Context: an optimization exercise on an open-source flow, tuned for small area and a short achievable clock period. The choices shown serve that exercise and are no tape-out recipe.
RTL that was checked went through simulation tests only; none was proved equivalent to the original.
Some runs may be left out. An edit can pass the tests and still lose a function that they never use.
Only the layout flow was run in runs 2 and 4 to 6; the RTL was not checked for function there.

Run 1, track usage over the die:
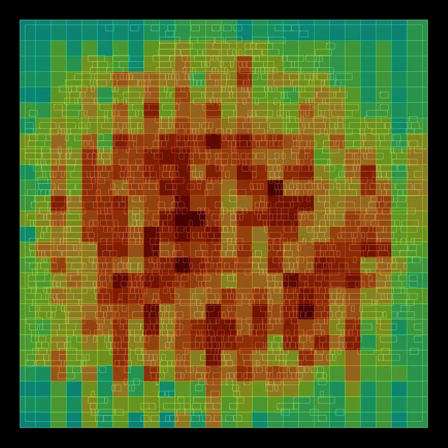
Run 1, sizing map:
Scale: 3 px per um.
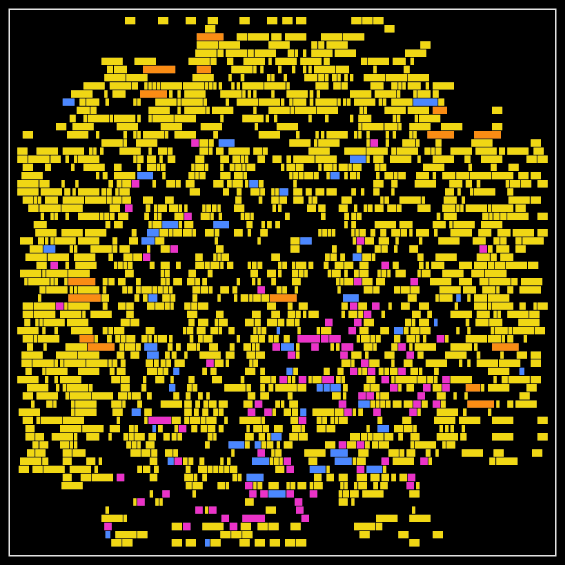
Run 1, clock wires, drivers and flops:
Scale: 2 px per um.
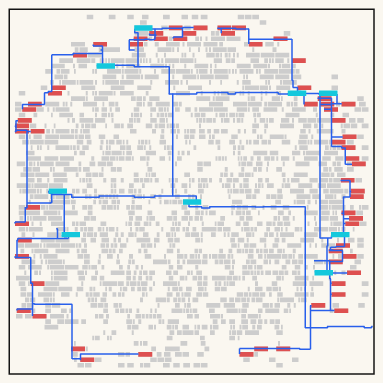
==> design.v <==
`timescale 1ns / 1ps
module wallace_tree #(
    parameter W  = 32,
    parameter g = 4
)(
    input  wire [(8*W)-1:0] pp_flat,
    input  wire signed [W-1:0] acc_in,
    output wire [(W)+g-1:0] row0,
    output wire [(W)+g-1:0] row1
);
    localparam WT = (W) + g;   
    wire [WT-1:0] pp [0:7];
    genvar j;
    generate
        for (j = 0; j < 8; j = j + 1) begin
            wire [W-1:0] pp_w;
            assign pp_w = pp_flat[(j+1)*W-1 -: W];
            assign pp[j] = {{(WT-W){pp_w[W-1]}}, pp_w};
        end
    endgenerate
    wire [WT-1:0] product_ext;
    assign product_ext = {{(WT-W){acc_in[W-1]}}, acc_in};
    wire [WT-1:0] s1_0, c1_0;
    wire [WT-1:0] s1_1, c1_1;
    wire [WT-1:0] s1_2, c1_2;
    genvar i;
    generate
        for (i = 0; i < WT; i = i + 1) begin
            fa fa1 (pp[0][i], pp[1][i], pp[2][i], s1_0[i], c1_0[i]);
            fa fa2 (pp[3][i], pp[4][i], pp[5][i], s1_1[i], c1_1[i]);
            fa fa3 (pp[6][i], pp[7][i], product_ext[i], s1_2[i], c1_2[i]);
        end
    endgenerate
    wire [WT-1:0] c1_0s = {c1_0[WT-2:0], 1'b0};
    wire [WT-1:0] c1_1s = {c1_1[WT-2:0], 1'b0};
    wire [WT-1:0] c1_2s = {c1_2[WT-2:0], 1'b0};
    wire [WT-1:0] c2_0, c2_1,s2_0,s2_1;
    wire [WT-1:0] c2_0s, c2_1s;
    generate
        for (i = 0; i < WT; i = i + 1) begin
            fa fa4 (s1_0[i], c1_0s[i], s1_2[i], s2_0[i], c2_0[i]);
            fa fa5 (s1_1[i], c1_1s[i], c1_2s[i], s2_1[i], c2_1[i]);
        end
    endgenerate
    assign c2_0s = {c2_0[WT-2:0], 1'b0};
    assign c2_1s = {c2_1[WT-2:0], 1'b0};
    wire [WT-1:0] c3_0,s3_0;
    wire [WT-1:0] c3_0s;
    generate
        for (i = 0; i < WT; i = i + 1) begin
            fa fa6 (s2_0[i], c2_0s[i], s2_1[i], s3_0[i], c3_0[i]);
        end
    endgenerate
    assign c3_0s = {c3_0[WT-2:0], 1'b0};
    wire [WT-1:0] c4_0;
    generate
        for (i = 0; i < WT; i = i + 1) begin
            fa fa7 (s3_0[i], c3_0s[i], c2_1s[i], row0[i], c4_0[i]);
        end
    endgenerate
    assign row1 = {c4_0[WT-2:0], 1'b0};
endmodule
module multiplier_16bit #(
parameter W=16,
parameter g=4
) (
    input  wire clk,
    input  wire rst,
    input  wire signed [W-1:0] a,
    input  wire signed [W-1:0] b,
    output reg  signed [2*W-1:0] product,
    output reg  signed [W-1:0]   a_out,
    output reg  signed [W-1:0]   b_out
);
    localparam WT = (2*W)+g;
    reg signed [2*W-1:0] acc_reg;
    wire signed [(8*2*W)-1:0] pp_flat;
    booth_radix4 booth (
        .a(a),
        .b(b),
        .pp_flat(pp_flat)
    );
    wire signed [WT-1:0] row0, row1;
    wallace_tree wt (
        .pp_flat(pp_flat),
        .acc_in (acc_reg),
        .row0   (row0),
        .row1   (row1)
    );
    wire signed [WT-1:0] final_sum_wide;
    carry_skip_adder cpa (
        .a   (row0),
        .b   (row1),
        .cin (1'b0),
        .sum (final_sum_wide),
        .cout()
    );
    always @(posedge clk) begin
        if (rst) begin
            product <= 0;
            acc_reg <= 0;
            a_out   <= 0;
            b_out   <= 0;
        end else begin
            product <= final_sum_wide[2*W-1:0];
            acc_reg <= final_sum_wide[2*W-1:0];
            a_out <= a;
            b_out <= b;
        end
    end
endmodule
module cla_4bit (
    input  wire [3:0] a, b,
    input  wire       cin,
    output wire [3:0] sum,
    output wire       cout,
    output wire       prop
);
    wire [3:0] g, p;
    wire [4:0] c;
    assign p = a ^ b;
    assign g = a & b;
    assign c[0] = cin;
    assign c[1] = g[0] | (p[0] & c[0]);
    assign c[2] = g[1] | (p[1] & c[1]);
    assign c[3] = g[2] | (p[2] & c[2]);
    assign c[4] = g[3] | (p[3] & c[3]);
    assign sum  = p ^ c[3:0];
    assign cout = c[4];
    assign prop = &p;
endmodule
module carry_skip_adder #(
    parameter W = 16,
    parameter g = 4
)(
    input  wire [(W*2)+g-1:0] a, b,
    input  wire         cin,
    output wire [(W*2)+g-1:0] sum,
    output wire         cout
);
    localparam WT = (2*W)+g;
    localparam BLOCKS = WT / 4;
    wire [BLOCKS:0] c;
    wire [BLOCKS-1:0] block_prop;
    assign c[0] = cin;
    genvar i;
    generate
        for (i = 0; i < BLOCKS; i = i + 1) begin : CSA
            wire cout_i;
            cla_4bit cla (
                .a   (a[i*4 +: 4]),
                .b   (b[i*4 +: 4]),
                .cin (c[i]),
                .sum (sum[i*4 +: 4]),
                .cout(cout_i),
                .prop(block_prop[i])
            );
            assign c[i+1] = block_prop[i] ? c[i] : cout_i;
        end
    endgenerate
    assign cout = c[BLOCKS];
endmodule
module booth_radix4 #(
    parameter W = 16
)(
    input  wire signed [W-1:0] a,
    input  wire signed [W-1:0] b,
    output wire signed [(8*2*W)-1:0] pp_flat
);
    wire signed [W:0]   a_ext = {a[W-1], a};
    wire        [W+1:0] b_ext = {b[W-1], b, 1'b0};
    genvar i;
    generate
        for (i = 0; i < 8; i = i + 1) begin : BOOTH
            wire [2:0] booth_bits = b_ext[2*i +: 3];
            reg  signed [W+1:0] mult;
            wire signed [2*W-1:0] pp_i;
            always @(*) begin
                case (booth_bits)
                    3'b000,
                    3'b111: mult = 0;
                    3'b001,
                    3'b010: mult = {{a_ext[W]}, a_ext};
                    3'b011: mult = {a_ext, 1'b0};
                    3'b100: mult = -{a_ext, 1'b0};
                    3'b101,
                    3'b110: mult = -{{a_ext[W]}, a_ext};
                    default: mult = 0;
                endcase
            end
            assign pp_i = $signed(mult) <<< (2*i);
            assign pp_flat[(i+1)*2*W-1 -: 2*W] = pp_i;
        end
    endgenerate
endmodule
module fa (
    input  wire a,
    input  wire b,
    input  wire c,
    output wire sum,
    output wire carry
);
    assign sum   = a ^ b ^ c;
    assign carry = (a & b) | (b & c) | (a & c);
endmodule
==> run.sh <==
#!/bin/bash
# synth_recipe.tcl (not shown) runs the flow's synth.tcl, then flattens the netlist and writes it again
# the make line also repeats each setting of config.mk as NAME=value (left out here)
make -C /OpenROAD-flow-scripts/flow DESIGN_CONFIG=/design/flow/config.mk WORK_HOME=/design/flow/orfs CLKGATE_MAP_FILE= SYNTH_SCRIPT=/design/flow/synth_recipe.tcl finish
==> config.mk <==
export PLATFORM = sky130hd
export DESIGN_NAME = multiplier_16bit
export DESIGN_NICKNAME = multiplier_16bit
export VERILOG_FILES = /design/flow/design.v
export SDC_FILE = /design/flow/constraint.sdc
export NUM_CORES = 4
export LEC_CHECK = 0
export CAP_MARGIN = 20
export CORE_MARGIN = 2
export CORE_UTILIZATION = 40
export SLEW_MARGIN = 20
==> constraint.sdc <==
create_clock -name core_clock -period 20.0 [get_ports {clk}]
set_input_delay 4.0000 -clock core_clock [delete_from_list [all_inputs] [get_ports {clk}]]
set_output_delay 4.0000 -clock core_clock [all_outputs]
set_load 0.01 [all_outputs]
==> results.txt, run 1 <==
mux contribution to synthesized area 0.0361; H-tree levels 3; Routed Antenna Nets 0; Top Ports 98; routed via count 11.9k; Die H 182 um; Synth Area in Compound Gates 0.220; Cell Area, Placed 0.0139 sq mm; max_cap viols 0; Final WS setup 0.781 ns; number of CTS-inserted buffers 9; inverters 205; hold crit path type register to register; # rows 65; Synth async-reset ratio 0; met2 Usage GRT 0.448; Worst-Margin Slew 1.11 ns; cell repeated most along the worst path fa_1; Starting Density 0.403; Final Non-Filler Cells 1970; largest net degree at the start of global routing 66; unrepaired setup endpoints after global routing false; Die X-Extent 182 um; die area 0.0330 sq mm; Syn Area/Cell 8.18 sq um; worst reg2reg endpoint acc_reg[31]; IO buf count 97; Root Driver clkbuf_16; FF+latch count, synth 64; met2 wire length 20500 um; XOR/XNOR Fraction of Synth Area 0.0550; number of synthesis warnings 3; largest family of logic cells by synthesized area adder cells; hpwl dp 35700 um; first-pass GRT wire length 72500 um; multi-input combinational area share 0.687; Crit Path Category input port to register; initial drt markers 1463; Mapped Nets 1803; CP arrival 19.53 ns; initial antenna violation count 2; Reg2Reg Depth 51; Post-Synth Adder-Cell Area 0.326; Post-Route WL 47100 um; crit path max fanout 13; Nets 1823; Data buffer area share 0.110; area occupied by multi-input gates 0.00980 sq mm; type of origin of the critical path input port; clock buffers 13; tap cells 402; FMAX 52.0 MHz; max reg flops 32; hold endpoint acc_reg[0]; min Tclk post-route 19.22 ns; TritonCTS clock tree done; Routed wire per std cell 23.9 um; Hold Startpoint acc_reg[0]; clock sinks 64; DP Worst Slack 0.206 ns; WP buf/inv 7; setup_tns 0 ns; reg2reg start acc_reg[3]; core area 0.0313 sq mm; register area share after synthesis 0.101; register-to-register setup slack 5.92 ns; status no timing/DRC/antenna violations; clock tree buffer depth 2; Reg area 0.00128 sq mm; final hold slack 0.627 ns; Seq area share 0.0898; final setup fails 0; dpl cells 1954; Routability Congestion 1.01; Final Hold Viols 0; Design Area, Final 0.0143 sq mm; cell area after synthesis 0.0126 sq mm; Top delay family on crit path adder cells; met1 track demand over resource 0.370; max incr delay on CP 0.58 ns; Max Slew Vio Count 0; Clock buf/inv share 0.0239; multi-input gates 1103; final worst-path cycle share 0.961; GR Overflow Total 0; sequential cells 64; clk slew on worst S/H paths 0.06 ns; max layer used met4; vias in the first global route 11.9k; Worst path slowest cell clkdlybuf4s50_1; Synth cell types 76; ys flop type dfxtp_1; Post-Synth Simple-Gate Area 0.138; vias per std cell 6.05; # fillers 3048; M1 wire length 18100 um; GR Util met3 0.0568; number of flops mapped to enable cells by yosys 0; DRT Pass-1 Iters 6; DRC viols 0; layout cells sized above 1 0.0976
Notes on 'track usage over the die' above:
GRT busiest layer: met2
gr usage total: 0.293
Layout Utilization: 0.456

Notes on 'sizing map' above:
legend:
  x6 and larger:
    color: orange
    cells: 15
  x1 and smaller:
    color: yellow
    cells: 1414
  x3 and x4:
    color: magenta
    cells: 89
  x2:
    color: blue
    cells: 49
Syn-to-layout area delta: 13.0%
layout buffer count excluding clock buffers: 180

Notes on 'clock wires, drivers and flops' above:
legend:
  flip-flops:
    color: red
    count: 64
  clock wires:
    color: blue
    length: 1340 um
  clock-net drivers:
    color: cyan
    count: 9
flops lie: spread over the die
post-route clock skew: 0.0134 ns
Worst-Skew Late Latency: 0.37 ns

-- run 1: timing repair --
item / 4_1_cts / 5_1_grt
hold endpoints to repair: 0 / 0
hold buffers: 0 / 0
gates resized for setup: 0 / 5
setup endpoints to repair: 0 / 1
-- run 1: synthesized netlist by cell type, types with 5 or more instances --
master,number,area [sq um]
a211oi_1,6,45.0
a21o_1,10,75.1
a21oi_1,74,370
a221o_1,10,100
a221oi_1,66,578
a221oi_2,6,90.1
a22o_1,8,70.1
a22oi_1,19,143
a2bb2oi_1,5,43.8
a31o_2,7,61.3
a31oi_1,16,100
and2_1,12,75.1
buf_1,26,97.6
buf_2,10,50.1
buf_4,36,270
clkbuf_1,98,368
dfxtp_1,64,1280
fa_1,172,3440
ha_1,54,676
inv_1,199,747
mux2i_1,41,410
nand2_1,117,439
nand2b_1,7,43.8
nand3_1,5,25.0
nand4_1,9,56.3
nor2_1,103,387
nor2b_1,49,307
nor3_1,34,170
o211ai_1,14,105
o21ai_0,85,425
o22a_1,6,52.6
o22ai_1,18,113
o31ai_1,5,37.5
xnor2_1,50,438
xor2_1,20,175
-- run 1: how the worst max path moves through the flow --
| stage | to | cells past startpoint | start |
|---|---|---|---|
| after floorplan | acc_reg[31] | 59 | a[0] |
| after global placement | acc_reg[31] | 59 | a[1] |
| after detailed placement | acc_reg[31] | 59 | a[0] |
| after CTS | acc_reg[31] | 59 | a[0] |
| after global routing | acc_reg[31] | 59 | a[0] |
| final | acc_reg[31] | 57 | a[2] |
-- run 1: through the flow --
stage | utilization
detailed placement | 0.444
CTS | 0.455
global route | 0.456
finish | 0.456
global placement | 0.444
floorplan | -
-- run 1: cells in the final DEF, fill, tap and decap left out, types with 10 or more instances in the layout --
cell             synthesis  routed
inv_1                  199     199
fa_1                   172     171
nand2_1                117     117
nor2_1                 103     103
clkdlybuf4s50_1          0      93
o21ai_0                 85      84
buf_4                   36      83
a21oi_1                 74      74
a221oi_1                66      66
dfxtp_1                 64      64
ha_1                    54      53
xnor2_1                 50      50
nor2b_1                 49      49
mux2i_1                 41      41
nor3_1                  34      34
xor2_1                  20      20
a22oi_1                 19      19
o22ai_1                 18      18
a31oi_1                 16      16
o211ai_1                14      14
and2_1                  12      12
a221o_1                 10      10
a21o_1                  10      10
Run 1, placed cells, one color a class:
Scale: 2 px per um.
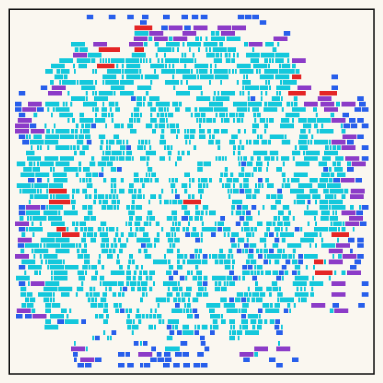

==> run 2: a larger rewrite; changed files in full <==
removed: run.sh
==> design.v <==
`timescale 1ns / 1ps
module multiplier_16bit (
    input  wire clk,
    input  wire rst,
    input  wire signed [15:0] a,
    input  wire signed [15:0] b,
    output reg  signed [31:0] product,
    output reg  signed [15:0] a_out,
    output reg  signed [15:0] b_out
);
    wire [15:0] ag = a & {16{~rst}};
    wire [31:0] accg = product & {32{~rst}};
    wire one0 = b[0] ^ 1'b0;
    wire two0 = (b[1] & ~b[0] & ~1'b0) | (~b[1] & b[0] & 1'b0);
    wire neg0 = b[1];
    wire [16:0] x0;
    assign x0[0] = ((one0 & ag[0]) | (two0 & 1'b0)) ^ neg0;
    assign x0[1] = ((one0 & ag[1]) | (two0 & ag[0])) ^ neg0;
    assign x0[2] = ((one0 & ag[2]) | (two0 & ag[1])) ^ neg0;
    assign x0[3] = ((one0 & ag[3]) | (two0 & ag[2])) ^ neg0;
    assign x0[4] = ((one0 & ag[4]) | (two0 & ag[3])) ^ neg0;
    assign x0[5] = ((one0 & ag[5]) | (two0 & ag[4])) ^ neg0;
    assign x0[6] = ((one0 & ag[6]) | (two0 & ag[5])) ^ neg0;
    assign x0[7] = ((one0 & ag[7]) | (two0 & ag[6])) ^ neg0;
    assign x0[8] = ((one0 & ag[8]) | (two0 & ag[7])) ^ neg0;
    assign x0[9] = ((one0 & ag[9]) | (two0 & ag[8])) ^ neg0;
    assign x0[10] = ((one0 & ag[10]) | (two0 & ag[9])) ^ neg0;
    assign x0[11] = ((one0 & ag[11]) | (two0 & ag[10])) ^ neg0;
    assign x0[12] = ((one0 & ag[12]) | (two0 & ag[11])) ^ neg0;
    assign x0[13] = ((one0 & ag[13]) | (two0 & ag[12])) ^ neg0;
    assign x0[14] = ((one0 & ag[14]) | (two0 & ag[13])) ^ neg0;
    assign x0[15] = ((one0 & ag[15]) | (two0 & ag[14])) ^ neg0;
    assign x0[16] = ((one0 & ag[15]) | (two0 & ag[15])) ^ neg0;
    wire one1 = b[2] ^ b[1];
    wire two1 = (b[3] & ~b[2] & ~b[1]) | (~b[3] & b[2] & b[1]);
    wire neg1 = b[3];
    wire [16:0] x1;
    assign x1[0] = ((one1 & ag[0]) | (two1 & 1'b0)) ^ neg1;
    assign x1[1] = ((one1 & ag[1]) | (two1 & ag[0])) ^ neg1;
    assign x1[2] = ((one1 & ag[2]) | (two1 & ag[1])) ^ neg1;
    assign x1[3] = ((one1 & ag[3]) | (two1 & ag[2])) ^ neg1;
    assign x1[4] = ((one1 & ag[4]) | (two1 & ag[3])) ^ neg1;
    assign x1[5] = ((one1 & ag[5]) | (two1 & ag[4])) ^ neg1;
    assign x1[6] = ((one1 & ag[6]) | (two1 & ag[5])) ^ neg1;
    assign x1[7] = ((one1 & ag[7]) | (two1 & ag[6])) ^ neg1;
    assign x1[8] = ((one1 & ag[8]) | (two1 & ag[7])) ^ neg1;
    assign x1[9] = ((one1 & ag[9]) | (two1 & ag[8])) ^ neg1;
    assign x1[10] = ((one1 & ag[10]) | (two1 & ag[9])) ^ neg1;
    assign x1[11] = ((one1 & ag[11]) | (two1 & ag[10])) ^ neg1;
    assign x1[12] = ((one1 & ag[12]) | (two1 & ag[11])) ^ neg1;
    assign x1[13] = ((one1 & ag[13]) | (two1 & ag[12])) ^ neg1;
    assign x1[14] = ((one1 & ag[14]) | (two1 & ag[13])) ^ neg1;
    assign x1[15] = ((one1 & ag[15]) | (two1 & ag[14])) ^ neg1;
    assign x1[16] = ((one1 & ag[15]) | (two1 & ag[15])) ^ neg1;
    wire one2 = b[4] ^ b[3];
    wire two2 = (b[5] & ~b[4] & ~b[3]) | (~b[5] & b[4] & b[3]);
    wire neg2 = b[5];
    wire [16:0] x2;
    assign x2[0] = ((one2 & ag[0]) | (two2 & 1'b0)) ^ neg2;
    assign x2[1] = ((one2 & ag[1]) | (two2 & ag[0])) ^ neg2;
    assign x2[2] = ((one2 & ag[2]) | (two2 & ag[1])) ^ neg2;
    assign x2[3] = ((one2 & ag[3]) | (two2 & ag[2])) ^ neg2;
    assign x2[4] = ((one2 & ag[4]) | (two2 & ag[3])) ^ neg2;
    assign x2[5] = ((one2 & ag[5]) | (two2 & ag[4])) ^ neg2;
    assign x2[6] = ((one2 & ag[6]) | (two2 & ag[5])) ^ neg2;
    assign x2[7] = ((one2 & ag[7]) | (two2 & ag[6])) ^ neg2;
    assign x2[8] = ((one2 & ag[8]) | (two2 & ag[7])) ^ neg2;
    assign x2[9] = ((one2 & ag[9]) | (two2 & ag[8])) ^ neg2;
    assign x2[10] = ((one2 & ag[10]) | (two2 & ag[9])) ^ neg2;
    assign x2[11] = ((one2 & ag[11]) | (two2 & ag[10])) ^ neg2;
    assign x2[12] = ((one2 & ag[12]) | (two2 & ag[11])) ^ neg2;
    assign x2[13] = ((one2 & ag[13]) | (two2 & ag[12])) ^ neg2;
    assign x2[14] = ((one2 & ag[14]) | (two2 & ag[13])) ^ neg2;
    assign x2[15] = ((one2 & ag[15]) | (two2 & ag[14])) ^ neg2;
    assign x2[16] = ((one2 & ag[15]) | (two2 & ag[15])) ^ neg2;
    wire one3 = b[6] ^ b[5];
    wire two3 = (b[7] & ~b[6] & ~b[5]) | (~b[7] & b[6] & b[5]);
    wire neg3 = b[7];
    wire [16:0] x3;
    assign x3[0] = ((one3 & ag[0]) | (two3 & 1'b0)) ^ neg3;
    assign x3[1] = ((one3 & ag[1]) | (two3 & ag[0])) ^ neg3;
    assign x3[2] = ((one3 & ag[2]) | (two3 & ag[1])) ^ neg3;
    assign x3[3] = ((one3 & ag[3]) | (two3 & ag[2])) ^ neg3;
    assign x3[4] = ((one3 & ag[4]) | (two3 & ag[3])) ^ neg3;
    assign x3[5] = ((one3 & ag[5]) | (two3 & ag[4])) ^ neg3;
    assign x3[6] = ((one3 & ag[6]) | (two3 & ag[5])) ^ neg3;
    assign x3[7] = ((one3 & ag[7]) | (two3 & ag[6])) ^ neg3;
    assign x3[8] = ((one3 & ag[8]) | (two3 & ag[7])) ^ neg3;
    assign x3[9] = ((one3 & ag[9]) | (two3 & ag[8])) ^ neg3;
    assign x3[10] = ((one3 & ag[10]) | (two3 & ag[9])) ^ neg3;
    assign x3[11] = ((one3 & ag[11]) | (two3 & ag[10])) ^ neg3;
    assign x3[12] = ((one3 & ag[12]) | (two3 & ag[11])) ^ neg3;
    assign x3[13] = ((one3 & ag[13]) | (two3 & ag[12])) ^ neg3;
    assign x3[14] = ((one3 & ag[14]) | (two3 & ag[13])) ^ neg3;
    assign x3[15] = ((one3 & ag[15]) | (two3 & ag[14])) ^ neg3;
    assign x3[16] = ((one3 & ag[15]) | (two3 & ag[15])) ^ neg3;
    wire one4 = b[8] ^ b[7];
    wire two4 = (b[9] & ~b[8] & ~b[7]) | (~b[9] & b[8] & b[7]);
    wire neg4 = b[9];
    wire [16:0] x4;
    assign x4[0] = ((one4 & ag[0]) | (two4 & 1'b0)) ^ neg4;
    assign x4[1] = ((one4 & ag[1]) | (two4 & ag[0])) ^ neg4;
    assign x4[2] = ((one4 & ag[2]) | (two4 & ag[1])) ^ neg4;
    assign x4[3] = ((one4 & ag[3]) | (two4 & ag[2])) ^ neg4;
    assign x4[4] = ((one4 & ag[4]) | (two4 & ag[3])) ^ neg4;
    assign x4[5] = ((one4 & ag[5]) | (two4 & ag[4])) ^ neg4;
    assign x4[6] = ((one4 & ag[6]) | (two4 & ag[5])) ^ neg4;
    assign x4[7] = ((one4 & ag[7]) | (two4 & ag[6])) ^ neg4;
    assign x4[8] = ((one4 & ag[8]) | (two4 & ag[7])) ^ neg4;
    assign x4[9] = ((one4 & ag[9]) | (two4 & ag[8])) ^ neg4;
    assign x4[10] = ((one4 & ag[10]) | (two4 & ag[9])) ^ neg4;
    assign x4[11] = ((one4 & ag[11]) | (two4 & ag[10])) ^ neg4;
    assign x4[12] = ((one4 & ag[12]) | (two4 & ag[11])) ^ neg4;
    assign x4[13] = ((one4 & ag[13]) | (two4 & ag[12])) ^ neg4;
    assign x4[14] = ((one4 & ag[14]) | (two4 & ag[13])) ^ neg4;
    assign x4[15] = ((one4 & ag[15]) | (two4 & ag[14])) ^ neg4;
    assign x4[16] = ((one4 & ag[15]) | (two4 & ag[15])) ^ neg4;
    wire one5 = b[10] ^ b[9];
    wire two5 = (b[11] & ~b[10] & ~b[9]) | (~b[11] & b[10] & b[9]);
    wire neg5 = b[11];
    wire [16:0] x5;
    assign x5[0] = ((one5 & ag[0]) | (two5 & 1'b0)) ^ neg5;
    assign x5[1] = ((one5 & ag[1]) | (two5 & ag[0])) ^ neg5;
    assign x5[2] = ((one5 & ag[2]) | (two5 & ag[1])) ^ neg5;
    assign x5[3] = ((one5 & ag[3]) | (two5 & ag[2])) ^ neg5;
    assign x5[4] = ((one5 & ag[4]) | (two5 & ag[3])) ^ neg5;
    assign x5[5] = ((one5 & ag[5]) | (two5 & ag[4])) ^ neg5;
    assign x5[6] = ((one5 & ag[6]) | (two5 & ag[5])) ^ neg5;
    assign x5[7] = ((one5 & ag[7]) | (two5 & ag[6])) ^ neg5;
    assign x5[8] = ((one5 & ag[8]) | (two5 & ag[7])) ^ neg5;
    assign x5[9] = ((one5 & ag[9]) | (two5 & ag[8])) ^ neg5;
    assign x5[10] = ((one5 & ag[10]) | (two5 & ag[9])) ^ neg5;
    assign x5[11] = ((one5 & ag[11]) | (two5 & ag[10])) ^ neg5;
    assign x5[12] = ((one5 & ag[12]) | (two5 & ag[11])) ^ neg5;
    assign x5[13] = ((one5 & ag[13]) | (two5 & ag[12])) ^ neg5;
    assign x5[14] = ((one5 & ag[14]) | (two5 & ag[13])) ^ neg5;
    assign x5[15] = ((one5 & ag[15]) | (two5 & ag[14])) ^ neg5;
    assign x5[16] = ((one5 & ag[15]) | (two5 & ag[15])) ^ neg5;
    wire one6 = b[12] ^ b[11];
    wire two6 = (b[13] & ~b[12] & ~b[11]) | (~b[13] & b[12] & b[11]);
    wire neg6 = b[13];
    wire [16:0] x6;
    assign x6[0] = ((one6 & ag[0]) | (two6 & 1'b0)) ^ neg6;
    assign x6[1] = ((one6 & ag[1]) | (two6 & ag[0])) ^ neg6;
    assign x6[2] = ((one6 & ag[2]) | (two6 & ag[1])) ^ neg6;
    assign x6[3] = ((one6 & ag[3]) | (two6 & ag[2])) ^ neg6;
    assign x6[4] = ((one6 & ag[4]) | (two6 & ag[3])) ^ neg6;
    assign x6[5] = ((one6 & ag[5]) | (two6 & ag[4])) ^ neg6;
    assign x6[6] = ((one6 & ag[6]) | (two6 & ag[5])) ^ neg6;
    assign x6[7] = ((one6 & ag[7]) | (two6 & ag[6])) ^ neg6;
    assign x6[8] = ((one6 & ag[8]) | (two6 & ag[7])) ^ neg6;
    assign x6[9] = ((one6 & ag[9]) | (two6 & ag[8])) ^ neg6;
    assign x6[10] = ((one6 & ag[10]) | (two6 & ag[9])) ^ neg6;
    assign x6[11] = ((one6 & ag[11]) | (two6 & ag[10])) ^ neg6;
    assign x6[12] = ((one6 & ag[12]) | (two6 & ag[11])) ^ neg6;
    assign x6[13] = ((one6 & ag[13]) | (two6 & ag[12])) ^ neg6;
    assign x6[14] = ((one6 & ag[14]) | (two6 & ag[13])) ^ neg6;
    assign x6[15] = ((one6 & ag[15]) | (two6 & ag[14])) ^ neg6;
    assign x6[16] = ((one6 & ag[15]) | (two6 & ag[15])) ^ neg6;
    wire one7 = b[14] ^ b[13];
    wire two7 = (b[15] & ~b[14] & ~b[13]) | (~b[15] & b[14] & b[13]);
    wire neg7 = b[15];
    wire [16:0] x7;
    assign x7[0] = ((one7 & ag[0]) | (two7 & 1'b0)) ^ neg7;
    assign x7[1] = ((one7 & ag[1]) | (two7 & ag[0])) ^ neg7;
    assign x7[2] = ((one7 & ag[2]) | (two7 & ag[1])) ^ neg7;
    assign x7[3] = ((one7 & ag[3]) | (two7 & ag[2])) ^ neg7;
    assign x7[4] = ((one7 & ag[4]) | (two7 & ag[3])) ^ neg7;
    assign x7[5] = ((one7 & ag[5]) | (two7 & ag[4])) ^ neg7;
    assign x7[6] = ((one7 & ag[6]) | (two7 & ag[5])) ^ neg7;
    assign x7[7] = ((one7 & ag[7]) | (two7 & ag[6])) ^ neg7;
    assign x7[8] = ((one7 & ag[8]) | (two7 & ag[7])) ^ neg7;
    assign x7[9] = ((one7 & ag[9]) | (two7 & ag[8])) ^ neg7;
    assign x7[10] = ((one7 & ag[10]) | (two7 & ag[9])) ^ neg7;
    assign x7[11] = ((one7 & ag[11]) | (two7 & ag[10])) ^ neg7;
    assign x7[12] = ((one7 & ag[12]) | (two7 & ag[11])) ^ neg7;
    assign x7[13] = ((one7 & ag[13]) | (two7 & ag[12])) ^ neg7;
    assign x7[14] = ((one7 & ag[14]) | (two7 & ag[13])) ^ neg7;
    assign x7[15] = ((one7 & ag[15]) | (two7 & ag[14])) ^ neg7;
    assign x7[16] = ((one7 & ag[15]) | (two7 & ag[15])) ^ neg7;
    wire s0 = accg[0] ^ neg0 ^ x0[0];
    wire c1 = (accg[0] & neg0) | (accg[0] & x0[0]) | (neg0 & x0[0]);
    wire s2 = accg[1] ^ x0[1] ^ c1;
    wire c3 = (accg[1] & x0[1]) | (accg[1] & c1) | (x0[1] & c1);
    wire s4 = accg[2] ^ neg1 ^ x0[2];
    wire c5 = (accg[2] & neg1) | (accg[2] & x0[2]) | (neg1 & x0[2]);
    wire s6 = x1[0] ^ s4 ^ c3;
    wire c7 = (x1[0] & s4) | (x1[0] & c3) | (s4 & c3);
    wire s8 = accg[3] ^ x0[3] ^ x1[1];
    wire c9 = (accg[3] & x0[3]) | (accg[3] & x1[1]) | (x0[3] & x1[1]);
    wire s10 = c5 ^ s8 ^ c7;
    wire c11 = (c5 & s8) | (c5 & c7) | (s8 & c7);
    wire s12 = accg[4] ^ neg2 ^ x0[4];
    wire c13 = (accg[4] & neg2) | (accg[4] & x0[4]) | (neg2 & x0[4]);
    wire s14 = x1[2] ^ x2[0] ^ c9;
    wire c15 = (x1[2] & x2[0]) | (x1[2] & c9) | (x2[0] & c9);
    wire s16 = s12 ^ s14 ^ c11;
    wire c17 = (s12 & s14) | (s12 & c11) | (s14 & c11);
    wire s18 = accg[5] ^ x0[5] ^ x1[3];
    wire c19 = (accg[5] & x0[5]) | (accg[5] & x1[3]) | (x0[5] & x1[3]);
    wire s20 = x2[1] ^ c13 ^ s18;
    wire c21 = (x2[1] & c13) | (x2[1] & s18) | (c13 & s18);
    wire s22 = c15 ^ s20;
    wire c23 = c15 & s20;
    wire s24 = accg[6] ^ neg3 ^ x0[6];
    wire c25 = (accg[6] & neg3) | (accg[6] & x0[6]) | (neg3 & x0[6]);
    wire s26 = x1[4] ^ x2[2] ^ x3[0];
    wire c27 = (x1[4] & x2[2]) | (x1[4] & x3[0]) | (x2[2] & x3[0]);
    wire s28 = c19 ^ s24 ^ s26;
    wire c29 = (c19 & s24) | (c19 & s26) | (s24 & s26);
    wire s30 = c21 ^ s28 ^ c23;
    wire c31 = (c21 & s28) | (c21 & c23) | (s28 & c23);
    wire s32 = accg[7] ^ x0[7] ^ x1[5];
    wire c33 = (accg[7] & x0[7]) | (accg[7] & x1[5]) | (x0[7] & x1[5]);
    wire s34 = x2[3] ^ x3[1] ^ c25;
    wire c35 = (x2[3] & x3[1]) | (x2[3] & c25) | (x3[1] & c25);
    wire s36 = c27 ^ s32 ^ s34;
    wire c37 = (c27 & s32) | (c27 & s34) | (s32 & s34);
    wire s38 = c29 ^ s36 ^ c31;
    wire c39 = (c29 & s36) | (c29 & c31) | (s36 & c31);
    wire s40 = accg[8] ^ neg4 ^ x0[8];
    wire c41 = (accg[8] & neg4) | (accg[8] & x0[8]) | (neg4 & x0[8]);
    wire s42 = x1[6] ^ x2[4] ^ x3[2];
    wire c43 = (x1[6] & x2[4]) | (x1[6] & x3[2]) | (x2[4] & x3[2]);
    wire s44 = x4[0] ^ c33 ^ s40;
    wire c45 = (x4[0] & c33) | (x4[0] & s40) | (c33 & s40);
    wire s46 = s42 ^ c35 ^ s44;
    wire c47 = (s42 & c35) | (s42 & s44) | (c35 & s44);
    wire s48 = c37 ^ s46;
    wire c49 = c37 & s46;
    wire s50 = accg[9] ^ x0[9] ^ x1[7];
    wire c51 = (accg[9] & x0[9]) | (accg[9] & x1[7]) | (x0[9] & x1[7]);
    wire s52 = x2[5] ^ x3[3] ^ x4[1];
    wire c53 = (x2[5] & x3[3]) | (x2[5] & x4[1]) | (x3[3] & x4[1]);
    wire s54 = c41 ^ c43 ^ s50;
    wire c55 = (c41 & c43) | (c41 & s50) | (c43 & s50);
    wire s56 = s52 ^ c45 ^ s54;
    wire c57 = (s52 & c45) | (s52 & s54) | (c45 & s54);
    wire s58 = c47 ^ s56;
    wire c59 = c47 & s56;
    wire s60 = accg[10] ^ neg5 ^ x0[10];
    wire c61 = (accg[10] & neg5) | (accg[10] & x0[10]) | (neg5 & x0[10]);
    wire s62 = x1[8] ^ x2[6] ^ x3[4];
    wire c63 = (x1[8] & x2[6]) | (x1[8] & x3[4]) | (x2[6] & x3[4]);
    wire s64 = x4[2] ^ x5[0] ^ c51;
    wire c65 = (x4[2] & x5[0]) | (x4[2] & c51) | (x5[0] & c51);
    wire s66 = c53 ^ s60 ^ s62;
    wire c67 = (c53 & s60) | (c53 & s62) | (s60 & s62);
    wire s68 = s64 ^ c55 ^ s66;
    wire c69 = (s64 & c55) | (s64 & s66) | (c55 & s66);
    wire s70 = c57 ^ s68;
    wire c71 = c57 & s68;
    wire s72 = accg[11] ^ x0[11] ^ x1[9];
    wire c73 = (accg[11] & x0[11]) | (accg[11] & x1[9]) | (x0[11] & x1[9]);
    wire s74 = x2[7] ^ x3[5] ^ x4[3];
    wire c75 = (x2[7] & x3[5]) | (x2[7] & x4[3]) | (x3[5] & x4[3]);
    wire s76 = x5[1] ^ c61 ^ c63;
    wire c77 = (x5[1] & c61) | (x5[1] & c63) | (c61 & c63);
    wire s78 = s72 ^ s74 ^ c65;
    wire c79 = (s72 & s74) | (s72 & c65) | (s74 & c65);
    wire s80 = s76 ^ c67 ^ s78;
    wire c81 = (s76 & c67) | (s76 & s78) | (c67 & s78);
    wire s82 = c69 ^ c71;
    wire c83 = c69 & c71;
    wire s84 = accg[12] ^ neg6 ^ x0[12];
    wire c85 = (accg[12] & neg6) | (accg[12] & x0[12]) | (neg6 & x0[12]);
    wire s86 = x1[10] ^ x2[8] ^ x3[6];
    wire c87 = (x1[10] & x2[8]) | (x1[10] & x3[6]) | (x2[8] & x3[6]);
    wire s88 = x4[4] ^ x5[2] ^ x6[0];
    wire c89 = (x4[4] & x5[2]) | (x4[4] & x6[0]) | (x5[2] & x6[0]);
    wire s90 = c73 ^ c75 ^ s84;
    wire c91 = (c73 & c75) | (c73 & s84) | (c75 & s84);
    wire s92 = s86 ^ s88 ^ c77;
    wire c93 = (s86 & s88) | (s86 & c77) | (s88 & c77);
    wire s94 = s90 ^ c79 ^ s92;
    wire c95 = (s90 & c79) | (s90 & s92) | (c79 & s92);
    wire s96 = c81 ^ s94;
    wire c97 = c81 & s94;
    wire s98 = accg[13] ^ x0[13] ^ x1[11];
    wire c99 = (accg[13] & x0[13]) | (accg[13] & x1[11]) | (x0[13] & x1[11]);
    wire s100 = x2[9] ^ x3[7] ^ x4[5];
    wire c101 = (x2[9] & x3[7]) | (x2[9] & x4[5]) | (x3[7] & x4[5]);
    wire s102 = x5[3] ^ x6[1] ^ c85;
    wire c103 = (x5[3] & x6[1]) | (x5[3] & c85) | (x6[1] & c85);
    wire s104 = c87 ^ c89 ^ s98;
    wire c105 = (c87 & c89) | (c87 & s98) | (c89 & s98);
    wire s106 = s100 ^ s102 ^ c91;
    wire c107 = (s100 & s102) | (s100 & c91) | (s102 & c91);
    wire s108 = s104 ^ c93 ^ s106;
    wire c109 = (s104 & c93) | (s104 & s106) | (c93 & s106);
    wire s110 = c95 ^ s108;
    wire c111 = c95 & s108;
    wire s112 = accg[14] ^ neg7 ^ x0[14];
    wire c113 = (accg[14] & neg7) | (accg[14] & x0[14]) | (neg7 & x0[14]);
    wire s114 = x1[12] ^ x2[10] ^ x3[8];
    wire c115 = (x1[12] & x2[10]) | (x1[12] & x3[8]) | (x2[10] & x3[8]);
    wire s116 = x4[6] ^ x5[4] ^ x6[2];
    wire c117 = (x4[6] & x5[4]) | (x4[6] & x6[2]) | (x5[4] & x6[2]);
    wire s118 = x7[0] ^ c99 ^ c101;
    wire c119 = (x7[0] & c99) | (x7[0] & c101) | (c99 & c101);
    wire s120 = s112 ^ s114 ^ s116;
    wire c121 = (s112 & s114) | (s112 & s116) | (s114 & s116);
    wire s122 = c103 ^ s118 ^ c105;
    wire c123 = (c103 & s118) | (c103 & c105) | (s118 & c105);
    wire s124 = s120 ^ c107 ^ s122;
    wire c125 = (s120 & c107) | (s120 & s122) | (c107 & s122);
    wire s126 = c109 ^ s124;
    wire c127 = c109 & s124;
    wire s128 = accg[15] ^ x0[15] ^ x1[13];
    wire c129 = (accg[15] & x0[15]) | (accg[15] & x1[13]) | (x0[15] & x1[13]);
    wire s130 = x2[11] ^ x3[9] ^ x4[7];
    wire c131 = (x2[11] & x3[9]) | (x2[11] & x4[7]) | (x3[9] & x4[7]);
    wire s132 = x5[5] ^ x6[3] ^ x7[1];
    wire c133 = (x5[5] & x6[3]) | (x5[5] & x7[1]) | (x6[3] & x7[1]);
    wire s134 = c113 ^ c115 ^ c117;
    wire c135 = (c113 & c115) | (c113 & c117) | (c115 & c117);
    wire s136 = s128 ^ s130 ^ s132;
    wire c137 = (s128 & s130) | (s128 & s132) | (s130 & s132);
    wire s138 = c119 ^ s134 ^ c121;
    wire c139 = (c119 & s134) | (c119 & c121) | (s134 & c121);
    wire s140 = s136 ^ c123 ^ s138;
    wire c141 = (s136 & c123) | (s136 & s138) | (c123 & s138);
    wire s142 = c125 ^ s140;
    wire c143 = c125 & s140;
    wire s144 = 1'b1 ^ accg[16] ^ ~x0[16];
    wire c145 = (1'b1 & accg[16]) | (1'b1 & ~x0[16]) | (accg[16] & ~x0[16]);
    wire s146 = x1[14] ^ x2[12] ^ x3[10];
    wire c147 = (x1[14] & x2[12]) | (x1[14] & x3[10]) | (x2[12] & x3[10]);
    wire s148 = x4[8] ^ x5[6] ^ x6[4];
    wire c149 = (x4[8] & x5[6]) | (x4[8] & x6[4]) | (x5[6] & x6[4]);
    wire s150 = x7[2] ^ c129 ^ c131;
    wire c151 = (x7[2] & c129) | (x7[2] & c131) | (c129 & c131);
    wire s152 = c133 ^ s144 ^ s146;
    wire c153 = (c133 & s144) | (c133 & s146) | (s144 & s146);
    wire s154 = s148 ^ c135 ^ s150;
    wire c155 = (s148 & c135) | (s148 & s150) | (c135 & s150);
    wire s156 = c137 ^ s152 ^ c139;
    wire c157 = (c137 & s152) | (c137 & c139) | (s152 & c139);
    wire s158 = s154 ^ c141 ^ s156;
    wire c159 = (s154 & c141) | (s154 & s156) | (c141 & s156);
    wire s160 = 1'b1 ^ accg[17] ^ x1[15];
    wire c161 = (1'b1 & accg[17]) | (1'b1 & x1[15]) | (accg[17] & x1[15]);
    wire s162 = x2[13] ^ x3[11] ^ x4[9];
    wire c163 = (x2[13] & x3[11]) | (x2[13] & x4[9]) | (x3[11] & x4[9]);
    wire s164 = x5[7] ^ x6[5] ^ x7[3];
    wire c165 = (x5[7] & x6[5]) | (x5[7] & x7[3]) | (x6[5] & x7[3]);
    wire s166 = c145 ^ c147 ^ c149;
    wire c167 = (c145 & c147) | (c145 & c149) | (c147 & c149);
    wire s168 = s160 ^ s162 ^ s164;
    wire c169 = (s160 & s162) | (s160 & s164) | (s162 & s164);
    wire s170 = c151 ^ s166 ^ c153;
    wire c171 = (c151 & s166) | (c151 & c153) | (s166 & c153);
    wire s172 = s168 ^ c155 ^ s170;
    wire c173 = (s168 & c155) | (s168 & s170) | (c155 & s170);
    wire s174 = c157 ^ s172;
    wire c175 = c157 & s172;
    wire s176 = accg[18] ^ ~x1[16] ^ x2[14];
    wire c177 = (accg[18] & ~x1[16]) | (accg[18] & x2[14]) | (~x1[16] & x2[14]);
    wire s178 = x3[12] ^ x4[10] ^ x5[8];
    wire c179 = (x3[12] & x4[10]) | (x3[12] & x5[8]) | (x4[10] & x5[8]);
    wire s180 = x6[6] ^ x7[4] ^ c161;
    wire c181 = (x6[6] & x7[4]) | (x6[6] & c161) | (x7[4] & c161);
    wire s182 = c163 ^ c165 ^ s176;
    wire c183 = (c163 & c165) | (c163 & s176) | (c165 & s176);
    wire s184 = s178 ^ c167 ^ s180;
    wire c185 = (s178 & c167) | (s178 & s180) | (c167 & s180);
    wire s186 = c169 ^ s182 ^ c171;
    wire c187 = (c169 & s182) | (c169 & c171) | (s182 & c171);
    wire s188 = s184 ^ c173 ^ s186;
    wire c189 = (s184 & c173) | (s184 & s186) | (c173 & s186);
    wire s190 = 1'b1 ^ accg[19] ^ x2[15];
    wire c191 = (1'b1 & accg[19]) | (1'b1 & x2[15]) | (accg[19] & x2[15]);
    wire s192 = x3[13] ^ x4[11] ^ x5[9];
    wire c193 = (x3[13] & x4[11]) | (x3[13] & x5[9]) | (x4[11] & x5[9]);
    wire s194 = x6[7] ^ x7[5] ^ c177;
    wire c195 = (x6[7] & x7[5]) | (x6[7] & c177) | (x7[5] & c177);
    wire s196 = c179 ^ s190 ^ s192;
    wire c197 = (c179 & s190) | (c179 & s192) | (s190 & s192);
    wire s198 = c181 ^ s194 ^ c183;
    wire c199 = (c181 & s194) | (c181 & c183) | (s194 & c183);
    wire s200 = s196 ^ c185 ^ s198;
    wire c201 = (s196 & c185) | (s196 & s198) | (c185 & s198);
    wire s202 = c187 ^ s200;
    wire c203 = c187 & s200;
    wire s204 = accg[20] ^ ~x2[16] ^ x3[14];
    wire c205 = (accg[20] & ~x2[16]) | (accg[20] & x3[14]) | (~x2[16] & x3[14]);
    wire s206 = x4[12] ^ x5[10] ^ x6[8];
    wire c207 = (x4[12] & x5[10]) | (x4[12] & x6[8]) | (x5[10] & x6[8]);
    wire s208 = x7[6] ^ c191 ^ c193;
    wire c209 = (x7[6] & c191) | (x7[6] & c193) | (c191 & c193);
    wire s210 = s204 ^ s206 ^ c195;
    wire c211 = (s204 & s206) | (s204 & c195) | (s206 & c195);
    wire s212 = s208 ^ c197 ^ c199;
    wire c213 = (s208 & c197) | (s208 & c199) | (c197 & c199);
    wire s214 = s210 ^ c201 ^ s212;
    wire c215 = (s210 & c201) | (s210 & s212) | (c201 & s212);
    wire s216 = 1'b1 ^ accg[21] ^ x3[15];
    wire c217 = (1'b1 & accg[21]) | (1'b1 & x3[15]) | (accg[21] & x3[15]);
    wire s218 = x4[13] ^ x5[11] ^ x6[9];
    wire c219 = (x4[13] & x5[11]) | (x4[13] & x6[9]) | (x5[11] & x6[9]);
    wire s220 = x7[7] ^ c205 ^ c207;
    wire c221 = (x7[7] & c205) | (x7[7] & c207) | (c205 & c207);
    wire s222 = s216 ^ s218 ^ c209;
    wire c223 = (s216 & s218) | (s216 & c209) | (s218 & c209);
    wire s224 = s220 ^ c211 ^ s222;
    wire c225 = (s220 & c211) | (s220 & s222) | (c211 & s222);
    wire s226 = c213 ^ s224;
    wire c227 = c213 & s224;
    wire s228 = accg[22] ^ ~x3[16] ^ x4[14];
    wire c229 = (accg[22] & ~x3[16]) | (accg[22] & x4[14]) | (~x3[16] & x4[14]);
    wire s230 = x5[12] ^ x6[10] ^ x7[8];
    wire c231 = (x5[12] & x6[10]) | (x5[12] & x7[8]) | (x6[10] & x7[8]);
    wire s232 = c217 ^ c219 ^ s228;
    wire c233 = (c217 & c219) | (c217 & s228) | (c219 & s228);
    wire s234 = s230 ^ c221 ^ s232;
    wire c235 = (s230 & c221) | (s230 & s232) | (c221 & s232);
    wire s236 = c223 ^ s234 ^ c225;
    wire c237 = (c223 & s234) | (c223 & c225) | (s234 & c225);
    wire s238 = 1'b1 ^ accg[23] ^ x4[15];
    wire c239 = (1'b1 & accg[23]) | (1'b1 & x4[15]) | (accg[23] & x4[15]);
    wire s240 = x5[13] ^ x6[11] ^ x7[9];
    wire c241 = (x5[13] & x6[11]) | (x5[13] & x7[9]) | (x6[11] & x7[9]);
    wire s242 = c229 ^ c231 ^ s238;
    wire c243 = (c229 & c231) | (c229 & s238) | (c231 & s238);
    wire s244 = s240 ^ c233 ^ s242;
    wire c245 = (s240 & c233) | (s240 & s242) | (c233 & s242);
    wire s246 = c235 ^ s244;
    wire c247 = c235 & s244;
    wire s248 = accg[24] ^ ~x4[16] ^ x5[14];
    wire c249 = (accg[24] & ~x4[16]) | (accg[24] & x5[14]) | (~x4[16] & x5[14]);
    wire s250 = x6[12] ^ x7[10] ^ c239;
    wire c251 = (x6[12] & x7[10]) | (x6[12] & c239) | (x7[10] & c239);
    wire s252 = c241 ^ s248 ^ s250;
    wire c253 = (c241 & s248) | (c241 & s250) | (s248 & s250);
    wire s254 = c243 ^ c245 ^ s252;
    wire c255 = (c243 & c245) | (c243 & s252) | (c245 & s252);
    wire s256 = 1'b1 ^ accg[25] ^ x5[15];
    wire c257 = (1'b1 & accg[25]) | (1'b1 & x5[15]) | (accg[25] & x5[15]);
    wire s258 = x6[13] ^ x7[11] ^ c249;
    wire c259 = (x6[13] & x7[11]) | (x6[13] & c249) | (x7[11] & c249);
    wire s260 = s256 ^ c251 ^ s258;
    wire c261 = (s256 & c251) | (s256 & s258) | (c251 & s258);
    wire s262 = c253 ^ s260;
    wire c263 = c253 & s260;
    wire s264 = accg[26] ^ ~x5[16] ^ x6[14];
    wire c265 = (accg[26] & ~x5[16]) | (accg[26] & x6[14]) | (~x5[16] & x6[14]);
    wire s266 = x7[12] ^ c257 ^ s264;
    wire c267 = (x7[12] & c257) | (x7[12] & s264) | (c257 & s264);
    wire s268 = c259 ^ s266 ^ c261;
    wire c269 = (c259 & s266) | (c259 & c261) | (s266 & c261);
    wire s270 = 1'b1 ^ accg[27] ^ x6[15];
    wire c271 = (1'b1 & accg[27]) | (1'b1 & x6[15]) | (accg[27] & x6[15]);
    wire s272 = x7[13] ^ c265 ^ s270;
    wire c273 = (x7[13] & c265) | (x7[13] & s270) | (c265 & s270);
    wire s274 = c267 ^ s272;
    wire c275 = c267 & s272;
    wire s276 = accg[28] ^ ~x6[16] ^ x7[14];
    wire c277 = (accg[28] & ~x6[16]) | (accg[28] & x7[14]) | (~x6[16] & x7[14]);
    wire s278 = c271 ^ s276 ^ c273;
    wire c279 = (c271 & s276) | (c271 & c273) | (s276 & c273);
    wire s280 = 1'b1 ^ accg[29] ^ x7[15];
    wire c281 = (1'b1 & accg[29]) | (1'b1 & x7[15]) | (accg[29] & x7[15]);
    wire s282 = c277 ^ s280 ^ c279;
    wire c283 = (c277 & s280) | (c277 & c279) | (s280 & c279);
    wire s284 = accg[30] ^ ~x7[16] ^ c281;
    wire c285 = (accg[30] & ~x7[16]) | (accg[30] & c281) | (~x7[16] & c281);
    wire s286 = 1'b1 ^ accg[31] ^ c285;
    wire c287 = (1'b1 & accg[31]) | (1'b1 & c285) | (accg[31] & c285);
    wire [31:0] r0 = {s286, s284, s282, c275, s274, c263, s262, c247, s246, c227, s226, c203, s202, c175, s174, c143, c127, c111, c97, c83, s80, c59, c49, s48, s38, s30, s22, s16, s10, s6, s2, s0};
    wire [31:0] r1 = {1'b0, c283, 1'b0, s278, c269, s268, c255, s254, c237, s236, c215, s214, c189, s188, c159, s158, s142, s126, s110, s96, s82, s70, s58, c39, 1'b0, 1'b0, c17, 1'b0, 1'b0, 1'b0, 1'b0, 1'b0};
    wire [31:0] sum;
    cpa ucpa (r0, r1, sum);
    always @(posedge clk) begin
        product <= sum;
        a_out   <= ag;
        b_out   <= b & {16{~rst}};
    end
endmodule
module cpa (input wire [31:0] a, input wire [31:0] b, output wire [31:0] s);
    assign s = a + b;
endmodule
==> flow/run.sh <==
#!/bin/bash
# Standard synthesis and layout, but with repair_timing aiming for extra setup slack so the
# resizer speeds up the critical paths (the clock constraint itself is unchanged).
set -euo pipefail
MARGIN=$(cat flow/setup_margin.txt)
bash standard.sh synth > synth.log 2>&1
SETUP_SLACK_MARGIN=$MARGIN bash standard.sh finish > layout.log 2>&1
==> flow/setup_margin.txt <==
12
==> standard.sh <==
#!/bin/bash
# synth_recipe.tcl (not shown) runs the flow's synth.tcl, then flattens the netlist and writes it again
# the make line also repeats each setting of config.mk as NAME=value (left out here)
make -C /OpenROAD-flow-scripts/flow DESIGN_CONFIG=/design/flow/config.mk WORK_HOME=/design/flow/orfs CLKGATE_MAP_FILE= SYNTH_SCRIPT=/design/flow/synth_recipe.tcl "${@:-finish}"
==> config.mk <==
export PLATFORM = sky130hd
export DESIGN_NAME = multiplier_16bit
export DESIGN_NICKNAME = multiplier_16bit
export VERILOG_FILES = /design/flow/design.v
export SDC_FILE = /design/flow/constraint.sdc
export NUM_CORES = 4
export LEC_CHECK = 0
export ABC_AREA = 1
export CAP_MARGIN = 20
export CORE_MARGIN = 2
export CORE_UTILIZATION = 40
export SLEW_MARGIN = 20
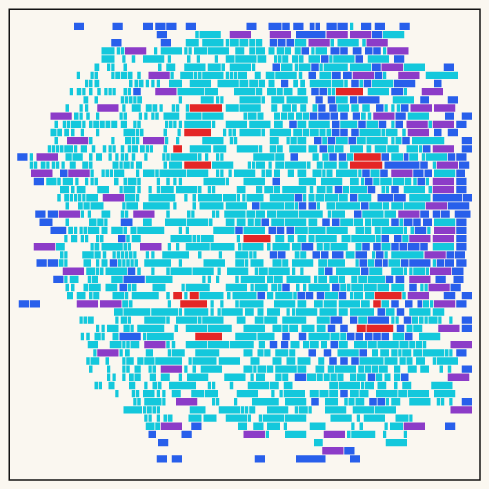
Run 2: placed cells, one color a class
Scale: 3 px per um.
legend:
  remaining buffers and delay cells:
    color: blue
    cells: 259
    share_of_their_area: 18%
  remaining logic cells:
    color: cyan
    cells: 1077
    share_of_their_area: 70%
  clock drivers and dummy loads:
    color: red
    cells: 16
    share_of_their_area: 2.5%
  registers:
    color: purple
    cells: 64
    share_of_their_area: 9.7%
core area: 0.0227 sq mm
Seq area share: 0.0942

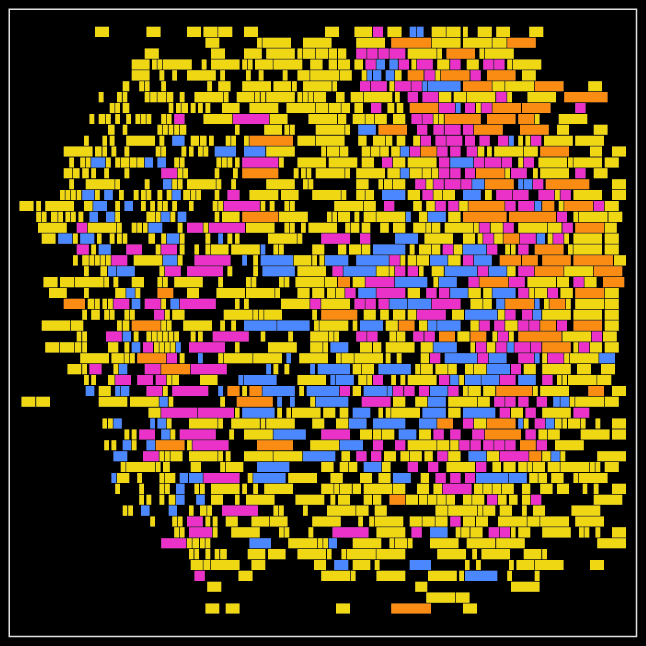
Run 2: sizing map
Scale: 4 px per um.
legend:
  x6 and larger:
    color: orange
    cells: 73
  x1 and smaller:
    color: yellow
    cells: 955
  x2:
    color: blue
    cells: 166
  x3 and x4:
    color: magenta
    cells: 222
Design Area, Final: 0.0136 sq mm
Syn-to-layout area delta: 46.3%
layout buffer count excluding clock buffers: 259
Final WS setup: 11.86 ns

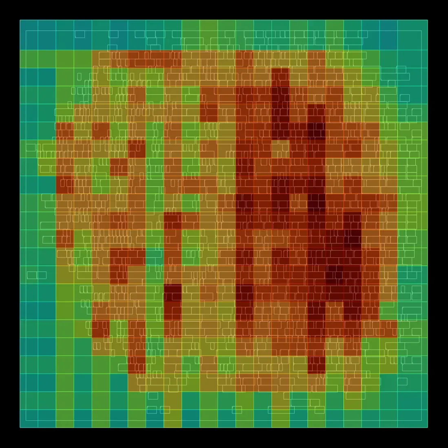
Run 2: track usage over the die
gr usage total: 0.273
GR Util met3: 0.0424
Layout Utilization: 0.599
Routed wire per std cell: 20.1 um

==> run 2 against run 1 <==
  * Final cell count down 14%
  * Register-to-register slack gained 10 ns
  * Via count down 23%
  * Critical path depth down 31
  * Utilization increased by 14 points
  * First-iteration DRC count down 38%
  * Flip-flop and latch count is the same
==> results.txt, run 2 <==
Post-Route WL 34100 um; Mapped Nets 1393; Final Hold Viols 0; Die X-Extent 156 um; unrepaired setup endpoints after global routing true; hold crit path type register to register; Routability Congestion 0.914; CP arrival 8.40 ns; Die H 156 um; count leader, synth inv_1; max reg flops 32; cell repeated most along the worst path nand2_2; Synth cell types 32; number of flops mapped to enable cells by yosys 0; Synth Area in Compound Gates 0.0957; Nets 1611; dpl cells 1521; Crit Path Category input port to register; Slew HR 0.658; routed via count 9131; final setup fails 0; DRC viols 0; Synth async-reset ratio 0; max_cap viols 0; final worst-path cycle share 0.407; Root Driver clkbuf_16; top post-synthesis cells by area fa_1, dfxtp_1, xor2_1, inv_1, nand2_1; initial antenna violation count 0; Post-Synth Adder-Cell Area 0.320; crit path max fanout 5; endpoint class of the critical path register; FMAX 123 MHz; Syn Inst Count 1193; max incr delay on CP 0.55 ns; # hold bufs at CTS 0; die area 0.0245 sq mm; Post-Synth Simple-Gate Area 0.167; most common cell after layout, fill and taps aside inv_1; post-route clock skew 0.0168 ns; top cell types by occurrence after synthesis inv_1, nand2_1, xor2_1; FF+latch count, synth 64; first-pass GRT wire length 51200 um; TritonCTS clock tree done; cell area after synthesis 0.00929 sq mm; Worst-Skew Late Latency 0.36 ns; GR Overflow Total 0; # rows 55; largest family of logic cells by synthesized area adder cells; initial drt markers 912; XOR/XNOR Fraction of Synth Area 0.134; min Tclk post-route 8.14 ns; number of CTS-inserted buffers 9; DRT Pass-1 Iters 5; Final Non-Filler Cells 1701; Worst-Margin Slew 0.507 ns; mux contribution to synthesized area 0; number of synthesis warnings 1; IO buf count 97; status no timing/DRC/antenna violations; Top Ports 98; layout cells sized above 1 0.326; Synth area leader fa_1; clock tree buffer depth 2; Worst path slowest cell fa_1; WP data required 20.26 ns; type of origin of the critical path input port; clock sinks 64; clk slew on worst S/H paths 0.07 ns; vias in the first global route 9132; hpwl dp 21600 um; Max Slew Vio Count 0; final hold slack 0.522 ns; setup_tns 0 ns; largest net degree at the start of global routing 21; # diodes 0; Cell Area, Placed 0.0107 sq mm; Syn Area/Cell 7.79 sq um; H-tree levels 3; commonest non-fill, non-tap cells in the layout inv_1, nand2_1, buf_4; register area share after synthesis 0.138; ys flop type dfxtp_1; vias per std cell 5.37; Starting Density 0.409; post-synth top area share 0.256; Routed Antenna Nets 0
-- run 2: cell count changes in the layout (fill, tap and decap cells not counted), sizes merged, moves of 49 or more --
| cell | previous run | this run |
|---|---|---|
| a21oi | 74 | 13 |
| a221oi | 72 | 0 |
| buf | 87 | 173 |
| fa | 172 | 119 |
| nand2 | 119 | 259 |
| nor2b | 49 | 0 |
| o21ai | 87 | 7 |
| o22ai | 18 | 119 |
| xnor2 | 52 | 3 |
| xor2 | 23 | 139 |
-- run 2: timing repair --
item,in CTS,in global routing
pin swaps,85,76
gates resized for setup,248,129
endpoints found under the setup margin,26,21
cloned,5,0
buffers inserted,136,23
-- run 2: per-stage QoR --
stage | setup slack (ns)
2_1_floorplan | 11.92
3_3_place_gp | 9.86
3_5_place_dp | 9.80
4_1_cts | 11.94
5_1_grt | 11.73
6_report | 11.86
-- run 2: area by class of cell --
type                            count  area, sq um
Inverter                          247         1020
Timing Repair Buffer              259         2370
Timing Repair inverter              3         68.8
Clock inverter                      7          103
Tap cell                          285          357
Multi-Input combinational cell    827         8180
Fill cell                        1846         9110
Sequential cell                    64         1280
Clock buffer                        9          225
-- run 2: final timing paths --
kind                     from           to  slack [ns]  cells after the start
setup reg to reg  product[18]  product[25]       15.94                     18
setup / recovery         b[9]  product[25]       11.86                     26
hold reg to reg    product[0]   product[0]        0.52                      2
hold / removal     product[0]   product[0]        0.52                      2
-- run 2: critical path, delay by kind of cell --
family	cells	cell delay, ns
adders and majority gates	6	2.47
xor gates and xnor gates	1	0.11
AOI/OAI and AO/OA	1	0.15
and+or+nand+nor	11	0.98
buffers and inverters	7	0.66
-- run 2: metal layers --
layer  vias to the layer above  GRT usage  wire [um]
met5                         -          0          0
met4                         0      0.114       1730
met3                       133     0.0424       2930
met2                       551      0.435      15500
met1                      4336      0.371      13900
li1                       4111          -          -
Run 2, clock wires, drivers and flops:
Scale: 2 px per um.
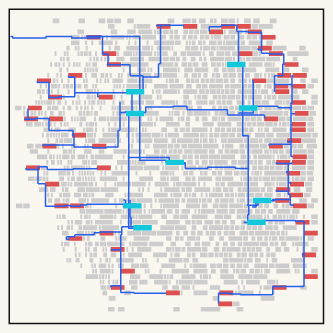

## Run 3: what changed since run 2
--- a/design.v
+++ b/design.v
@@ -470,4 +470,3 @@
     wire [31:0] r1 = {1'b0, c283, 1'b0, s278, c269, s268, c255, s254, c237, s236, c215, s214, c189, s188, c159, s158, s142, s126, s110, s96, s82, s70, s58, c39, 1'b0, 1'b0, c17, 1'b0, 1'b0, 1'b0, 1'b0, 1'b0};
-    wire [31:0] sum;
-    cpa ucpa (r0, r1, sum);
+    wire [31:0] sum = r0 + r1;
     always @(posedge clk) begin
@@ -478,4 +477 @@
 endmodule
-module cpa (input wire [31:0] a, input wire [31:0] b, output wire [31:0] s);
-    assign s = a + b;
-endmodule
==> run.sh (new file) <==
#!/bin/bash
# synth_recipe.tcl (not shown) runs the flow's synth.tcl, then flattens the netlist and writes it again
# the make line also repeats each setting of config.mk as NAME=value (left out here)
make -C /OpenROAD-flow-scripts/flow DESIGN_CONFIG=/design/flow/config.mk WORK_HOME=/design/flow/orfs CLKGATE_MAP_FILE= SYNTH_SCRIPT=/design/flow/synth_recipe.tcl finish
removed: flow/run.sh
removed: flow/setup_margin.txt
removed: standard.sh
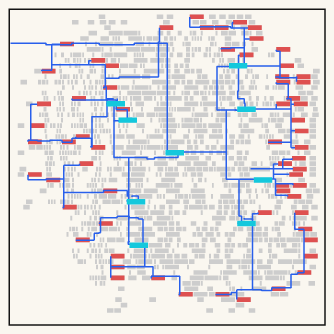
Run 3: clock wires, drivers and flops
Scale: 2 px per um.
legend:
  clock wires:
    color: blue
    length: 1340 um
  clock-net drivers:
    color: cyan
    count: 9
  flip-flops:
    color: red
    count: 64
flops lie: spread over the die
routed clock nets: 10
Worst-Skew Late Latency: 0.36 ns
post-route clock skew: 0.00856 ns

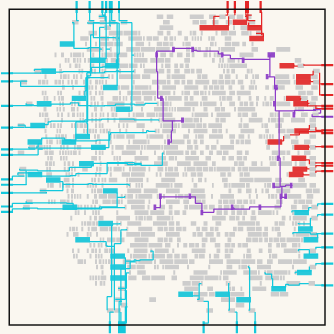
Run 3: port wiring
Scale: 2 px per um.
legend:
  product:
    color: cyan
    bits: 32
    direction: output
    end_cells: 32
    buffers: 32
    wire: 1680 um
  rst:
    color: purple
    bits: 1
    direction: input
    end_cells: 25
    buffers: 2
    wire: 337 um
  a_out:
    color: red
    bits: 16
    direction: output
    end_cells: 16
    buffers: 16
    wire: 172 um
Top Ports: 98
IO buf count: 97

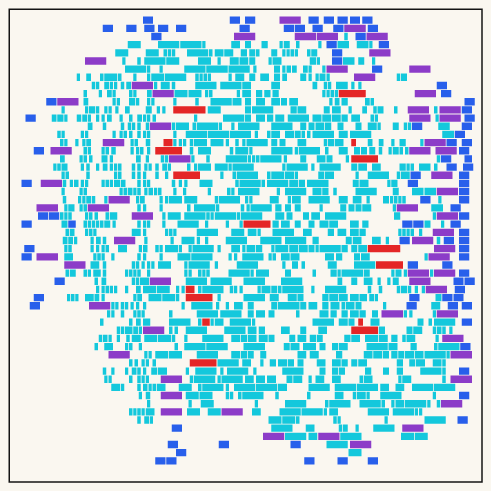
Run 3: placed cells, one color a class
Scale: 3 px per um.
legend:
  registers:
    color: purple
    cells: 64
    share_of_their_area: 12%
  remaining logic cells:
    color: cyan
    cells: 1073
    share_of_their_area: 75%
  remaining buffers and delay cells:
    color: blue
    cells: 99
    share_of_their_area: 9.6%
  clock drivers and dummy loads:
    color: red
    cells: 16
    share_of_their_area: 3.1%
core area: 0.0233 sq mm
Design Area, Final: 0.0107 sq mm
# rows: 56
Layout Utilization: 0.458
Seq area share: 0.120

==> run 3 against run 2 <==
  * Still clean on timing, DRC and antenna
  * Final cell count fell by 7.6%
  * Clock skew decreased by 0.0083 ns
  * Largest cell class unchanged
  * Global-route usage fell by 4.4 points
  * Final area is 22% lower
  * Synthesized area rose by 0.85%
==> results.txt, run 3 <==
status no timing/DRC/antenna violations; die area 0.0247 sq mm; FMAX 95.0 MHz; # diodes 0; largest net degree at the start of global routing 41; Root Driver clkbuf_16; GR Overflow Total 0; setup_tns 0 ns; Hold Startpoint product[0]; CTS resizes 0; commonest non-fill, non-tap cells in the layout inv_1, nand2_1, xor2_1; max reg flops 32; initial antenna violation count 0; Reg2Reg Depth 16; number of CTS-inserted buffers 9; met2 wire length 12100 um; layout cells sized above 1 0.0471; Post-Route WL 27300 um; FF+latch count, synth 64; Synth cell types 35; worst reg2reg endpoint product[19]; routed via count 7971; hpwl dp 21200 um; most common cell after layout, fill and taps aside inv_1; Routability Congestion 1.00; GR Util met3 0.0361; Syn Inst Count 1193; Die X-Extent 157 um; Starting Density 0.403; max layer used met4; reg2reg start product[14]; dpl cells 1555; gr usage total 0.229; Synth area leader fa_1
==> run 3: cell types whose count changed in the layout (fill, tap and decap cells not counted), sizes merged, moves of 2 or more <==
cell and delta:
clkbuf -2, clkdlybuf4s50 +32, dlygate4sd2 -15, inv +3, buf -171, dlymetal6s2s -2, nand4 +2, clkinvlp -4
==> run 3: area by class of cell <==
| type | count | area share |
|---|---|---|
| Sequential cell | 64 | 0.120 |
| Inverter | 248 | 0.0890 |
| Timing Repair Buffer | 99 | 0.0926 |
| Multi-Input combinational cell | 825 | 0.631 |
| Clock inverter | 7 | 0.00893 |
| Clock buffer | 9 | 0.0211 |
| Tap cell | 319 | 0.0375 |
==> run 3: cells by family (layout without fill, tap and decap cells) <==
kind of cell	count (synthesis)	count (layout)	synth area share
buf+inv	304	363	0.147
flops	64	64	0.137
fa+ha+maj	166	166	0.317
xor+xnor	141	141	0.132
compound gates	143	143	0.0957
simple gates	375	375	0.172
==> run 3: worst max path at each step <==
| stage | slack [ns] | to | depth (start not counted) | startpoint |
|---|---|---|---|---|
| after global placement | 9.43 | product[19] | 22 | b[9] |
| after detailed placement | 9.31 | product[19] | 22 | b[9] |
| after global routing | 9.31 | product[19] | 22 | b[9] |
| after floorplan | 11.52 | product[19] | 20 | b[5] |
| after CTS | 9.65 | product[19] | 22 | b[9] |
| final | 9.47 | product[19] | 22 | b[9] |
==> run 3: per-stage QoR <==
stage          hold slack [ns]  cell area, sq um  setup slack (ns)
2_1_floorplan            0.532              9370             11.52
3_3_place_gp             0.506             10300              9.43
3_5_place_dp             0.516             10300              9.31
4_1_cts                  0.526             10700              9.65
5_1_grt                  0.551             10700              9.31
6_report                 0.521             10700              9.47
==> run 3: critical path: stages <==
cell and delay (ns):
clkdlybuf4s50_1 0.99, inv_1 0.55, nand2_1 0.24, nand2_1 0.07
nand2_1 0.49, o22ai_1 0.16, xor2_1 0.19, fa_1 0.51
inv_1 0.05, fa_1 0.45, fa_1 0.42, inv_1 0.09
fa_1 0.43, fa_1 0.56, inv_1 0.05, ha_1 0.36
nand2_1 0.11, nor2_1 0.34, nand2_1 0.23, o21bai_1 0.24
nand3_1 0.10, xor2_1 0.16
Run 3, sizing map:
Scale: 4 px per um.
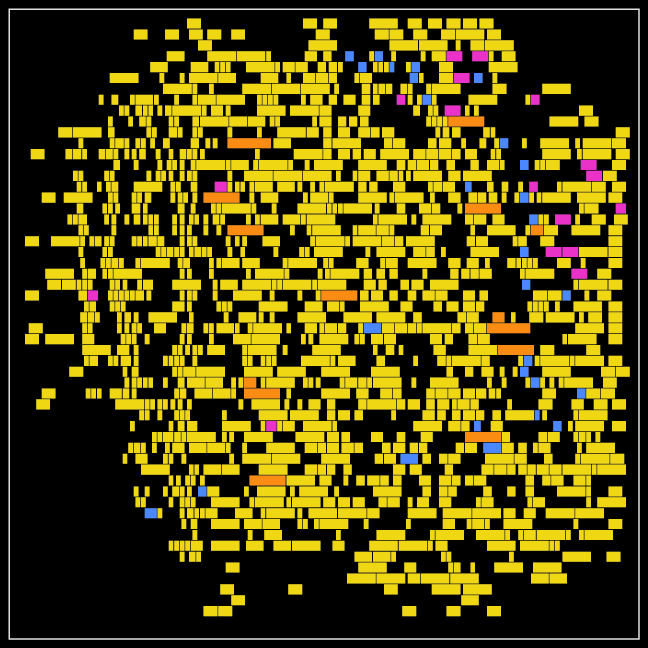

--- run 4: outline of the changes from run 3 ---
design.v: 477 -> 619 lines; modules unchanged: 0
  multiplier_16bit: edited, 476 -> 610 lines
  fa: new, 4 lines
  ha: new, 4 lines
==> module fa as of run 4 <==
module fa (input wire a, input wire b, input wire c, output wire s, output wire co);
    assign s  = a ^ b ^ c;
    assign co = (a & b) | (a & c) | (b & c);
endmodule
==> module ha as of run 4 <==
module ha (input wire a, input wire b, output wire s, output wire co);
    assign s  = a ^ b;
    assign co = a & b;
endmodule
--- a/config.mk
+++ b/config.mk
@@ -11,2 +11,3 @@
 export CORE_UTILIZATION = 40
 export SLEW_MARGIN = 20
+export SYNTH_HIERARCHICAL = 1
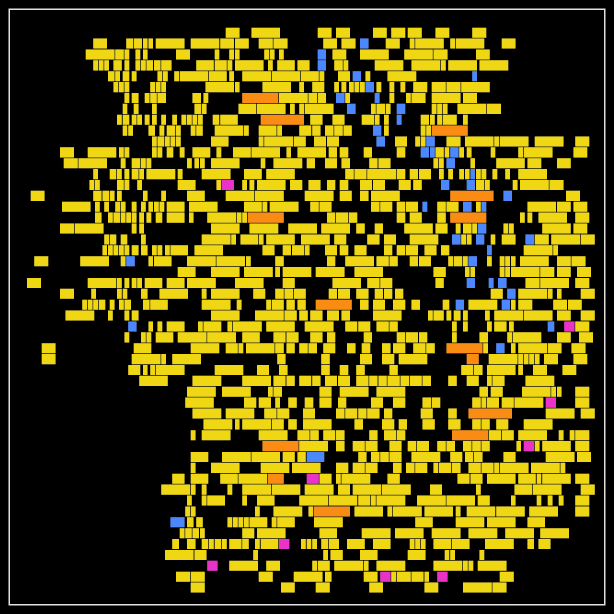
Run 4: sizing map
Scale: 4 px per um.
legend:
  x6 and larger:
    color: orange
    cells: 14
  x1 and smaller:
    color: yellow
    cells: 962
  x2:
    color: blue
    cells: 43
  x3 and x4:
    color: magenta
    cells: 9
layout buffer count excluding clock buffers: 104
Design Area, Final: 0.00973 sq mm
Final WS setup: 10.24 ns

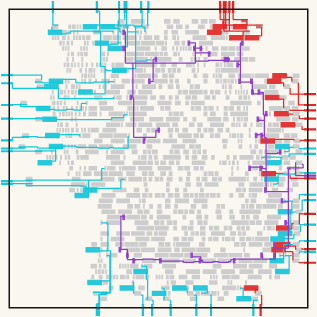
Run 4: port wiring
Scale: 2 px per um.
legend:
  a_out:
    color: red
    bits: 16
    direction: output
    end_cells: 16
    buffers: 16
    wire: 231 um
  product:
    color: cyan
    bits: 32
    direction: output
    end_cells: 32
    buffers: 32
    wire: 1090 um
  rst:
    color: purple
    bits: 1
    direction: input
    end_cells: 40
    buffers: 2
    wire: 503 um

==> run 4 against run 3 <==
  * Still clean
  * Global-route usage decreased by 1.9 points
  * Non-clock buffer count increased by 5
  * Via count decreased by 15%
  * Utilization increased by 2.0 points
  * Register-to-register slack improved by 0.24 ns
  * Final cell count decreased by 17%
  * Critical endpoint is now product[17]
  * Largest cell class unchanged
  * Highest routed layer unchanged
==> results.txt, run 4 <==
Syn Area/Cell 8.67 sq um; H-tree levels 3; Final Non-Filler Cells 1298; max_cap viols 0; Routability Congestion 0.868; post-synth top area share 0.293; hpwl dp 16400 um; Die X-Extent 148 um; number of flops mapped to enable cells by yosys 0; final hold slack 0.664 ns; Hold Startpoint product[31]; Synth cell types 27; Slew HR 0.302; CTS resizes 0; Synth area leader fa_1; status no timing/DRC/antenna violations; DRT Pass-1 Iters 5; hold crit path type register to register; clock sinks 64; ys flop type dfxtp_1; first-pass GRT wire length 36300 um; reg2reg start product[14]; Worst-Margin Slew 1.04 ns; Final Hold Viols 0; layout cells sized above 1 0.0642; Post-Route WL 21900 um; max reg flops 32; # rows 52; min Tclk post-route 9.76 ns; met1 track demand over resource 0.322; Syn-to-layout area delta 16.6%; largest net degree at the start of global routing 41; final worst-path cycle share 0.488; WP buf/inv 3; number of synthesis warnings 7
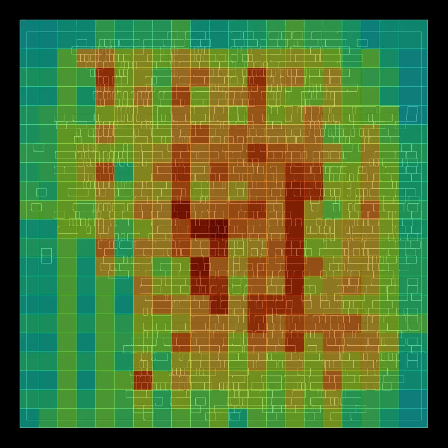
Run 4: track usage over the die
GR Util met3: 0.0365
Layout Utilization: 0.478
GRT busiest layer: met1
gr usage total: 0.210
Routed wire per std cell: 16.9 um

## run 4: kinds of logic after synthesis
logic type                 Yosys count  share of synthesized area
DFF                                 64                      0.153
adders and majority gates          169                      0.363
AOI/OAI and AO/OA                  148                      0.109
and+or+nand+nor                    270                      0.138
xor gates and xnor gates           137                      0.144
buffers and inverters              175                     0.0929
## run 4: final cells by class
class	count	area, sq um
tap	270	338
sequential	64	1280
clock buffer	9	225
timing repair buffer	104	1020
clock inverter	7	128
inverter	120	450
multi-input combinational	724	6290
fill	1987	10600
## run 4: worst min-delay path, cell delays in order (launching register included)
cell and delay [ns]:
dfxtp_1 0.33, nand2_1 0.08, xor2_1 0.11, nand2_1 0.07, nand2_1 0.04
## run 4: metrics by stage
step           area (sq um)  worst slack, ns
2_1_floorplan          8350            11.49
3_3_place_gp           9390             9.88
3_5_place_dp           9390             9.80
4_1_cts                9740            10.18
5_1_grt                9730             9.86
6_report               9730            10.24
## run 4: layer usage
layer  vias to the layer above  share of wire
met4                         0          0.014
met5                         -              0
met2                       249           0.43
li1                       3232              -
met3                        23          0.072
met1                      3261           0.48
## run 4: modules after synthesis (local to each module, per instance)
module | area, sq um | cells | flip-flops and latches
ha | 12.5 | 1 | 0
fa | 20.0 | 1 | 0
multiplier_16bit | 5760 | 828 | 64
## run 4: final timing paths
check	end	slack [ns]	depth (start not counted)
worst max-delay path	product[17]	10.24	20
worst min register to register	product[31]	0.66	4
worst max register to register	product[17]	15.68	15
worst min-delay path	product[31]	0.66	4
Run 4, placed cells, one color a class:
Scale: 3 px per um.
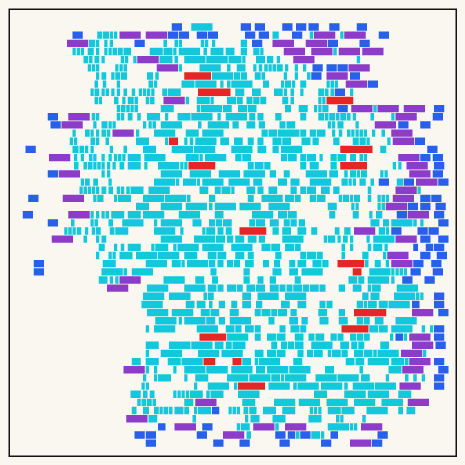

## Run 5: what changed since run 4
==> flow/run.sh (new file) <==
#!/bin/bash
# The standard synthesis and layout, with two changes to the layout:
#  * the port buffers are the smallest buffer cell (buffer_ports -buffer_cell) instead of
#    the delay-cell buffers buffer_ports picks by itself;
#  * repair_timing aims for extra setup slack (flow/setup_margin.txt, ns) so the resizer
#    speeds up the critical paths. The clock and I/O constraints are unchanged.
set -euo pipefail
export BUFFER_PORTS_ARGS="-buffer_cell sky130_fd_sc_hd__buf_1"
M=$(cat flow/setup_margin.txt)
if [[ "$M" != "0" ]]; then export SETUP_SLACK_MARGIN=$M; fi
S=$(cat flow/move_sequence.txt)
if [[ -n "$S" ]]; then export SETUP_MOVE_SEQUENCE=$S; fi
bash standard.sh synth > synth.log 2>&1
bash standard.sh finish > layout.log 2>&1
==> flow/move_sequence.txt (new file) <==
unbuffer,sizeup,swap
==> flow/setup_margin.txt (new file) <==
11.8
==> standard.sh (new file) <==
#!/bin/bash
# synth_recipe.tcl (not shown) runs the flow's synth.tcl, then flattens the netlist and writes it again
# the make line also repeats each setting of config.mk as NAME=value (left out here)
make -C /OpenROAD-flow-scripts/flow DESIGN_CONFIG=/design/flow/config.mk WORK_HOME=/design/flow/orfs CLKGATE_MAP_FILE= SYNTH_SCRIPT=/design/flow/synth_recipe.tcl "${@:-finish}"
removed: run.sh
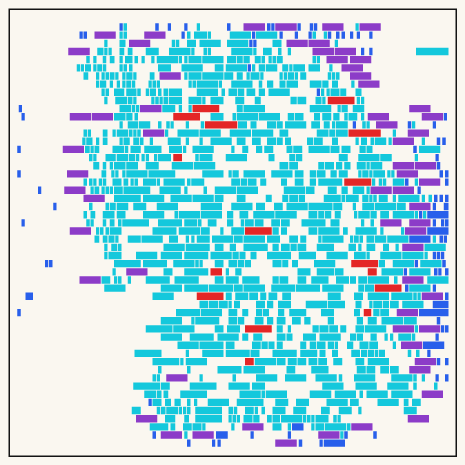
Run 5: placed cells, one color a class
Scale: 3 px per um.
legend:
  remaining logic cells:
    color: cyan
    cells: 844
    share_of_their_area: 79%
  clock drivers and dummy loads:
    color: red
    cells: 16
    share_of_their_area: 3.3%
  remaining buffers and delay cells:
    color: blue
    cells: 106
    share_of_their_area: 5.3%
  registers:
    color: purple
    cells: 64
    share_of_their_area: 13%
core area: 0.0204 sq mm
# rows: 52
Design Area, Final: 0.0103 sq mm
Layout Utilization: 0.508

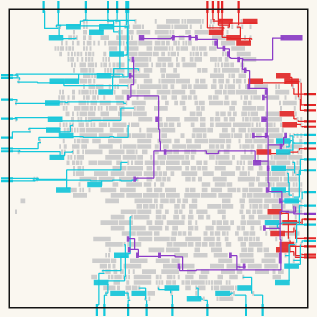
Run 5: port wiring
Scale: 2 px per um.
legend:
  rst:
    color: purple
    bits: 1
    direction: input
    end_cells: 40
    buffers: 2
    wire: 550 um
  product:
    color: cyan
    bits: 32
    direction: output
    end_cells: 32
    buffers: 32
    wire: 1170 um
  a_out:
    color: red
    bits: 16
    direction: output
    end_cells: 16
    buffers: 16
    wire: 273 um

==> run 5 against run 4 <==
  * Still clean
  * Global-route usage is 0.49 points higher
  * Die area did not move
  * Count of clock-buffer cells in the layout is the same
  * Non-clock buffer count grew 2
  * Sequential share of layout area decreased by 0.78 points
  * Clock skew shrank 0.0020 ns
  * Flip-flop and latch count is the same
  * Critical endpoint unchanged
==> results.txt, run 5 <==
DRC viols 0; clock sinks 64; M1 wire length 10600 um; met2 wire length 10300 um; post-synth top area share 0.293; unrepaired setup endpoints after global routing true; Syn-to-layout area delta 24.0%; top post-synthesis cells by area fa_1, dfxtp_1, xor2_1, o22ai_1, ha_1; Max Slew Vio Count 0; commonest non-fill, non-tap cells in the layout xor2_1, inv_1, nand2_1; mux contribution to synthesized area 0; cell area after synthesis 0.00835 sq mm; crit path max fanout 20; Worst path slowest cell fa_1; initial antenna violation count 0; IO buf count 97; H-tree levels 3; Post-Synth Simple-Gate Area 0.138; type of origin of the critical path input port; Nets 1228; Mapped Nets 1166; clk slew on worst S/H paths 0.07 ns; crit-path cells buf_1 -> buf_12 -> inv_2 -> nand2_4 -> nand2_1 -> nand2_4 -> o22ai_2 -> xor2_1 -> fa_2 -> fa_1 -> fa_2 -> fa_2 -> ha_4 -> ha_4 -> nand2_4 -> nor2_4 -> nand3_2 -> nand3_4 -> inv_2 -> fa_1 -> xnor2_1; crit path launch b[3]; DRT Pass-1 Iters 5; status no timing/DRC/antenna violations; first-pass GRT wire length 37500 um; reg2reg start product[14]; ys flop type dfxtp_1; Final WS setup 11.60 ns; largest family of logic cells by synthesized area adder cells; CP Capture Point product[17]; max incr delay on CP 0.56 ns; layout cells sized above 1 0.186; Routed Antenna Nets 0; count leader, synth nand2_1; die area 0.0220 sq mm; # hold bufs at CTS 0; Root Driver clkbuf_16; Syn Area/Cell 8.67 sq um; Synth area leader fa_1; XOR/XNOR Fraction of Synth Area 0.144; Final Non-Filler Cells 1300; Worst-Margin Slew 0.437 ns; dpl cells 1284; register area share after synthesis 0.153; Synth cell types 27; Met3 Wirelength 1770 um; Post-Synth Adder-Cell Area 0.363; largest net degree at the start of global routing 41; hpwl dp 16700 um; CP arrival 8.64 ns; GR Overflow Total 0
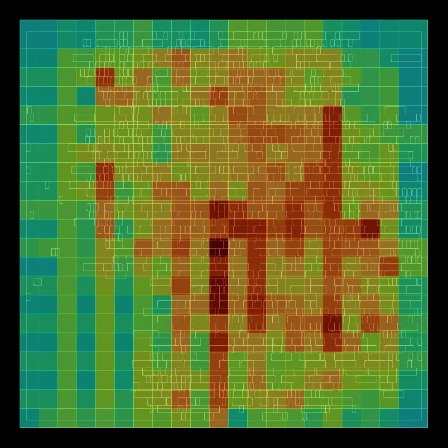
Run 5: track usage over the die
gr usage total: 0.215
met2 Usage GRT: 0.324
GR Util met3: 0.0497
Routed wire per std cell: 17.6 um
met1 track demand over resource: 0.319

run 5: cell count changes in the layout (fill, tap and decap cells not counted), moves of 18 or more:
cell             before  now
nand2_8               0   18
o22ai_1             118  100
buf_1                 0   95
fa_2                  0   24
nand2_1             135  103
clkdlybuf4s50_1      96    0
fa_1                122   98
nand2_4               0   26
run 5: worst max-delay path, delay by kind of cell:
family	cells	cell delay (ns)
buffers and inverters	4	0.50
adders and majority gates	7	2.85
xor gates and xnor gates	2	0.30
and+or+nand+nor	7	0.85
AOI/OAI and AO/OA	1	0.10
run 5: worst min path at each step:
stage,startpoint,to,slack [ns],cells past startpoint
global route,product[31],product[31],0.70,4
CTS,product[31],product[31],0.66,4
floorplan,product[31],product[31],0.61,4
detailed placement,product[31],product[31],0.65,4
global placement,product[31],product[31],0.64,4
finish,product[31],product[31],0.66,4
run 5: through the flow:
stage | hold WS [ns] | cell area, sq um | util
floorplan | 0.607 | 8750 | -
global placement | 0.640 | 9070 | 0.446
detailed placement | 0.649 | 9070 | 0.446
CTS | 0.661 | 9890 | 0.486
global route | 0.705 | 10300 | 0.508
finish | 0.659 | 10300 | 0.508
run 5: timing repair:
action | in CTS | in global routing
setup endpoints to repair | 24 | 16
buffers inserted | 0 | 0
resized for setup | 93 | 95
pin swaps | 29 | 50
run 5: cells by family after synthesis:
group                    after synthesis
AO/OA/AOI/OAI                        148
XOR/XNOR                             137
adder cells (fa/ha/maj)              169
buffers and inverters                175
flip-flops                            64
AND/OR/NAND/NOR                      270
run 5: metal layers:
metal | track usage | vias to the layer above
met1 | 0.319 | 3436
met5 | 0 | -
met3 | 0.0497 | 21
met2 | 0.324 | 251
li1 | - | 3234
met4 | 0.0414 | 0
run 5: area by class of cell:
cell class / instances / area (sq um) / area share
sequential: 64 / 1280 / 0.124
tap: 270 / 338 / 0.0326
clock inverter: 7 / 105 / 0.0102
timing repair buffer: 106 / 534 / 0.0516
inverter: 120 / 508 / 0.0491
clock buffer: 9 / 225 / 0.0218
multi-input combinational: 724 / 7360 / 0.711
Run 5, clock wires, drivers and flops:
Scale: 2 px per um.
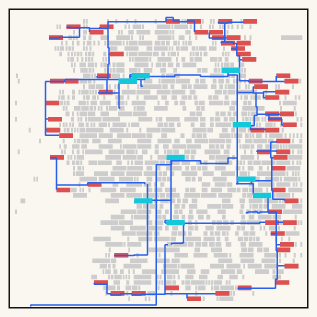

## Run 6: what changed since run 5
==> flow/move_sequence.txt (replaced) <==

==> flow/setup_margin.txt (replaced) <==
0
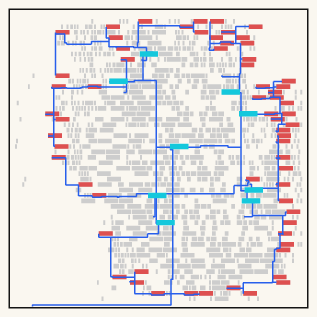
Run 6: clock wires, drivers and flops
Scale: 2 px per um.
legend:
  clock-net drivers:
    color: cyan
    count: 9
  clock wires:
    color: blue
    length: 1230 um
  flip-flops:
    color: red
    count: 64
flops lie: spread over the die
Worst-Skew Late Latency: 0.35 ns
post-route clock skew: 0.0112 ns

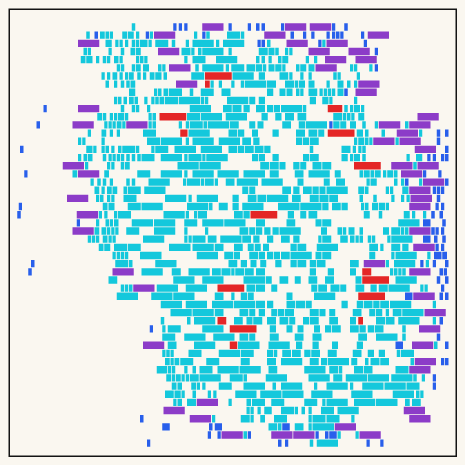
Run 6: placed cells, one color a class
Scale: 3 px per um.
legend:
  clock drivers and dummy loads:
    color: red
    cells: 16
    share_of_their_area: 3.2%
  remaining buffers and delay cells:
    color: blue
    cells: 106
    share_of_their_area: 5.0%
  registers:
    color: purple
    cells: 64
    share_of_their_area: 15%
  remaining logic cells:
    color: cyan
    cells: 844
    share_of_their_area: 77%
Seq area share: 0.141
Layout Utilization: 0.446
Design Area, Final: 0.00908 sq mm

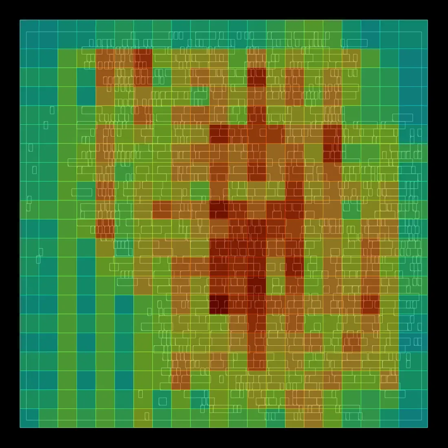
Run 6: track usage over the die
met2 Usage GRT: 0.310
Routed wire per std cell: 16.7 um

==> run 6 against run 5 <==
  * Global-route usage shrank 0.87 points
  * Flip-flop and latch count stayed put
  * Critical endpoint is now product[16]
  * Wire length decreased by 5.0%
  * Critical path type unchanged
  * Die area stayed put
  * Sequential share of layout area rose by 1.7 points
  * Register-to-register slack worse by 0.19 ns
  * Synthesized cell count did not move
  * Final area fell by 12%
  * Clock skew is essentially flat
==> results.txt, run 6 <==
Final Hold Viols 0; Routability Congestion 0.877; Nets 1228; endpoint class of the critical path register; number of synthesis warnings 7; Mapped Nets 1166; Synth Area in Compound Gates 0.109; status no timing/DRC/antenna violations; Post-Synth Adder-Cell Area 0.363; # rows 52; layout cells sized above 1 0.0660; # fillers 2020; # hold bufs at CTS 0; number of flops mapped to enable cells by yosys 0; gr usage total 0.207; Syn Inst Count 963; CP arrival 9.59 ns; type of origin of the critical path input port; Reg2Reg Depth 15; # diodes 0; IO buf count 97; cell area after synthesis 0.00835 sq mm; TritonCTS clock tree done; mux contribution to synthesized area 0; final worst-path cycle share 0.467; Top Ports 98; Root Driver clkbuf_16; Die X-Extent 148 um; initial antenna violation count 0; Syn Area/Cell 8.67 sq um; Synth async-reset ratio 0; max_cap viols 0; top cell types by occurrence after synthesis nand2_1, xor2_1, fa_1; ys flop type dfxtp_1; Max Slew Vio Count 0; vias in the first global route 6698; WP buf/inv 5; Worst-Margin Slew 0.643 ns; first-pass GRT wire length 35900 um; Starting Density 0.410; clk slew on worst S/H paths 0.07 ns; Post-Route WL 21700 um; Post-Synth Simple-Gate Area 0.138; Post-CTS Setup Inserts 0; routed via count 6763; largest family of logic cells by synthesized area adder cells; Slew HR 0.571; largest net degree at the start of global routing 41; Crit Path Category input port to register; Synth cell types 27; core area 0.0204 sq mm; register area share after synthesis 0.153; Syn-to-layout area delta 8.71%; Cell Area, Placed 0.00879 sq mm; Synth area leader fa_1; die area 0.0220 sq mm; hold crit path type register to register; min Tclk post-route 9.34 ns; GR Overflow Total 0; clock sinks 64; DRT Pass-1 Iters 5; vias per std cell 5.20; crit-path cells clkbuf_2 -> buf_4 -> inv_2 -> nand2_1 -> o22ai_1 -> xor2_1 -> fa_1 -> fa_1 -> fa_1 -> fa_1 -> ha_1 -> ha_1 -> nand2_1 -> nor2_1 -> nand3_1 -> nand3_2 -> inv_1 -> fa_1 -> inv_1; final setup fails 0; most common cell after layout, fill and taps aside nand2_1; post-synth top area share 0.293; max incr delay on CP 0.54 ns; FMAX 107 MHz; WP data required 20.25 ns; crit path max fanout 40; setup_tns 0 ns
==> run 6: path summary, 6_finish.rpt <==
| path | from | to | slack (ns) |
|---|---|---|---|
| setup / recovery | rst | product[16] | 10.66 |
| hold / removal | product[31] | product[31] | 0.67 |
| hold reg to reg | product[31] | product[31] | 0.67 |
| setup reg to reg | product[14] | product[16] | 15.71 |
==> run 6: cell families (layout without fill, tap and decap cells) <==
logic type,Yosys count,in the layout
AOI/OAI and AO/OA,148,148
xor gates and xnor gates,137,137
adders and majority gates,169,169
buffers and inverters,175,242
DFF,64,64
and+or+nand+nor,270,270
==> run 6: stage by stage <==
| step | hold slack [ns] | setup slack [ns] | std cells | util |
|---|---|---|---|---|
| 3_3_place_gp | 0.653 | 10.37 | 1284 | 0.432 |
| 5_1_grt | 0.696 | 10.24 | 1300 | 0.446 |
| 2_1_floorplan | 0.607 | 11.49 | 963 | - |
| 6_report | 0.667 | 10.66 | 1300 | 0.446 |
| 4_1_cts | 0.665 | 10.64 | 1300 | 0.446 |
| 3_5_place_dp | 0.653 | 10.29 | 1284 | 0.432 |
==> run 6: area by class of cell <==
type,instances,area (sq um),area share
repair buffers,106,433,0.0477
clock buffers,10,239,0.0263
flip-flops and latches,64,1280,0.141
well taps,270,338,0.0372
inverters,120,450,0.0496
clock inverters,6,42.5,0.00469
multi-input cells,724,6290,0.693
==> run 6: layer usage <==
metal | vias up | GRT usage | routed length, um
met5 | - | 0 | 0
met4 | 0 | 0.0533 | 306
met3 | 24 | 0.0433 | 1630
met2 | 267 | 0.310 | 9430
met1 | 3232 | 0.304 | 10300
li1 | 3240 | - | -
==> run 6: Yosys stat by module (local to each module, per instance) <==
module,cell area [sq um],flip-flops and latches,cells inside
multiplier_16bit,5760,64,828
ha,12.5,0,1
fa,20.0,0,1
==> run 6: tightest hold or removal path, stage by stage (launching register included) <==
cell     delay, ns
dfxtp_1       0.33
nand2_1       0.08
xor2_1        0.11
nand2_1       0.07
nand2_1       0.04
Run 6, sizing map:
Scale: 4 px per um.
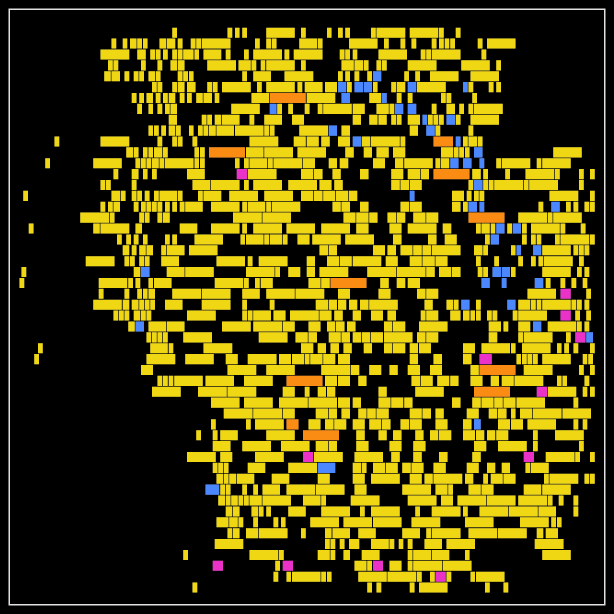

## Run 7: large edit since run 6, in outline
design.v: 619 -> 671 lines; modules unchanged: 2
  multiplier_16bit: edited, 610 -> 650 lines
  pg: new, 4 lines
  pgi: new, 4 lines
  fa1: new, 4 lines
==> module pgi as of run 7 <==
module pgi (input wire an, input wire bn, output wire p, output wire gn);
    assign p  = an ^ bn;
    assign gn = an | bn;
endmodule
==> module pg as of run 7 <==
module pg (input wire a, input wire b, output wire p, output wire gn);
    assign p  = a ^ b;
    assign gn = ~(a & b);
endmodule
==> module fa1 as of run 7 <==
module fa1 (input wire a, input wire b, output wire s, output wire co);
    assign s  = ~(a ^ b);
    assign co = a | b;
endmodule
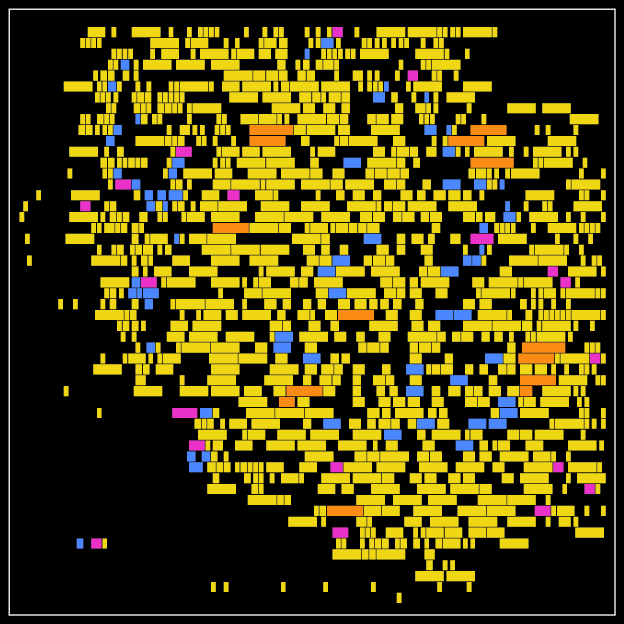
Run 7: sizing map
Scale: 4 px per um.
legend:
  x1 and smaller:
    color: yellow
    cells: 938
  x2:
    color: blue
    cells: 66
  x6 and larger:
    color: orange
    cells: 14
  x3 and x4:
    color: magenta
    cells: 19
layout buffer count excluding clock buffers: 106
Syn-to-layout area delta: 8.84%
Design Area, Final: 0.00941 sq mm

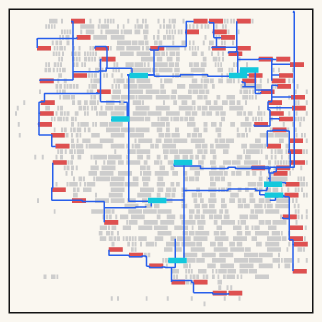
Run 7: clock wires, drivers and flops
Scale: 2 px per um.
legend:
  clock wires:
    color: blue
    length: 1250 um
  flip-flops:
    color: red
    count: 64
  clock-net drivers:
    color: cyan
    count: 9
routed clock nets: 10
post-route clock skew: 0.0175 ns
Worst-Skew Late Latency: 0.36 ns

==> run 7 against run 6 <==
  * Synthesized cell count increased by 0.93%
  * Count of clock-buffer cells in the layout down 1
  * Setup slack improved by 0.40 ns
  * First-iteration DRC count decreased by 5.0%
  * Sequential share of layout area is 0.51 points lower
  * Wire length is 1.2% higher
  * Utilization is 0.066 points lower
  * Synthesized area is 3.6% higher
  * Via count rose by 0.80%
==> results.txt, run 7 <==
unrepaired setup endpoints after global routing false; CP arrival 9.21 ns; Mapped Nets 1175; final worst-path cycle share 0.447; vias per std cell 5.20; Reg area 0.00128 sq mm; Top delay family on crit path adder cells; type of origin of the critical path input port; vias in the first global route 6544; Top Ports 98; # hold bufs at CTS 0; Slew HR 0.445; TritonCTS clock tree done; setup_tns 0 ns; Die X-Extent 151 um; die area 0.0228 sq mm; # diodes 0; first-pass GRT wire length 36000 um; Nets 1235; WP data required 20.28 ns; status no timing/DRC/antenna violations; max incr delay on CP 0.63 ns; DRT Pass-1 Iters 5; area occupied by multi-input gates 0.00646 sq mm; WP buf/inv 3; reg2reg start product[13]; most common cell after layout, fill and taps aside xor2_1; initial antenna violation count 0; Routability Congestion 0.838; Starting Density 0.409; number of CTS-inserted buffers 9; Max Slew Vio Count 0; max reg flops 32; layout cells sized above 1 0.0955; Layout Utilization 0.445; initial drt markers 527; hold crit path type register to register; # rows 53; endpoint class of the critical path register; crit-path cells buf_1 -> buf_4 -> nor2_1 -> o21ai_2 -> o22ai_1 -> xor2_1 -> fa_1 -> fa_1 -> fa_1 -> fa_1 -> ha_1 -> ha_1 -> nand2_2 -> inv_1 -> a21oi_2 -> nand3_4 -> ha_1 -> o21a_1 -> nor3_1; cell repeated most along the worst path fa_1; routed via count 6817; register-to-register setup slack 15.94 ns; H-tree levels 3; FMAX 112 MHz; Final Hold Viols 0; final setup fails 0; Syn Inst Count 972; critical path depth 19; Crit Path Category input port to register; largest net degree at the start of global routing 48; clk slew on worst S/H paths 0.06 ns; Syn Area/Cell 8.90 sq um; IO buf count 97; GR Overflow Total 0; Post-Route WL 22000 um; core area 0.0212 sq mm; Routed Antenna Nets 0; Root Driver clkbuf_16; Worst path slowest cell o21ai_2; number of synthesis warnings 7; Worst-Margin Slew 0.832 ns; CP Capture Point product[17]; DRC viols 0; CTS resizes 0; crit path max fanout 22; cell area after synthesis 0.00865 sq mm; min Tclk post-route 8.93 ns
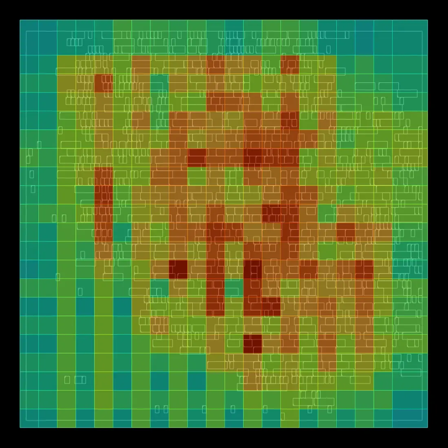
Run 7: track usage over the die
met1 track demand over resource: 0.311
Routed wire per std cell: 16.8 um
met2 Usage GRT: 0.294
gr usage total: 0.204
GR Util met3: 0.0449

==> run 7: cell types whose count changed in the layout (fill, tap and decap cells not counted), sizes merged, moves of 6 or more <==
cell / previous run / this run
nor2: 70 / 89
clkinv: 3 / 18
a21oi: 17 / 35
nand4: 9 / 1
a211oi: 0 / 7
inv: 121 / 130
nand2: 164 / 99
a31oi: 7 / 1
o21ai: 2 / 18
==> run 7: layout make-up <==
type	count	area share
multi-input cells	707	0.686
flip-flops and latches	64	0.136
inverters	144	0.0574
repair buffers	106	0.0460
well taps	275	0.0365
clock buffers	9	0.0239
clock inverters	7	0.0136
==> run 7: routing by layer <==
metal	share of wire	up-vias	track usage
li1	-	3268	-
met1	0.47	3299	0.311
met2	0.44	241	0.294
met3	0.082	9	0.0449
met4	0.0086	0	0.0439
met5	0	-	0
==> run 7: worst min path at each step <==
stage | start | to | depth (start not counted)
floorplan | product[0] | product[0] | 3
global placement | product[0] | product[0] | 3
detailed placement | product[0] | product[0] | 3
CTS | product[0] | product[0] | 3
global route | product[0] | product[0] | 3
finish | product[0] | product[0] | 3
==> run 7: worst register-to-register path, stage by stage (launching register included) <==
cell	delay, ns
dfxtp_1	0.34
fa_1	0.45
fa_1	0.49
fa_1	0.53
fa_1	0.42
ha_1	0.28
ha_1	0.35
nand2_2	0.13
inv_1	0.06
a21oi_2	0.17
nand3_4	0.22
ha_1	0.27
o21a_1	0.18
nor3_1	0.11
==> run 7: stage by stage <==
step                hold slack [ns]  setup slack [ns]  cell area [sq um]  cells
floorplan                     0.686             11.56               8650    972
global placement              0.654             10.72               9060   1296
detailed placement            0.661             10.72               9060   1296
CTS                           0.675             11.07               9410   1312
global route                  0.729             10.69               9410   1312
finish                        0.678             11.07               9410   1312
Run 7, placed cells, one color a class:
Scale: 3 px per um.
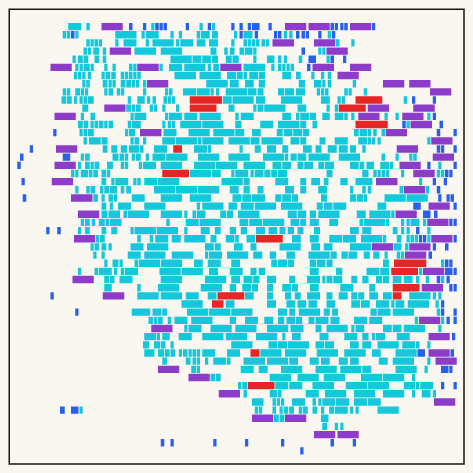

## Run 8: what changed since run 7
==> flow/move_sequence.txt (replaced) <==
unbuffer,sizeup,swap
==> flow/setup_margin.txt (replaced) <==
11.3
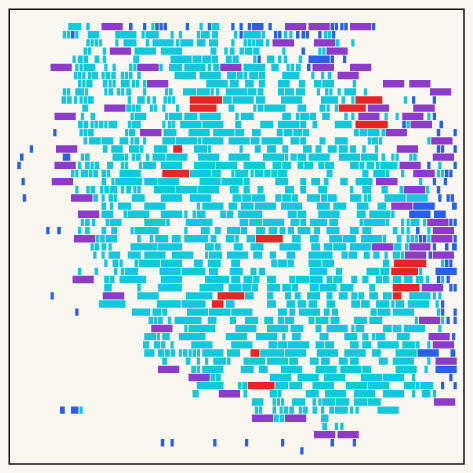
Run 8: placed cells, one color a class
Scale: 3 px per um.
legend:
  remaining buffers and delay cells:
    color: blue
    cells: 106
    share_of_their_area: 5.4%
  remaining logic cells:
    color: cyan
    cells: 851
    share_of_their_area: 78%
  registers:
    color: purple
    cells: 64
    share_of_their_area: 13%
  clock drivers and dummy loads:
    color: red
    cells: 16
    share_of_their_area: 3.7%
Seq area share: 0.129
Layout Utilization: 0.471
Design Area, Final: 0.00996 sq mm
# rows: 53

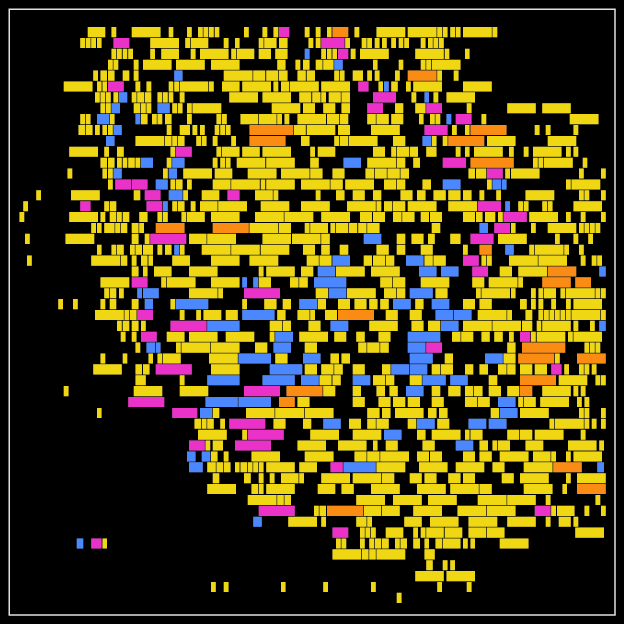
Run 8: sizing map
Scale: 4 px per um.
legend:
  x6 and larger:
    color: orange
    cells: 24
  x2:
    color: blue
    cells: 93
  x3 and x4:
    color: magenta
    cells: 48
  x1 and smaller:
    color: yellow
    cells: 872
Syn-to-layout area delta: 15.1%
Final WS setup: 11.47 ns

==> run 8 against run 7 <==
  * Fmax rose by 4.7%
  * Synthesized area unchanged
  * First-iteration DRC count is 5.7% higher
  * Utilization rose by 2.6 points
  * Via count up 0.87%
  * Synthesized cell count unchanged
  * Highest routed layer unchanged
==> results.txt, run 8 <==
status no timing/DRC/antenna violations; Top Ports 98; Max Slew Vio Count 0; Worst-Skew Late Latency 0.36 ns; final setup fails 0; Die X-Extent 151 um; Mapped Nets 1175; number of synthesis warnings 7; largest net degree at the start of global routing 48; M1 wire length 10700 um; cell area after synthesis 0.00865 sq mm; layout cells sized above 1 0.159; max_cap viols 0; # diodes 0; GR Overflow Total 0; crit path launch b[7]; commonest non-fill, non-tap cells in the layout xor2_1, inv_1, fa_1; number of CTS-inserted buffers 9; Routability Congestion 0.838; WP data required 20.28 ns; hold crit path type register to register; setup_tns 0 ns; Root Driver clkbuf_16; max layer used met4; min Tclk post-route 8.53 ns; Nets 1235; initial antenna violation count 0; Starting Density 0.409; final worst-path cycle share 0.426; H-tree levels 3; Routed Antenna Nets 0; crit path max fanout 22; Hold Startpoint product[0]; hpwl dp 16800 um; CP arrival 8.81 ns; clk slew on worst S/H paths 0.06 ns; clock sinks 64; type of origin of the critical path input port; DRT Pass-1 Iters 5; FMAX 117 MHz; DRC viols 0; Die H 151 um; Post-CTS Setup Inserts 0; post-route clock skew 0.0182 ns; IO buf count 97; die area 0.0228 sq mm; vias per std cell 5.24; Post-Route WL 22700 um; Crit Path Category input port to register; clock tree buffer depth 2; Slew HR 0.497; Worst-Margin Slew 0.754 ns; most common cell after layout, fill and taps aside xor2_1; core area 0.0212 sq mm; Syn Inst Count 972; met2 wire length 10200 um; routed via count 6876; Syn Area/Cell 8.90 sq um; TritonCTS clock tree done; max reg flops 32; initial drt markers 557; endpoint class of the critical path register; Met3 Wirelength 1590 um; first-pass GRT wire length 36000 um; unrepaired setup endpoints after global routing false; Final Hold Viols 0; vias in the first global route 6565; reg2reg start product[14]
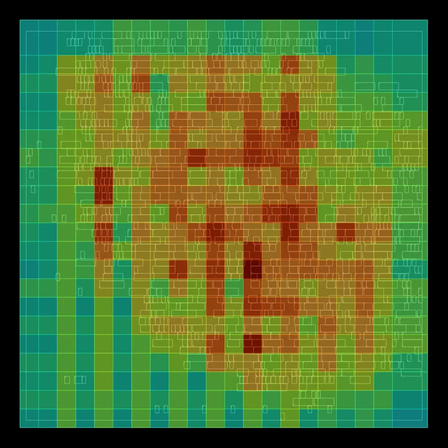
Run 8: track usage over the die
met1 track demand over resource: 0.311
gr usage total: 0.204
met2 Usage GRT: 0.295
Routed wire per std cell: 17.3 um
GR Util met3: 0.0446

run 8: worst paths after layout:
check        slack [ns]  cells past startpoint          end
max               11.47                     19  product[17]
min                0.67                      3   product[0]
max reg2reg       16.01                     15  product[28]
min reg2reg        0.67                      3   product[0]
run 8: worst max-delay path: stages:
cell      delay [ns]
clkbuf_2        0.11
buf_12          0.19
inv_2           0.08
o21ai_4         0.47
o22ai_2         0.20
xor2_2          0.23
fa_2            0.53
fa_2            0.39
fa_2            0.56
fa_2            0.46
ha_4            0.29
ha_4            0.20
nand2_2         0.09
inv_1           0.05
a21oi_2         0.16
nand3_4         0.24
ha_4            0.25
o21a_1          0.17
nor3_1          0.11
run 8: routing by layer:
layer / global-route usage / vias up
met5: 0 / -
met4: 0.0444 / 0
met3: 0.0446 / 15
met2: 0.295 / 237
met1: 0.311 / 3370
li1: - / 3254
run 8: area by class of cell:
cell class / count / area [sq um]
clock buffer: 9 / 225
clock inverter: 7 / 128
fill: 2067 / 11200
inverter: 144 / 564
multi-input combinational: 707 / 6890
sequential: 64 / 1280
tap: 275 / 344
timing repair buffer: 106 / 523
run 8: through the flow:
step	hold WS (ns)	worst slack, ns	instances	instance area (sq um)
after CTS	0.675	11.31	1312	9490
final	0.675	11.47	1312	9960
after global routing	0.729	11.24	1312	9960
after detailed placement	0.661	10.72	1296	9060
after global placement	0.654	10.72	1296	9060
after floorplan	0.686	11.56	972	8650
run 8: what timing repair did:
action                     in CTS  in global routing
gates resized for setup        17                 98
pin swaps                       5                 39
setup endpoints to repair      16                 16
hold buffers                    0                  0
Run 8, port wiring:
Scale: 2 px per um.
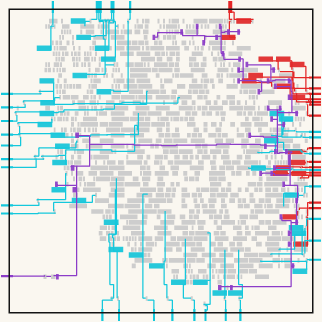

## Run 9: what changed since run 8
==> flow/setup_margin.txt (replaced) <==
10.8
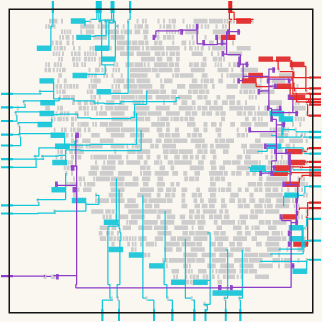
Run 9: port wiring
Scale: 2 px per um.
legend:
  product:
    color: cyan
    bits: 32
    direction: output
    end_cells: 32
    buffers: 32
    wire: 1410 um
  a_out:
    color: red
    bits: 16
    direction: output
    end_cells: 16
    buffers: 16
    wire: 265 um
  rst:
    color: purple
    bits: 1
    direction: input
    end_cells: 47
    buffers: 2
    wire: 581 um

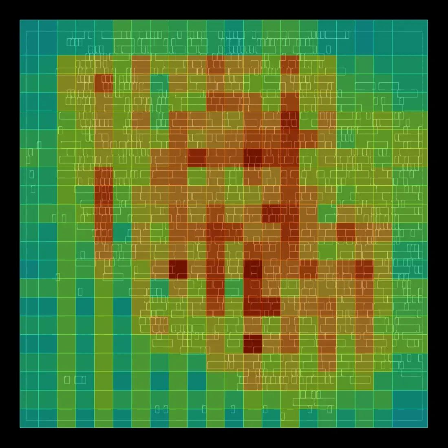
Run 9: track usage over the die
met1 track demand over resource: 0.311
GR Util met3: 0.0449

==> run 9 against run 8 <==
  * Sequential share of layout area increased by 0.67 points
  * Wire length decreased by 3.2%
  * Synthesized area unchanged
  * First-iteration DRC count increased by 3.4%
  * Count of clock-buffer cells in the layout unchanged
  * Global-route usage about the same
  * Die area unchanged
  * Clock skew decreased by 0.0020 ns
  * Final area decreased by 5.0%
  * Register-to-register slack got worse by 0.07 ns
  * Worst hold slack about the same
==> results.txt, run 9 <==
max reg flops 32; # rows 53; Crit Path Category input port to register; WP data required 20.28 ns; Final Hold Viols 0; IO buf count 97; type of origin of the critical path input port; routed via count 6824; number of synthesis warnings 7; final worst-path cycle share 0.438; max incr delay on CP 0.53 ns; commonest non-fill, non-tap cells in the layout xor2_1, fa_1, inv_1; Final Non-Filler Cells 1312; Design Area, Final 0.00946 sq mm; clock tree buffer depth 2; Die H 151 um; TritonCTS clock tree done; cell area after synthesis 0.00865 sq mm; largest net degree at the start of global routing 48; Worst-Skew Late Latency 0.36 ns; Syn Area/Cell 8.90 sq um; endpoint class of the critical path register; # hold bufs at CTS 0; DRT Pass-1 Iters 5; Post-CTS Setup Inserts 0; Worst path slowest cell fa_1; dpl cells 1296; Root Driver clkbuf_16; CTS resizes 0; hold crit path type register to register; DRC viols 0; setup_tns 0 ns; Post-Route WL 22000 um; Max Slew Vio Count 0; core area 0.0212 sq mm; number of CTS-inserted buffers 9; clock sinks 64; FMAX 114 MHz; Slew HR 0.495; Routability Congestion 0.838; final setup fails 0; min Tclk post-route 8.77 ns; layout cells sized above 1 0.100; vias per std cell 5.20; unrepaired setup endpoints after global routing false; Mapped Nets 1175; cell repeated most along the worst path fa_1; status no timing/DRC/antenna violations; Routed Antenna Nets 0; Syn Inst Count 972; Top Ports 98; Die X-Extent 151 um; # diodes 0; H-tree levels 3; vias in the first global route 6544; CP arrival 9.05 ns; clk slew on worst S/H paths 0.06 ns; crit path max fanout 22; hpwl dp 16800 um; Starting Density 0.409; Layout Utilization 0.447; Cell Area, Placed 0.00906 sq mm; initial drt markers 576; initial antenna violation count 0; GR Overflow Total 0; Nets 1235; Syn-to-layout area delta 9.42%; Final WS setup 11.23 ns; max_cap viols 0; first-pass GRT wire length 36000 um; Worst-Margin Slew 0.757 ns; most common cell after layout, fill and taps aside xor2_1
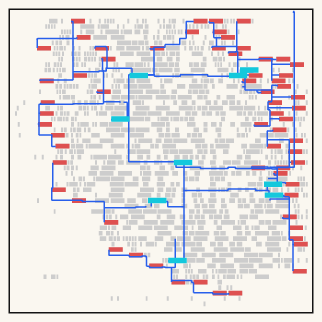
Run 9: clock wires, drivers and flops
Scale: 2 px per um.
legend:
  flip-flops:
    color: red
    count: 64
  clock-net drivers:
    color: cyan
    count: 9
  clock wires:
    color: blue
    length: 1250 um
flops lie: spread over the die
post-route clock skew: 0.0162 ns

## run 9: worst max-delay path: cells and delay by family
| kind | cells | cell delay (ns) |
|---|---|---|
| fa+ha+maj | 7 | 2.85 |
| buf+inv | 4 | 0.56 |
| compound gates | 4 | 1.00 |
| simple gates | 3 | 0.44 |
| xor+xnor | 1 | 0.19 |
## run 9: worst paths after layout
path / from / to / slack [ns] / cells past startpoint
min reg2reg: product[0] / product[0] / 0.68 / 3
max: b[3] / product[17] / 11.23 / 19
min: product[0] / product[0] / 0.68 / 3
max reg2reg: product[13] / product[17] / 15.94 / 13
## run 9: final cells by class
type	instances	area (sq um)
Sequential cell	64	1280
Fill cell	2131	11700
Clock inverter	7	128
Multi-Input combinational cell	707	6510
Inverter	144	541
Tap cell	275	344
Timing Repair Buffer	106	433
Clock buffer	9	225
## run 9: metal layers
metal | GRT usage | part of all wire | vias to the layer above
met5 | 0 | 0 | -
met4 | 0.0439 | 0.0079 | 0
met3 | 0.0449 | 0.079 | 11
met2 | 0.294 | 0.44 | 227
met1 | 0.311 | 0.48 | 3324
li1 | - | - | 3262
## run 9: through the flow
stage	hold slack [ns]
after global routing	0.729
final	0.675
after global placement	0.654
after CTS	0.675
after floorplan	0.686
after detailed placement	0.661
Run 9, sizing map:
Scale: 4 px per um.
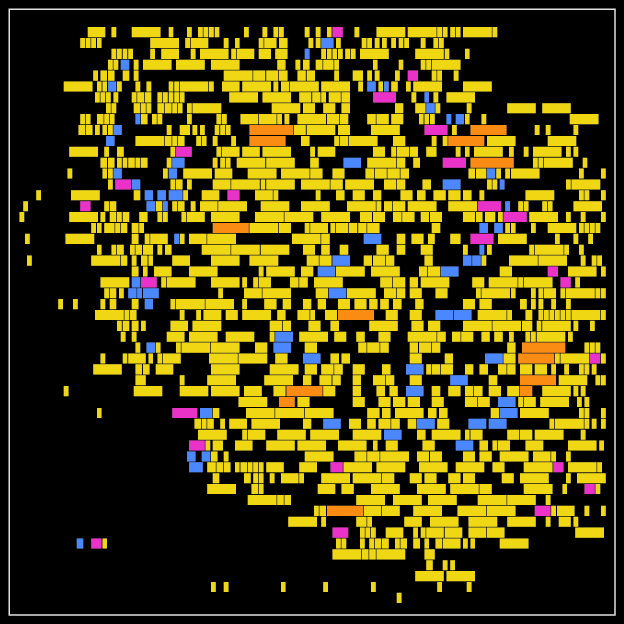

## Run 10: what changed since run 9
==> flow/move_sequence.txt (replaced) <==

==> flow/setup_margin.txt (replaced) <==
0
--- a/config.mk
+++ b/config.mk
@@ -10,3 +10,4 @@
 export CORE_MARGIN = 2
-export CORE_UTILIZATION = 40
+export CORE_UTILIZATION = 65
+export PLACE_DENSITY = 0.75
 export SLEW_MARGIN = 20
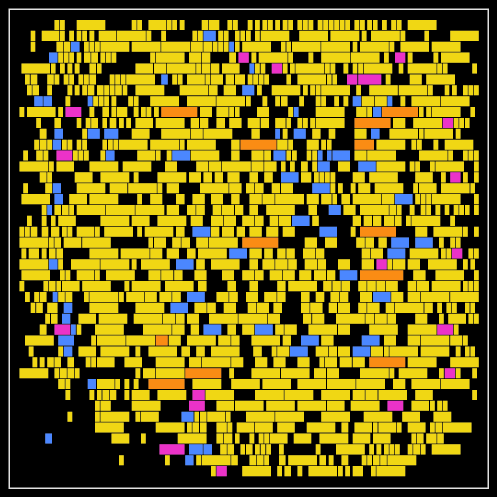
Run 10: sizing map
Scale: 4 px per um.
legend:
  x1 and smaller:
    color: yellow
    cells: 938
  x6 and larger:
    color: orange
    cells: 12
  x2:
    color: blue
    cells: 67
  x3 and x4:
    color: magenta
    cells: 19
Syn-to-layout area delta: 6.78%
Design Area, Final: 0.00924 sq mm
layout buffer count excluding clock buffers: 105
Final WS setup: 11.06 ns

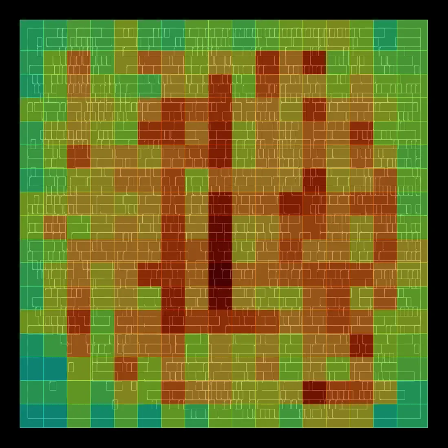
Run 10: track usage over the die
gr usage total: 0.305
Routed wire per std cell: 16.9 um
met1 track demand over resource: 0.418
GRT busiest layer: met2

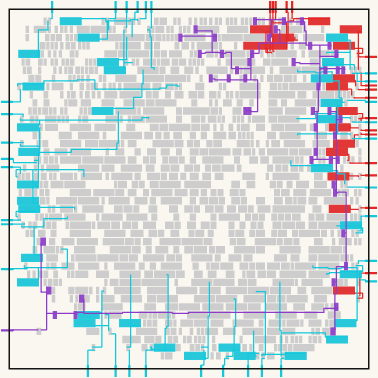
Run 10: port wiring
Scale: 3 px per um.
legend:
  a_out:
    color: red
    bits: 16
    direction: output
    end_cells: 16
    buffers: 16
    wire: 188 um
  product:
    color: cyan
    bits: 32
    direction: output
    end_cells: 32
    buffers: 32
    wire: 1050 um
  rst:
    color: purple
    bits: 1
    direction: input
    end_cells: 47
    buffers: 1
    wire: 467 um

==> run 10 against run 9 <==
  * Utilization grew 26 points
  * Synthesized area stayed put
  * Flip-flop and latch count unchanged
  * Count of clock-buffer cells in the layout grew 1
  * Worst hold slack got worse by 0.0089 ns
  * Clock skew shrank 0.0072 ns
  * Sequential share of layout area grew 0.33 points
==> results.txt, run 10 <==
status no timing/DRC/antenna violations; cell area after synthesis 0.00865 sq mm; Slew HR 0.329; reg2reg start product[14]; Routability Congestion 0.859; type of origin of the critical path input port; routed via count 6889; hpwl dp 15700 um; CP arrival 9.13 ns; endpoint class of the critical path register; Syn Area/Cell 8.90 sq um; number of CTS-inserted buffers 9; Syn Inst Count 972; hold crit path type register to register; clock sinks 64; Post-CTS Setup Inserts 0; Top Ports 98; Nets 1234; Worst-Margin Slew 1.01 ns; TritonCTS clock tree done; # fillers 1088; clock tree buffer depth 2; clk slew on worst S/H paths 0.06 ns; unrepaired setup endpoints after global routing false; Post-Route WL 20400 um; CTS resizes 0; FMAX 112 MHz; core area 0.0131 sq mm; die area 0.0142 sq mm; initial drt markers 588; GR Overflow Total 0; Top delay family on crit path adder cells; max incr delay on CP 0.59 ns; hold path depth 3; layout cells sized above 1 0.0946; Routed Antenna Nets 0; Crit Path Category input port to register; Die H 119 um; Reg2Reg Depth 13; DRC viols 0; initial antenna violation count 0; worst reg2reg endpoint product[17]; Root Driver clkbuf_16; Hold Startpoint product[0]; Worst path slowest cell o21ai_2; IO buf count 97; Final Hold Viols 0; WP buf/inv 3; crit-path cells buf_1 -> buf_4 -> nor2_1 -> o21ai_2 -> o22ai_1 -> xor2_1 -> fa_1 -> fa_1 -> fa_1 -> fa_1 -> ha_1 -> ha_1 -> nand2_2 -> inv_1 -> a21oi_2 -> nand3_4 -> ha_1 -> nor3_1 -> nor3_1; max reg flops 32; post-route clock skew 0.00894 ns; Layout Utilization 0.703; Mapped Nets 1175; vias per std cell 5.68; WP data required 20.19 ns; DRT Pass-1 Iters 5; max_cap viols 0; setup_tns 0 ns; # diodes 0; largest net degree at the start of global routing 48; Starting Density 0.658; Die X-Extent 119 um
run 10: metal layers:
layer | vias up | track usage | part of all wire
met2 | 275 | 0.490 | 0.48
met3 | 32 | 0.0685 | 0.067
li1 | 3265 | - | -
met1 | 3317 | 0.418 | 0.43
met5 | - | 0 | 0
met4 | 0 | 0.0846 | 0.022
run 10: cell type report:
| class | count | area, sq um | share of cell area |
|---|---|---|---|
| multi-input cells | 707 | 6460 | 0.700 |
| flip-flops and latches | 64 | 1280 | 0.139 |
| inverters | 144 | 541 | 0.0585 |
| repair buffers | 105 | 425 | 0.0461 |
| clock buffers | 10 | 239 | 0.0259 |
| well taps | 176 | 220 | 0.0238 |
| clock inverters | 6 | 67.6 | 0.00732 |
run 10: metrics by stage:
| stage | std cells | worst slack (ns) | hold WS (ns) |
|---|---|---|---|
| after floorplan | 972 | 11.56 | 0.686 |
| after global placement | 1196 | 10.80 | 0.645 |
| after detailed placement | 1196 | 10.73 | 0.670 |
| after CTS | 1212 | 11.07 | 0.683 |
| after global routing | 1212 | 10.70 | 0.718 |
| final | 1212 | 11.06 | 0.666 |
run 10: worst reg2reg max path, cell delays in order (launching register included):
cell     delay [ns]
dfxtp_1        0.34
fa_1           0.45
fa_1           0.52
fa_1           0.53
fa_1           0.41
ha_1           0.29
ha_1           0.33
nand2_2        0.11
inv_1          0.06
a21oi_2        0.18
nand3_4        0.23
ha_1           0.29
nor3_1         0.16
nor3_1         0.07
run 10: worst max-delay path by stage:
stage	startpoint	endpoint	slack [ns]	cells after the start
finish	b[5]	product[17]	11.06	19
global route	b[9]	product[29]	10.70	21
CTS	b[3]	product[17]	11.07	19
detailed placement	b[3]	product[17]	10.73	19
global placement	b[3]	product[17]	10.80	19
floorplan	b[4]	product[17]	11.56	20

==> notes/layouts.md <==
Pictures saved along the way, in no particular order.

Port wiring.
Scale: 2 px per um.
(a)
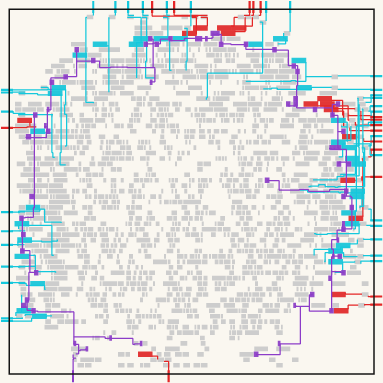
(b)
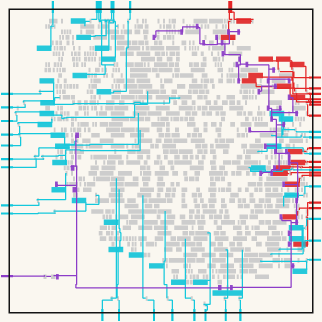
(c)
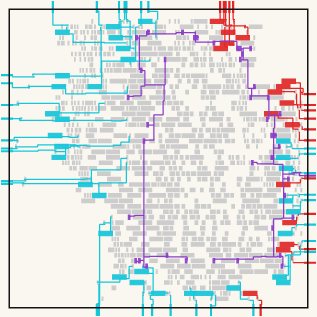
(d)
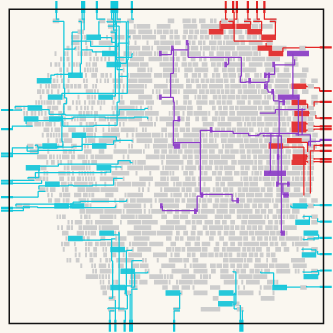
Of these, largest die: (a)
Of these, most cells: (a)
(c) -> run 6
(b) -> run 7
(d) -> run 2
(a) -> run 1


==> notes/layouts.md <==
Pictures saved along the way, in no particular order.

Clock wires, drivers and flops.
Plate I
Scale: 3 px per um.
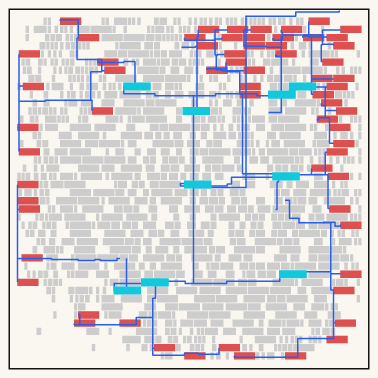
Plate II
Scale: 2 px per um.
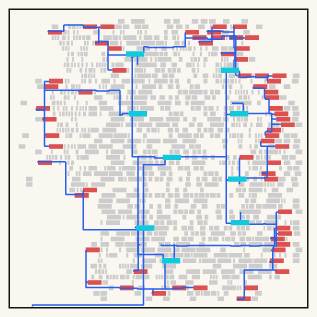
The one with the largest die is Plate II.
For run 4, see Plate II.
For run 10, see Plate I.

Key to Plate I:
legend:
  flip-flops:
    color: red
    count: 64
  clock wires:
    color: blue
    length: 1140 um
  clock-net drivers:
    color: cyan
    count: 9
flops lie: spread over the die
routed clock nets: 10

port drivers added, routing unchanged:
Ports are ideal in the flow. The routed layouts listed here were re-timed in OpenROAD.
Step 1, drivers: a clkbuf_16 drives clk and a buf_2 each remaining input, both assumed.
Step 2 also shifts input and output timing later by t, the mid clock arrival at the registers, as if the neighbouring blocks saw the same clock.
a / b / c = ideal ports / drivers / drivers and shift; a / b = the first two.
| run | t, ns | slack for setup (ns) | worst register clock-pin slew, ns | worst data-port slew with drivers (ns) | pins driven straight from the clock port |
|---|---|---|---|---|---|
| run 1 | 0.418 | 0.781 / 0.811 / 0.392 | 0.06 / 0.06 | 0.10 | 1 |
| run 2 | 0.397 | 11.860 / 11.822 / 11.425 | 0.07 / 0.07 | 0.08 | 1 |
| run 3 | 0.397 | 9.474 / 9.496 / 9.100 | 0.07 / 0.07 | 0.05 | 1 |
| run 4 | 0.392 | 10.237 / 10.242 / 9.850 | 0.07 / 0.07 | 0.06 | 1 |
| run 5 | 0.393 | 11.597 / 11.592 / 11.200 | 0.07 / 0.07 | 0.07 | 1 |
| run 6 | 0.388 | 10.662 / 10.685 / 10.297 | 0.07 / 0.07 | 0.06 | 1 |
| run 7 | 0.402 | 11.066 / 11.092 / 10.689 | 0.07 / 0.07 | 0.04 | 1 |
| run 8 | 0.402 | 11.471 / 11.496 / 11.094 | 0.07 / 0.07 | 0.04 | 1 |
| run 9 | 0.402 | 11.231 / 11.251 / 10.849 | 0.07 / 0.07 | 0.04 | 1 |
| run 10 | 0.388 | 11.060 / 11.081 / 10.693 | 0.06 / 0.06 | 0.04 | 1 |
After both steps every run listed still meets setup and hold. The setup slack of run 2, which loses most, moves by -0.038 ns with the drivers and by -0.435 ns with both steps.
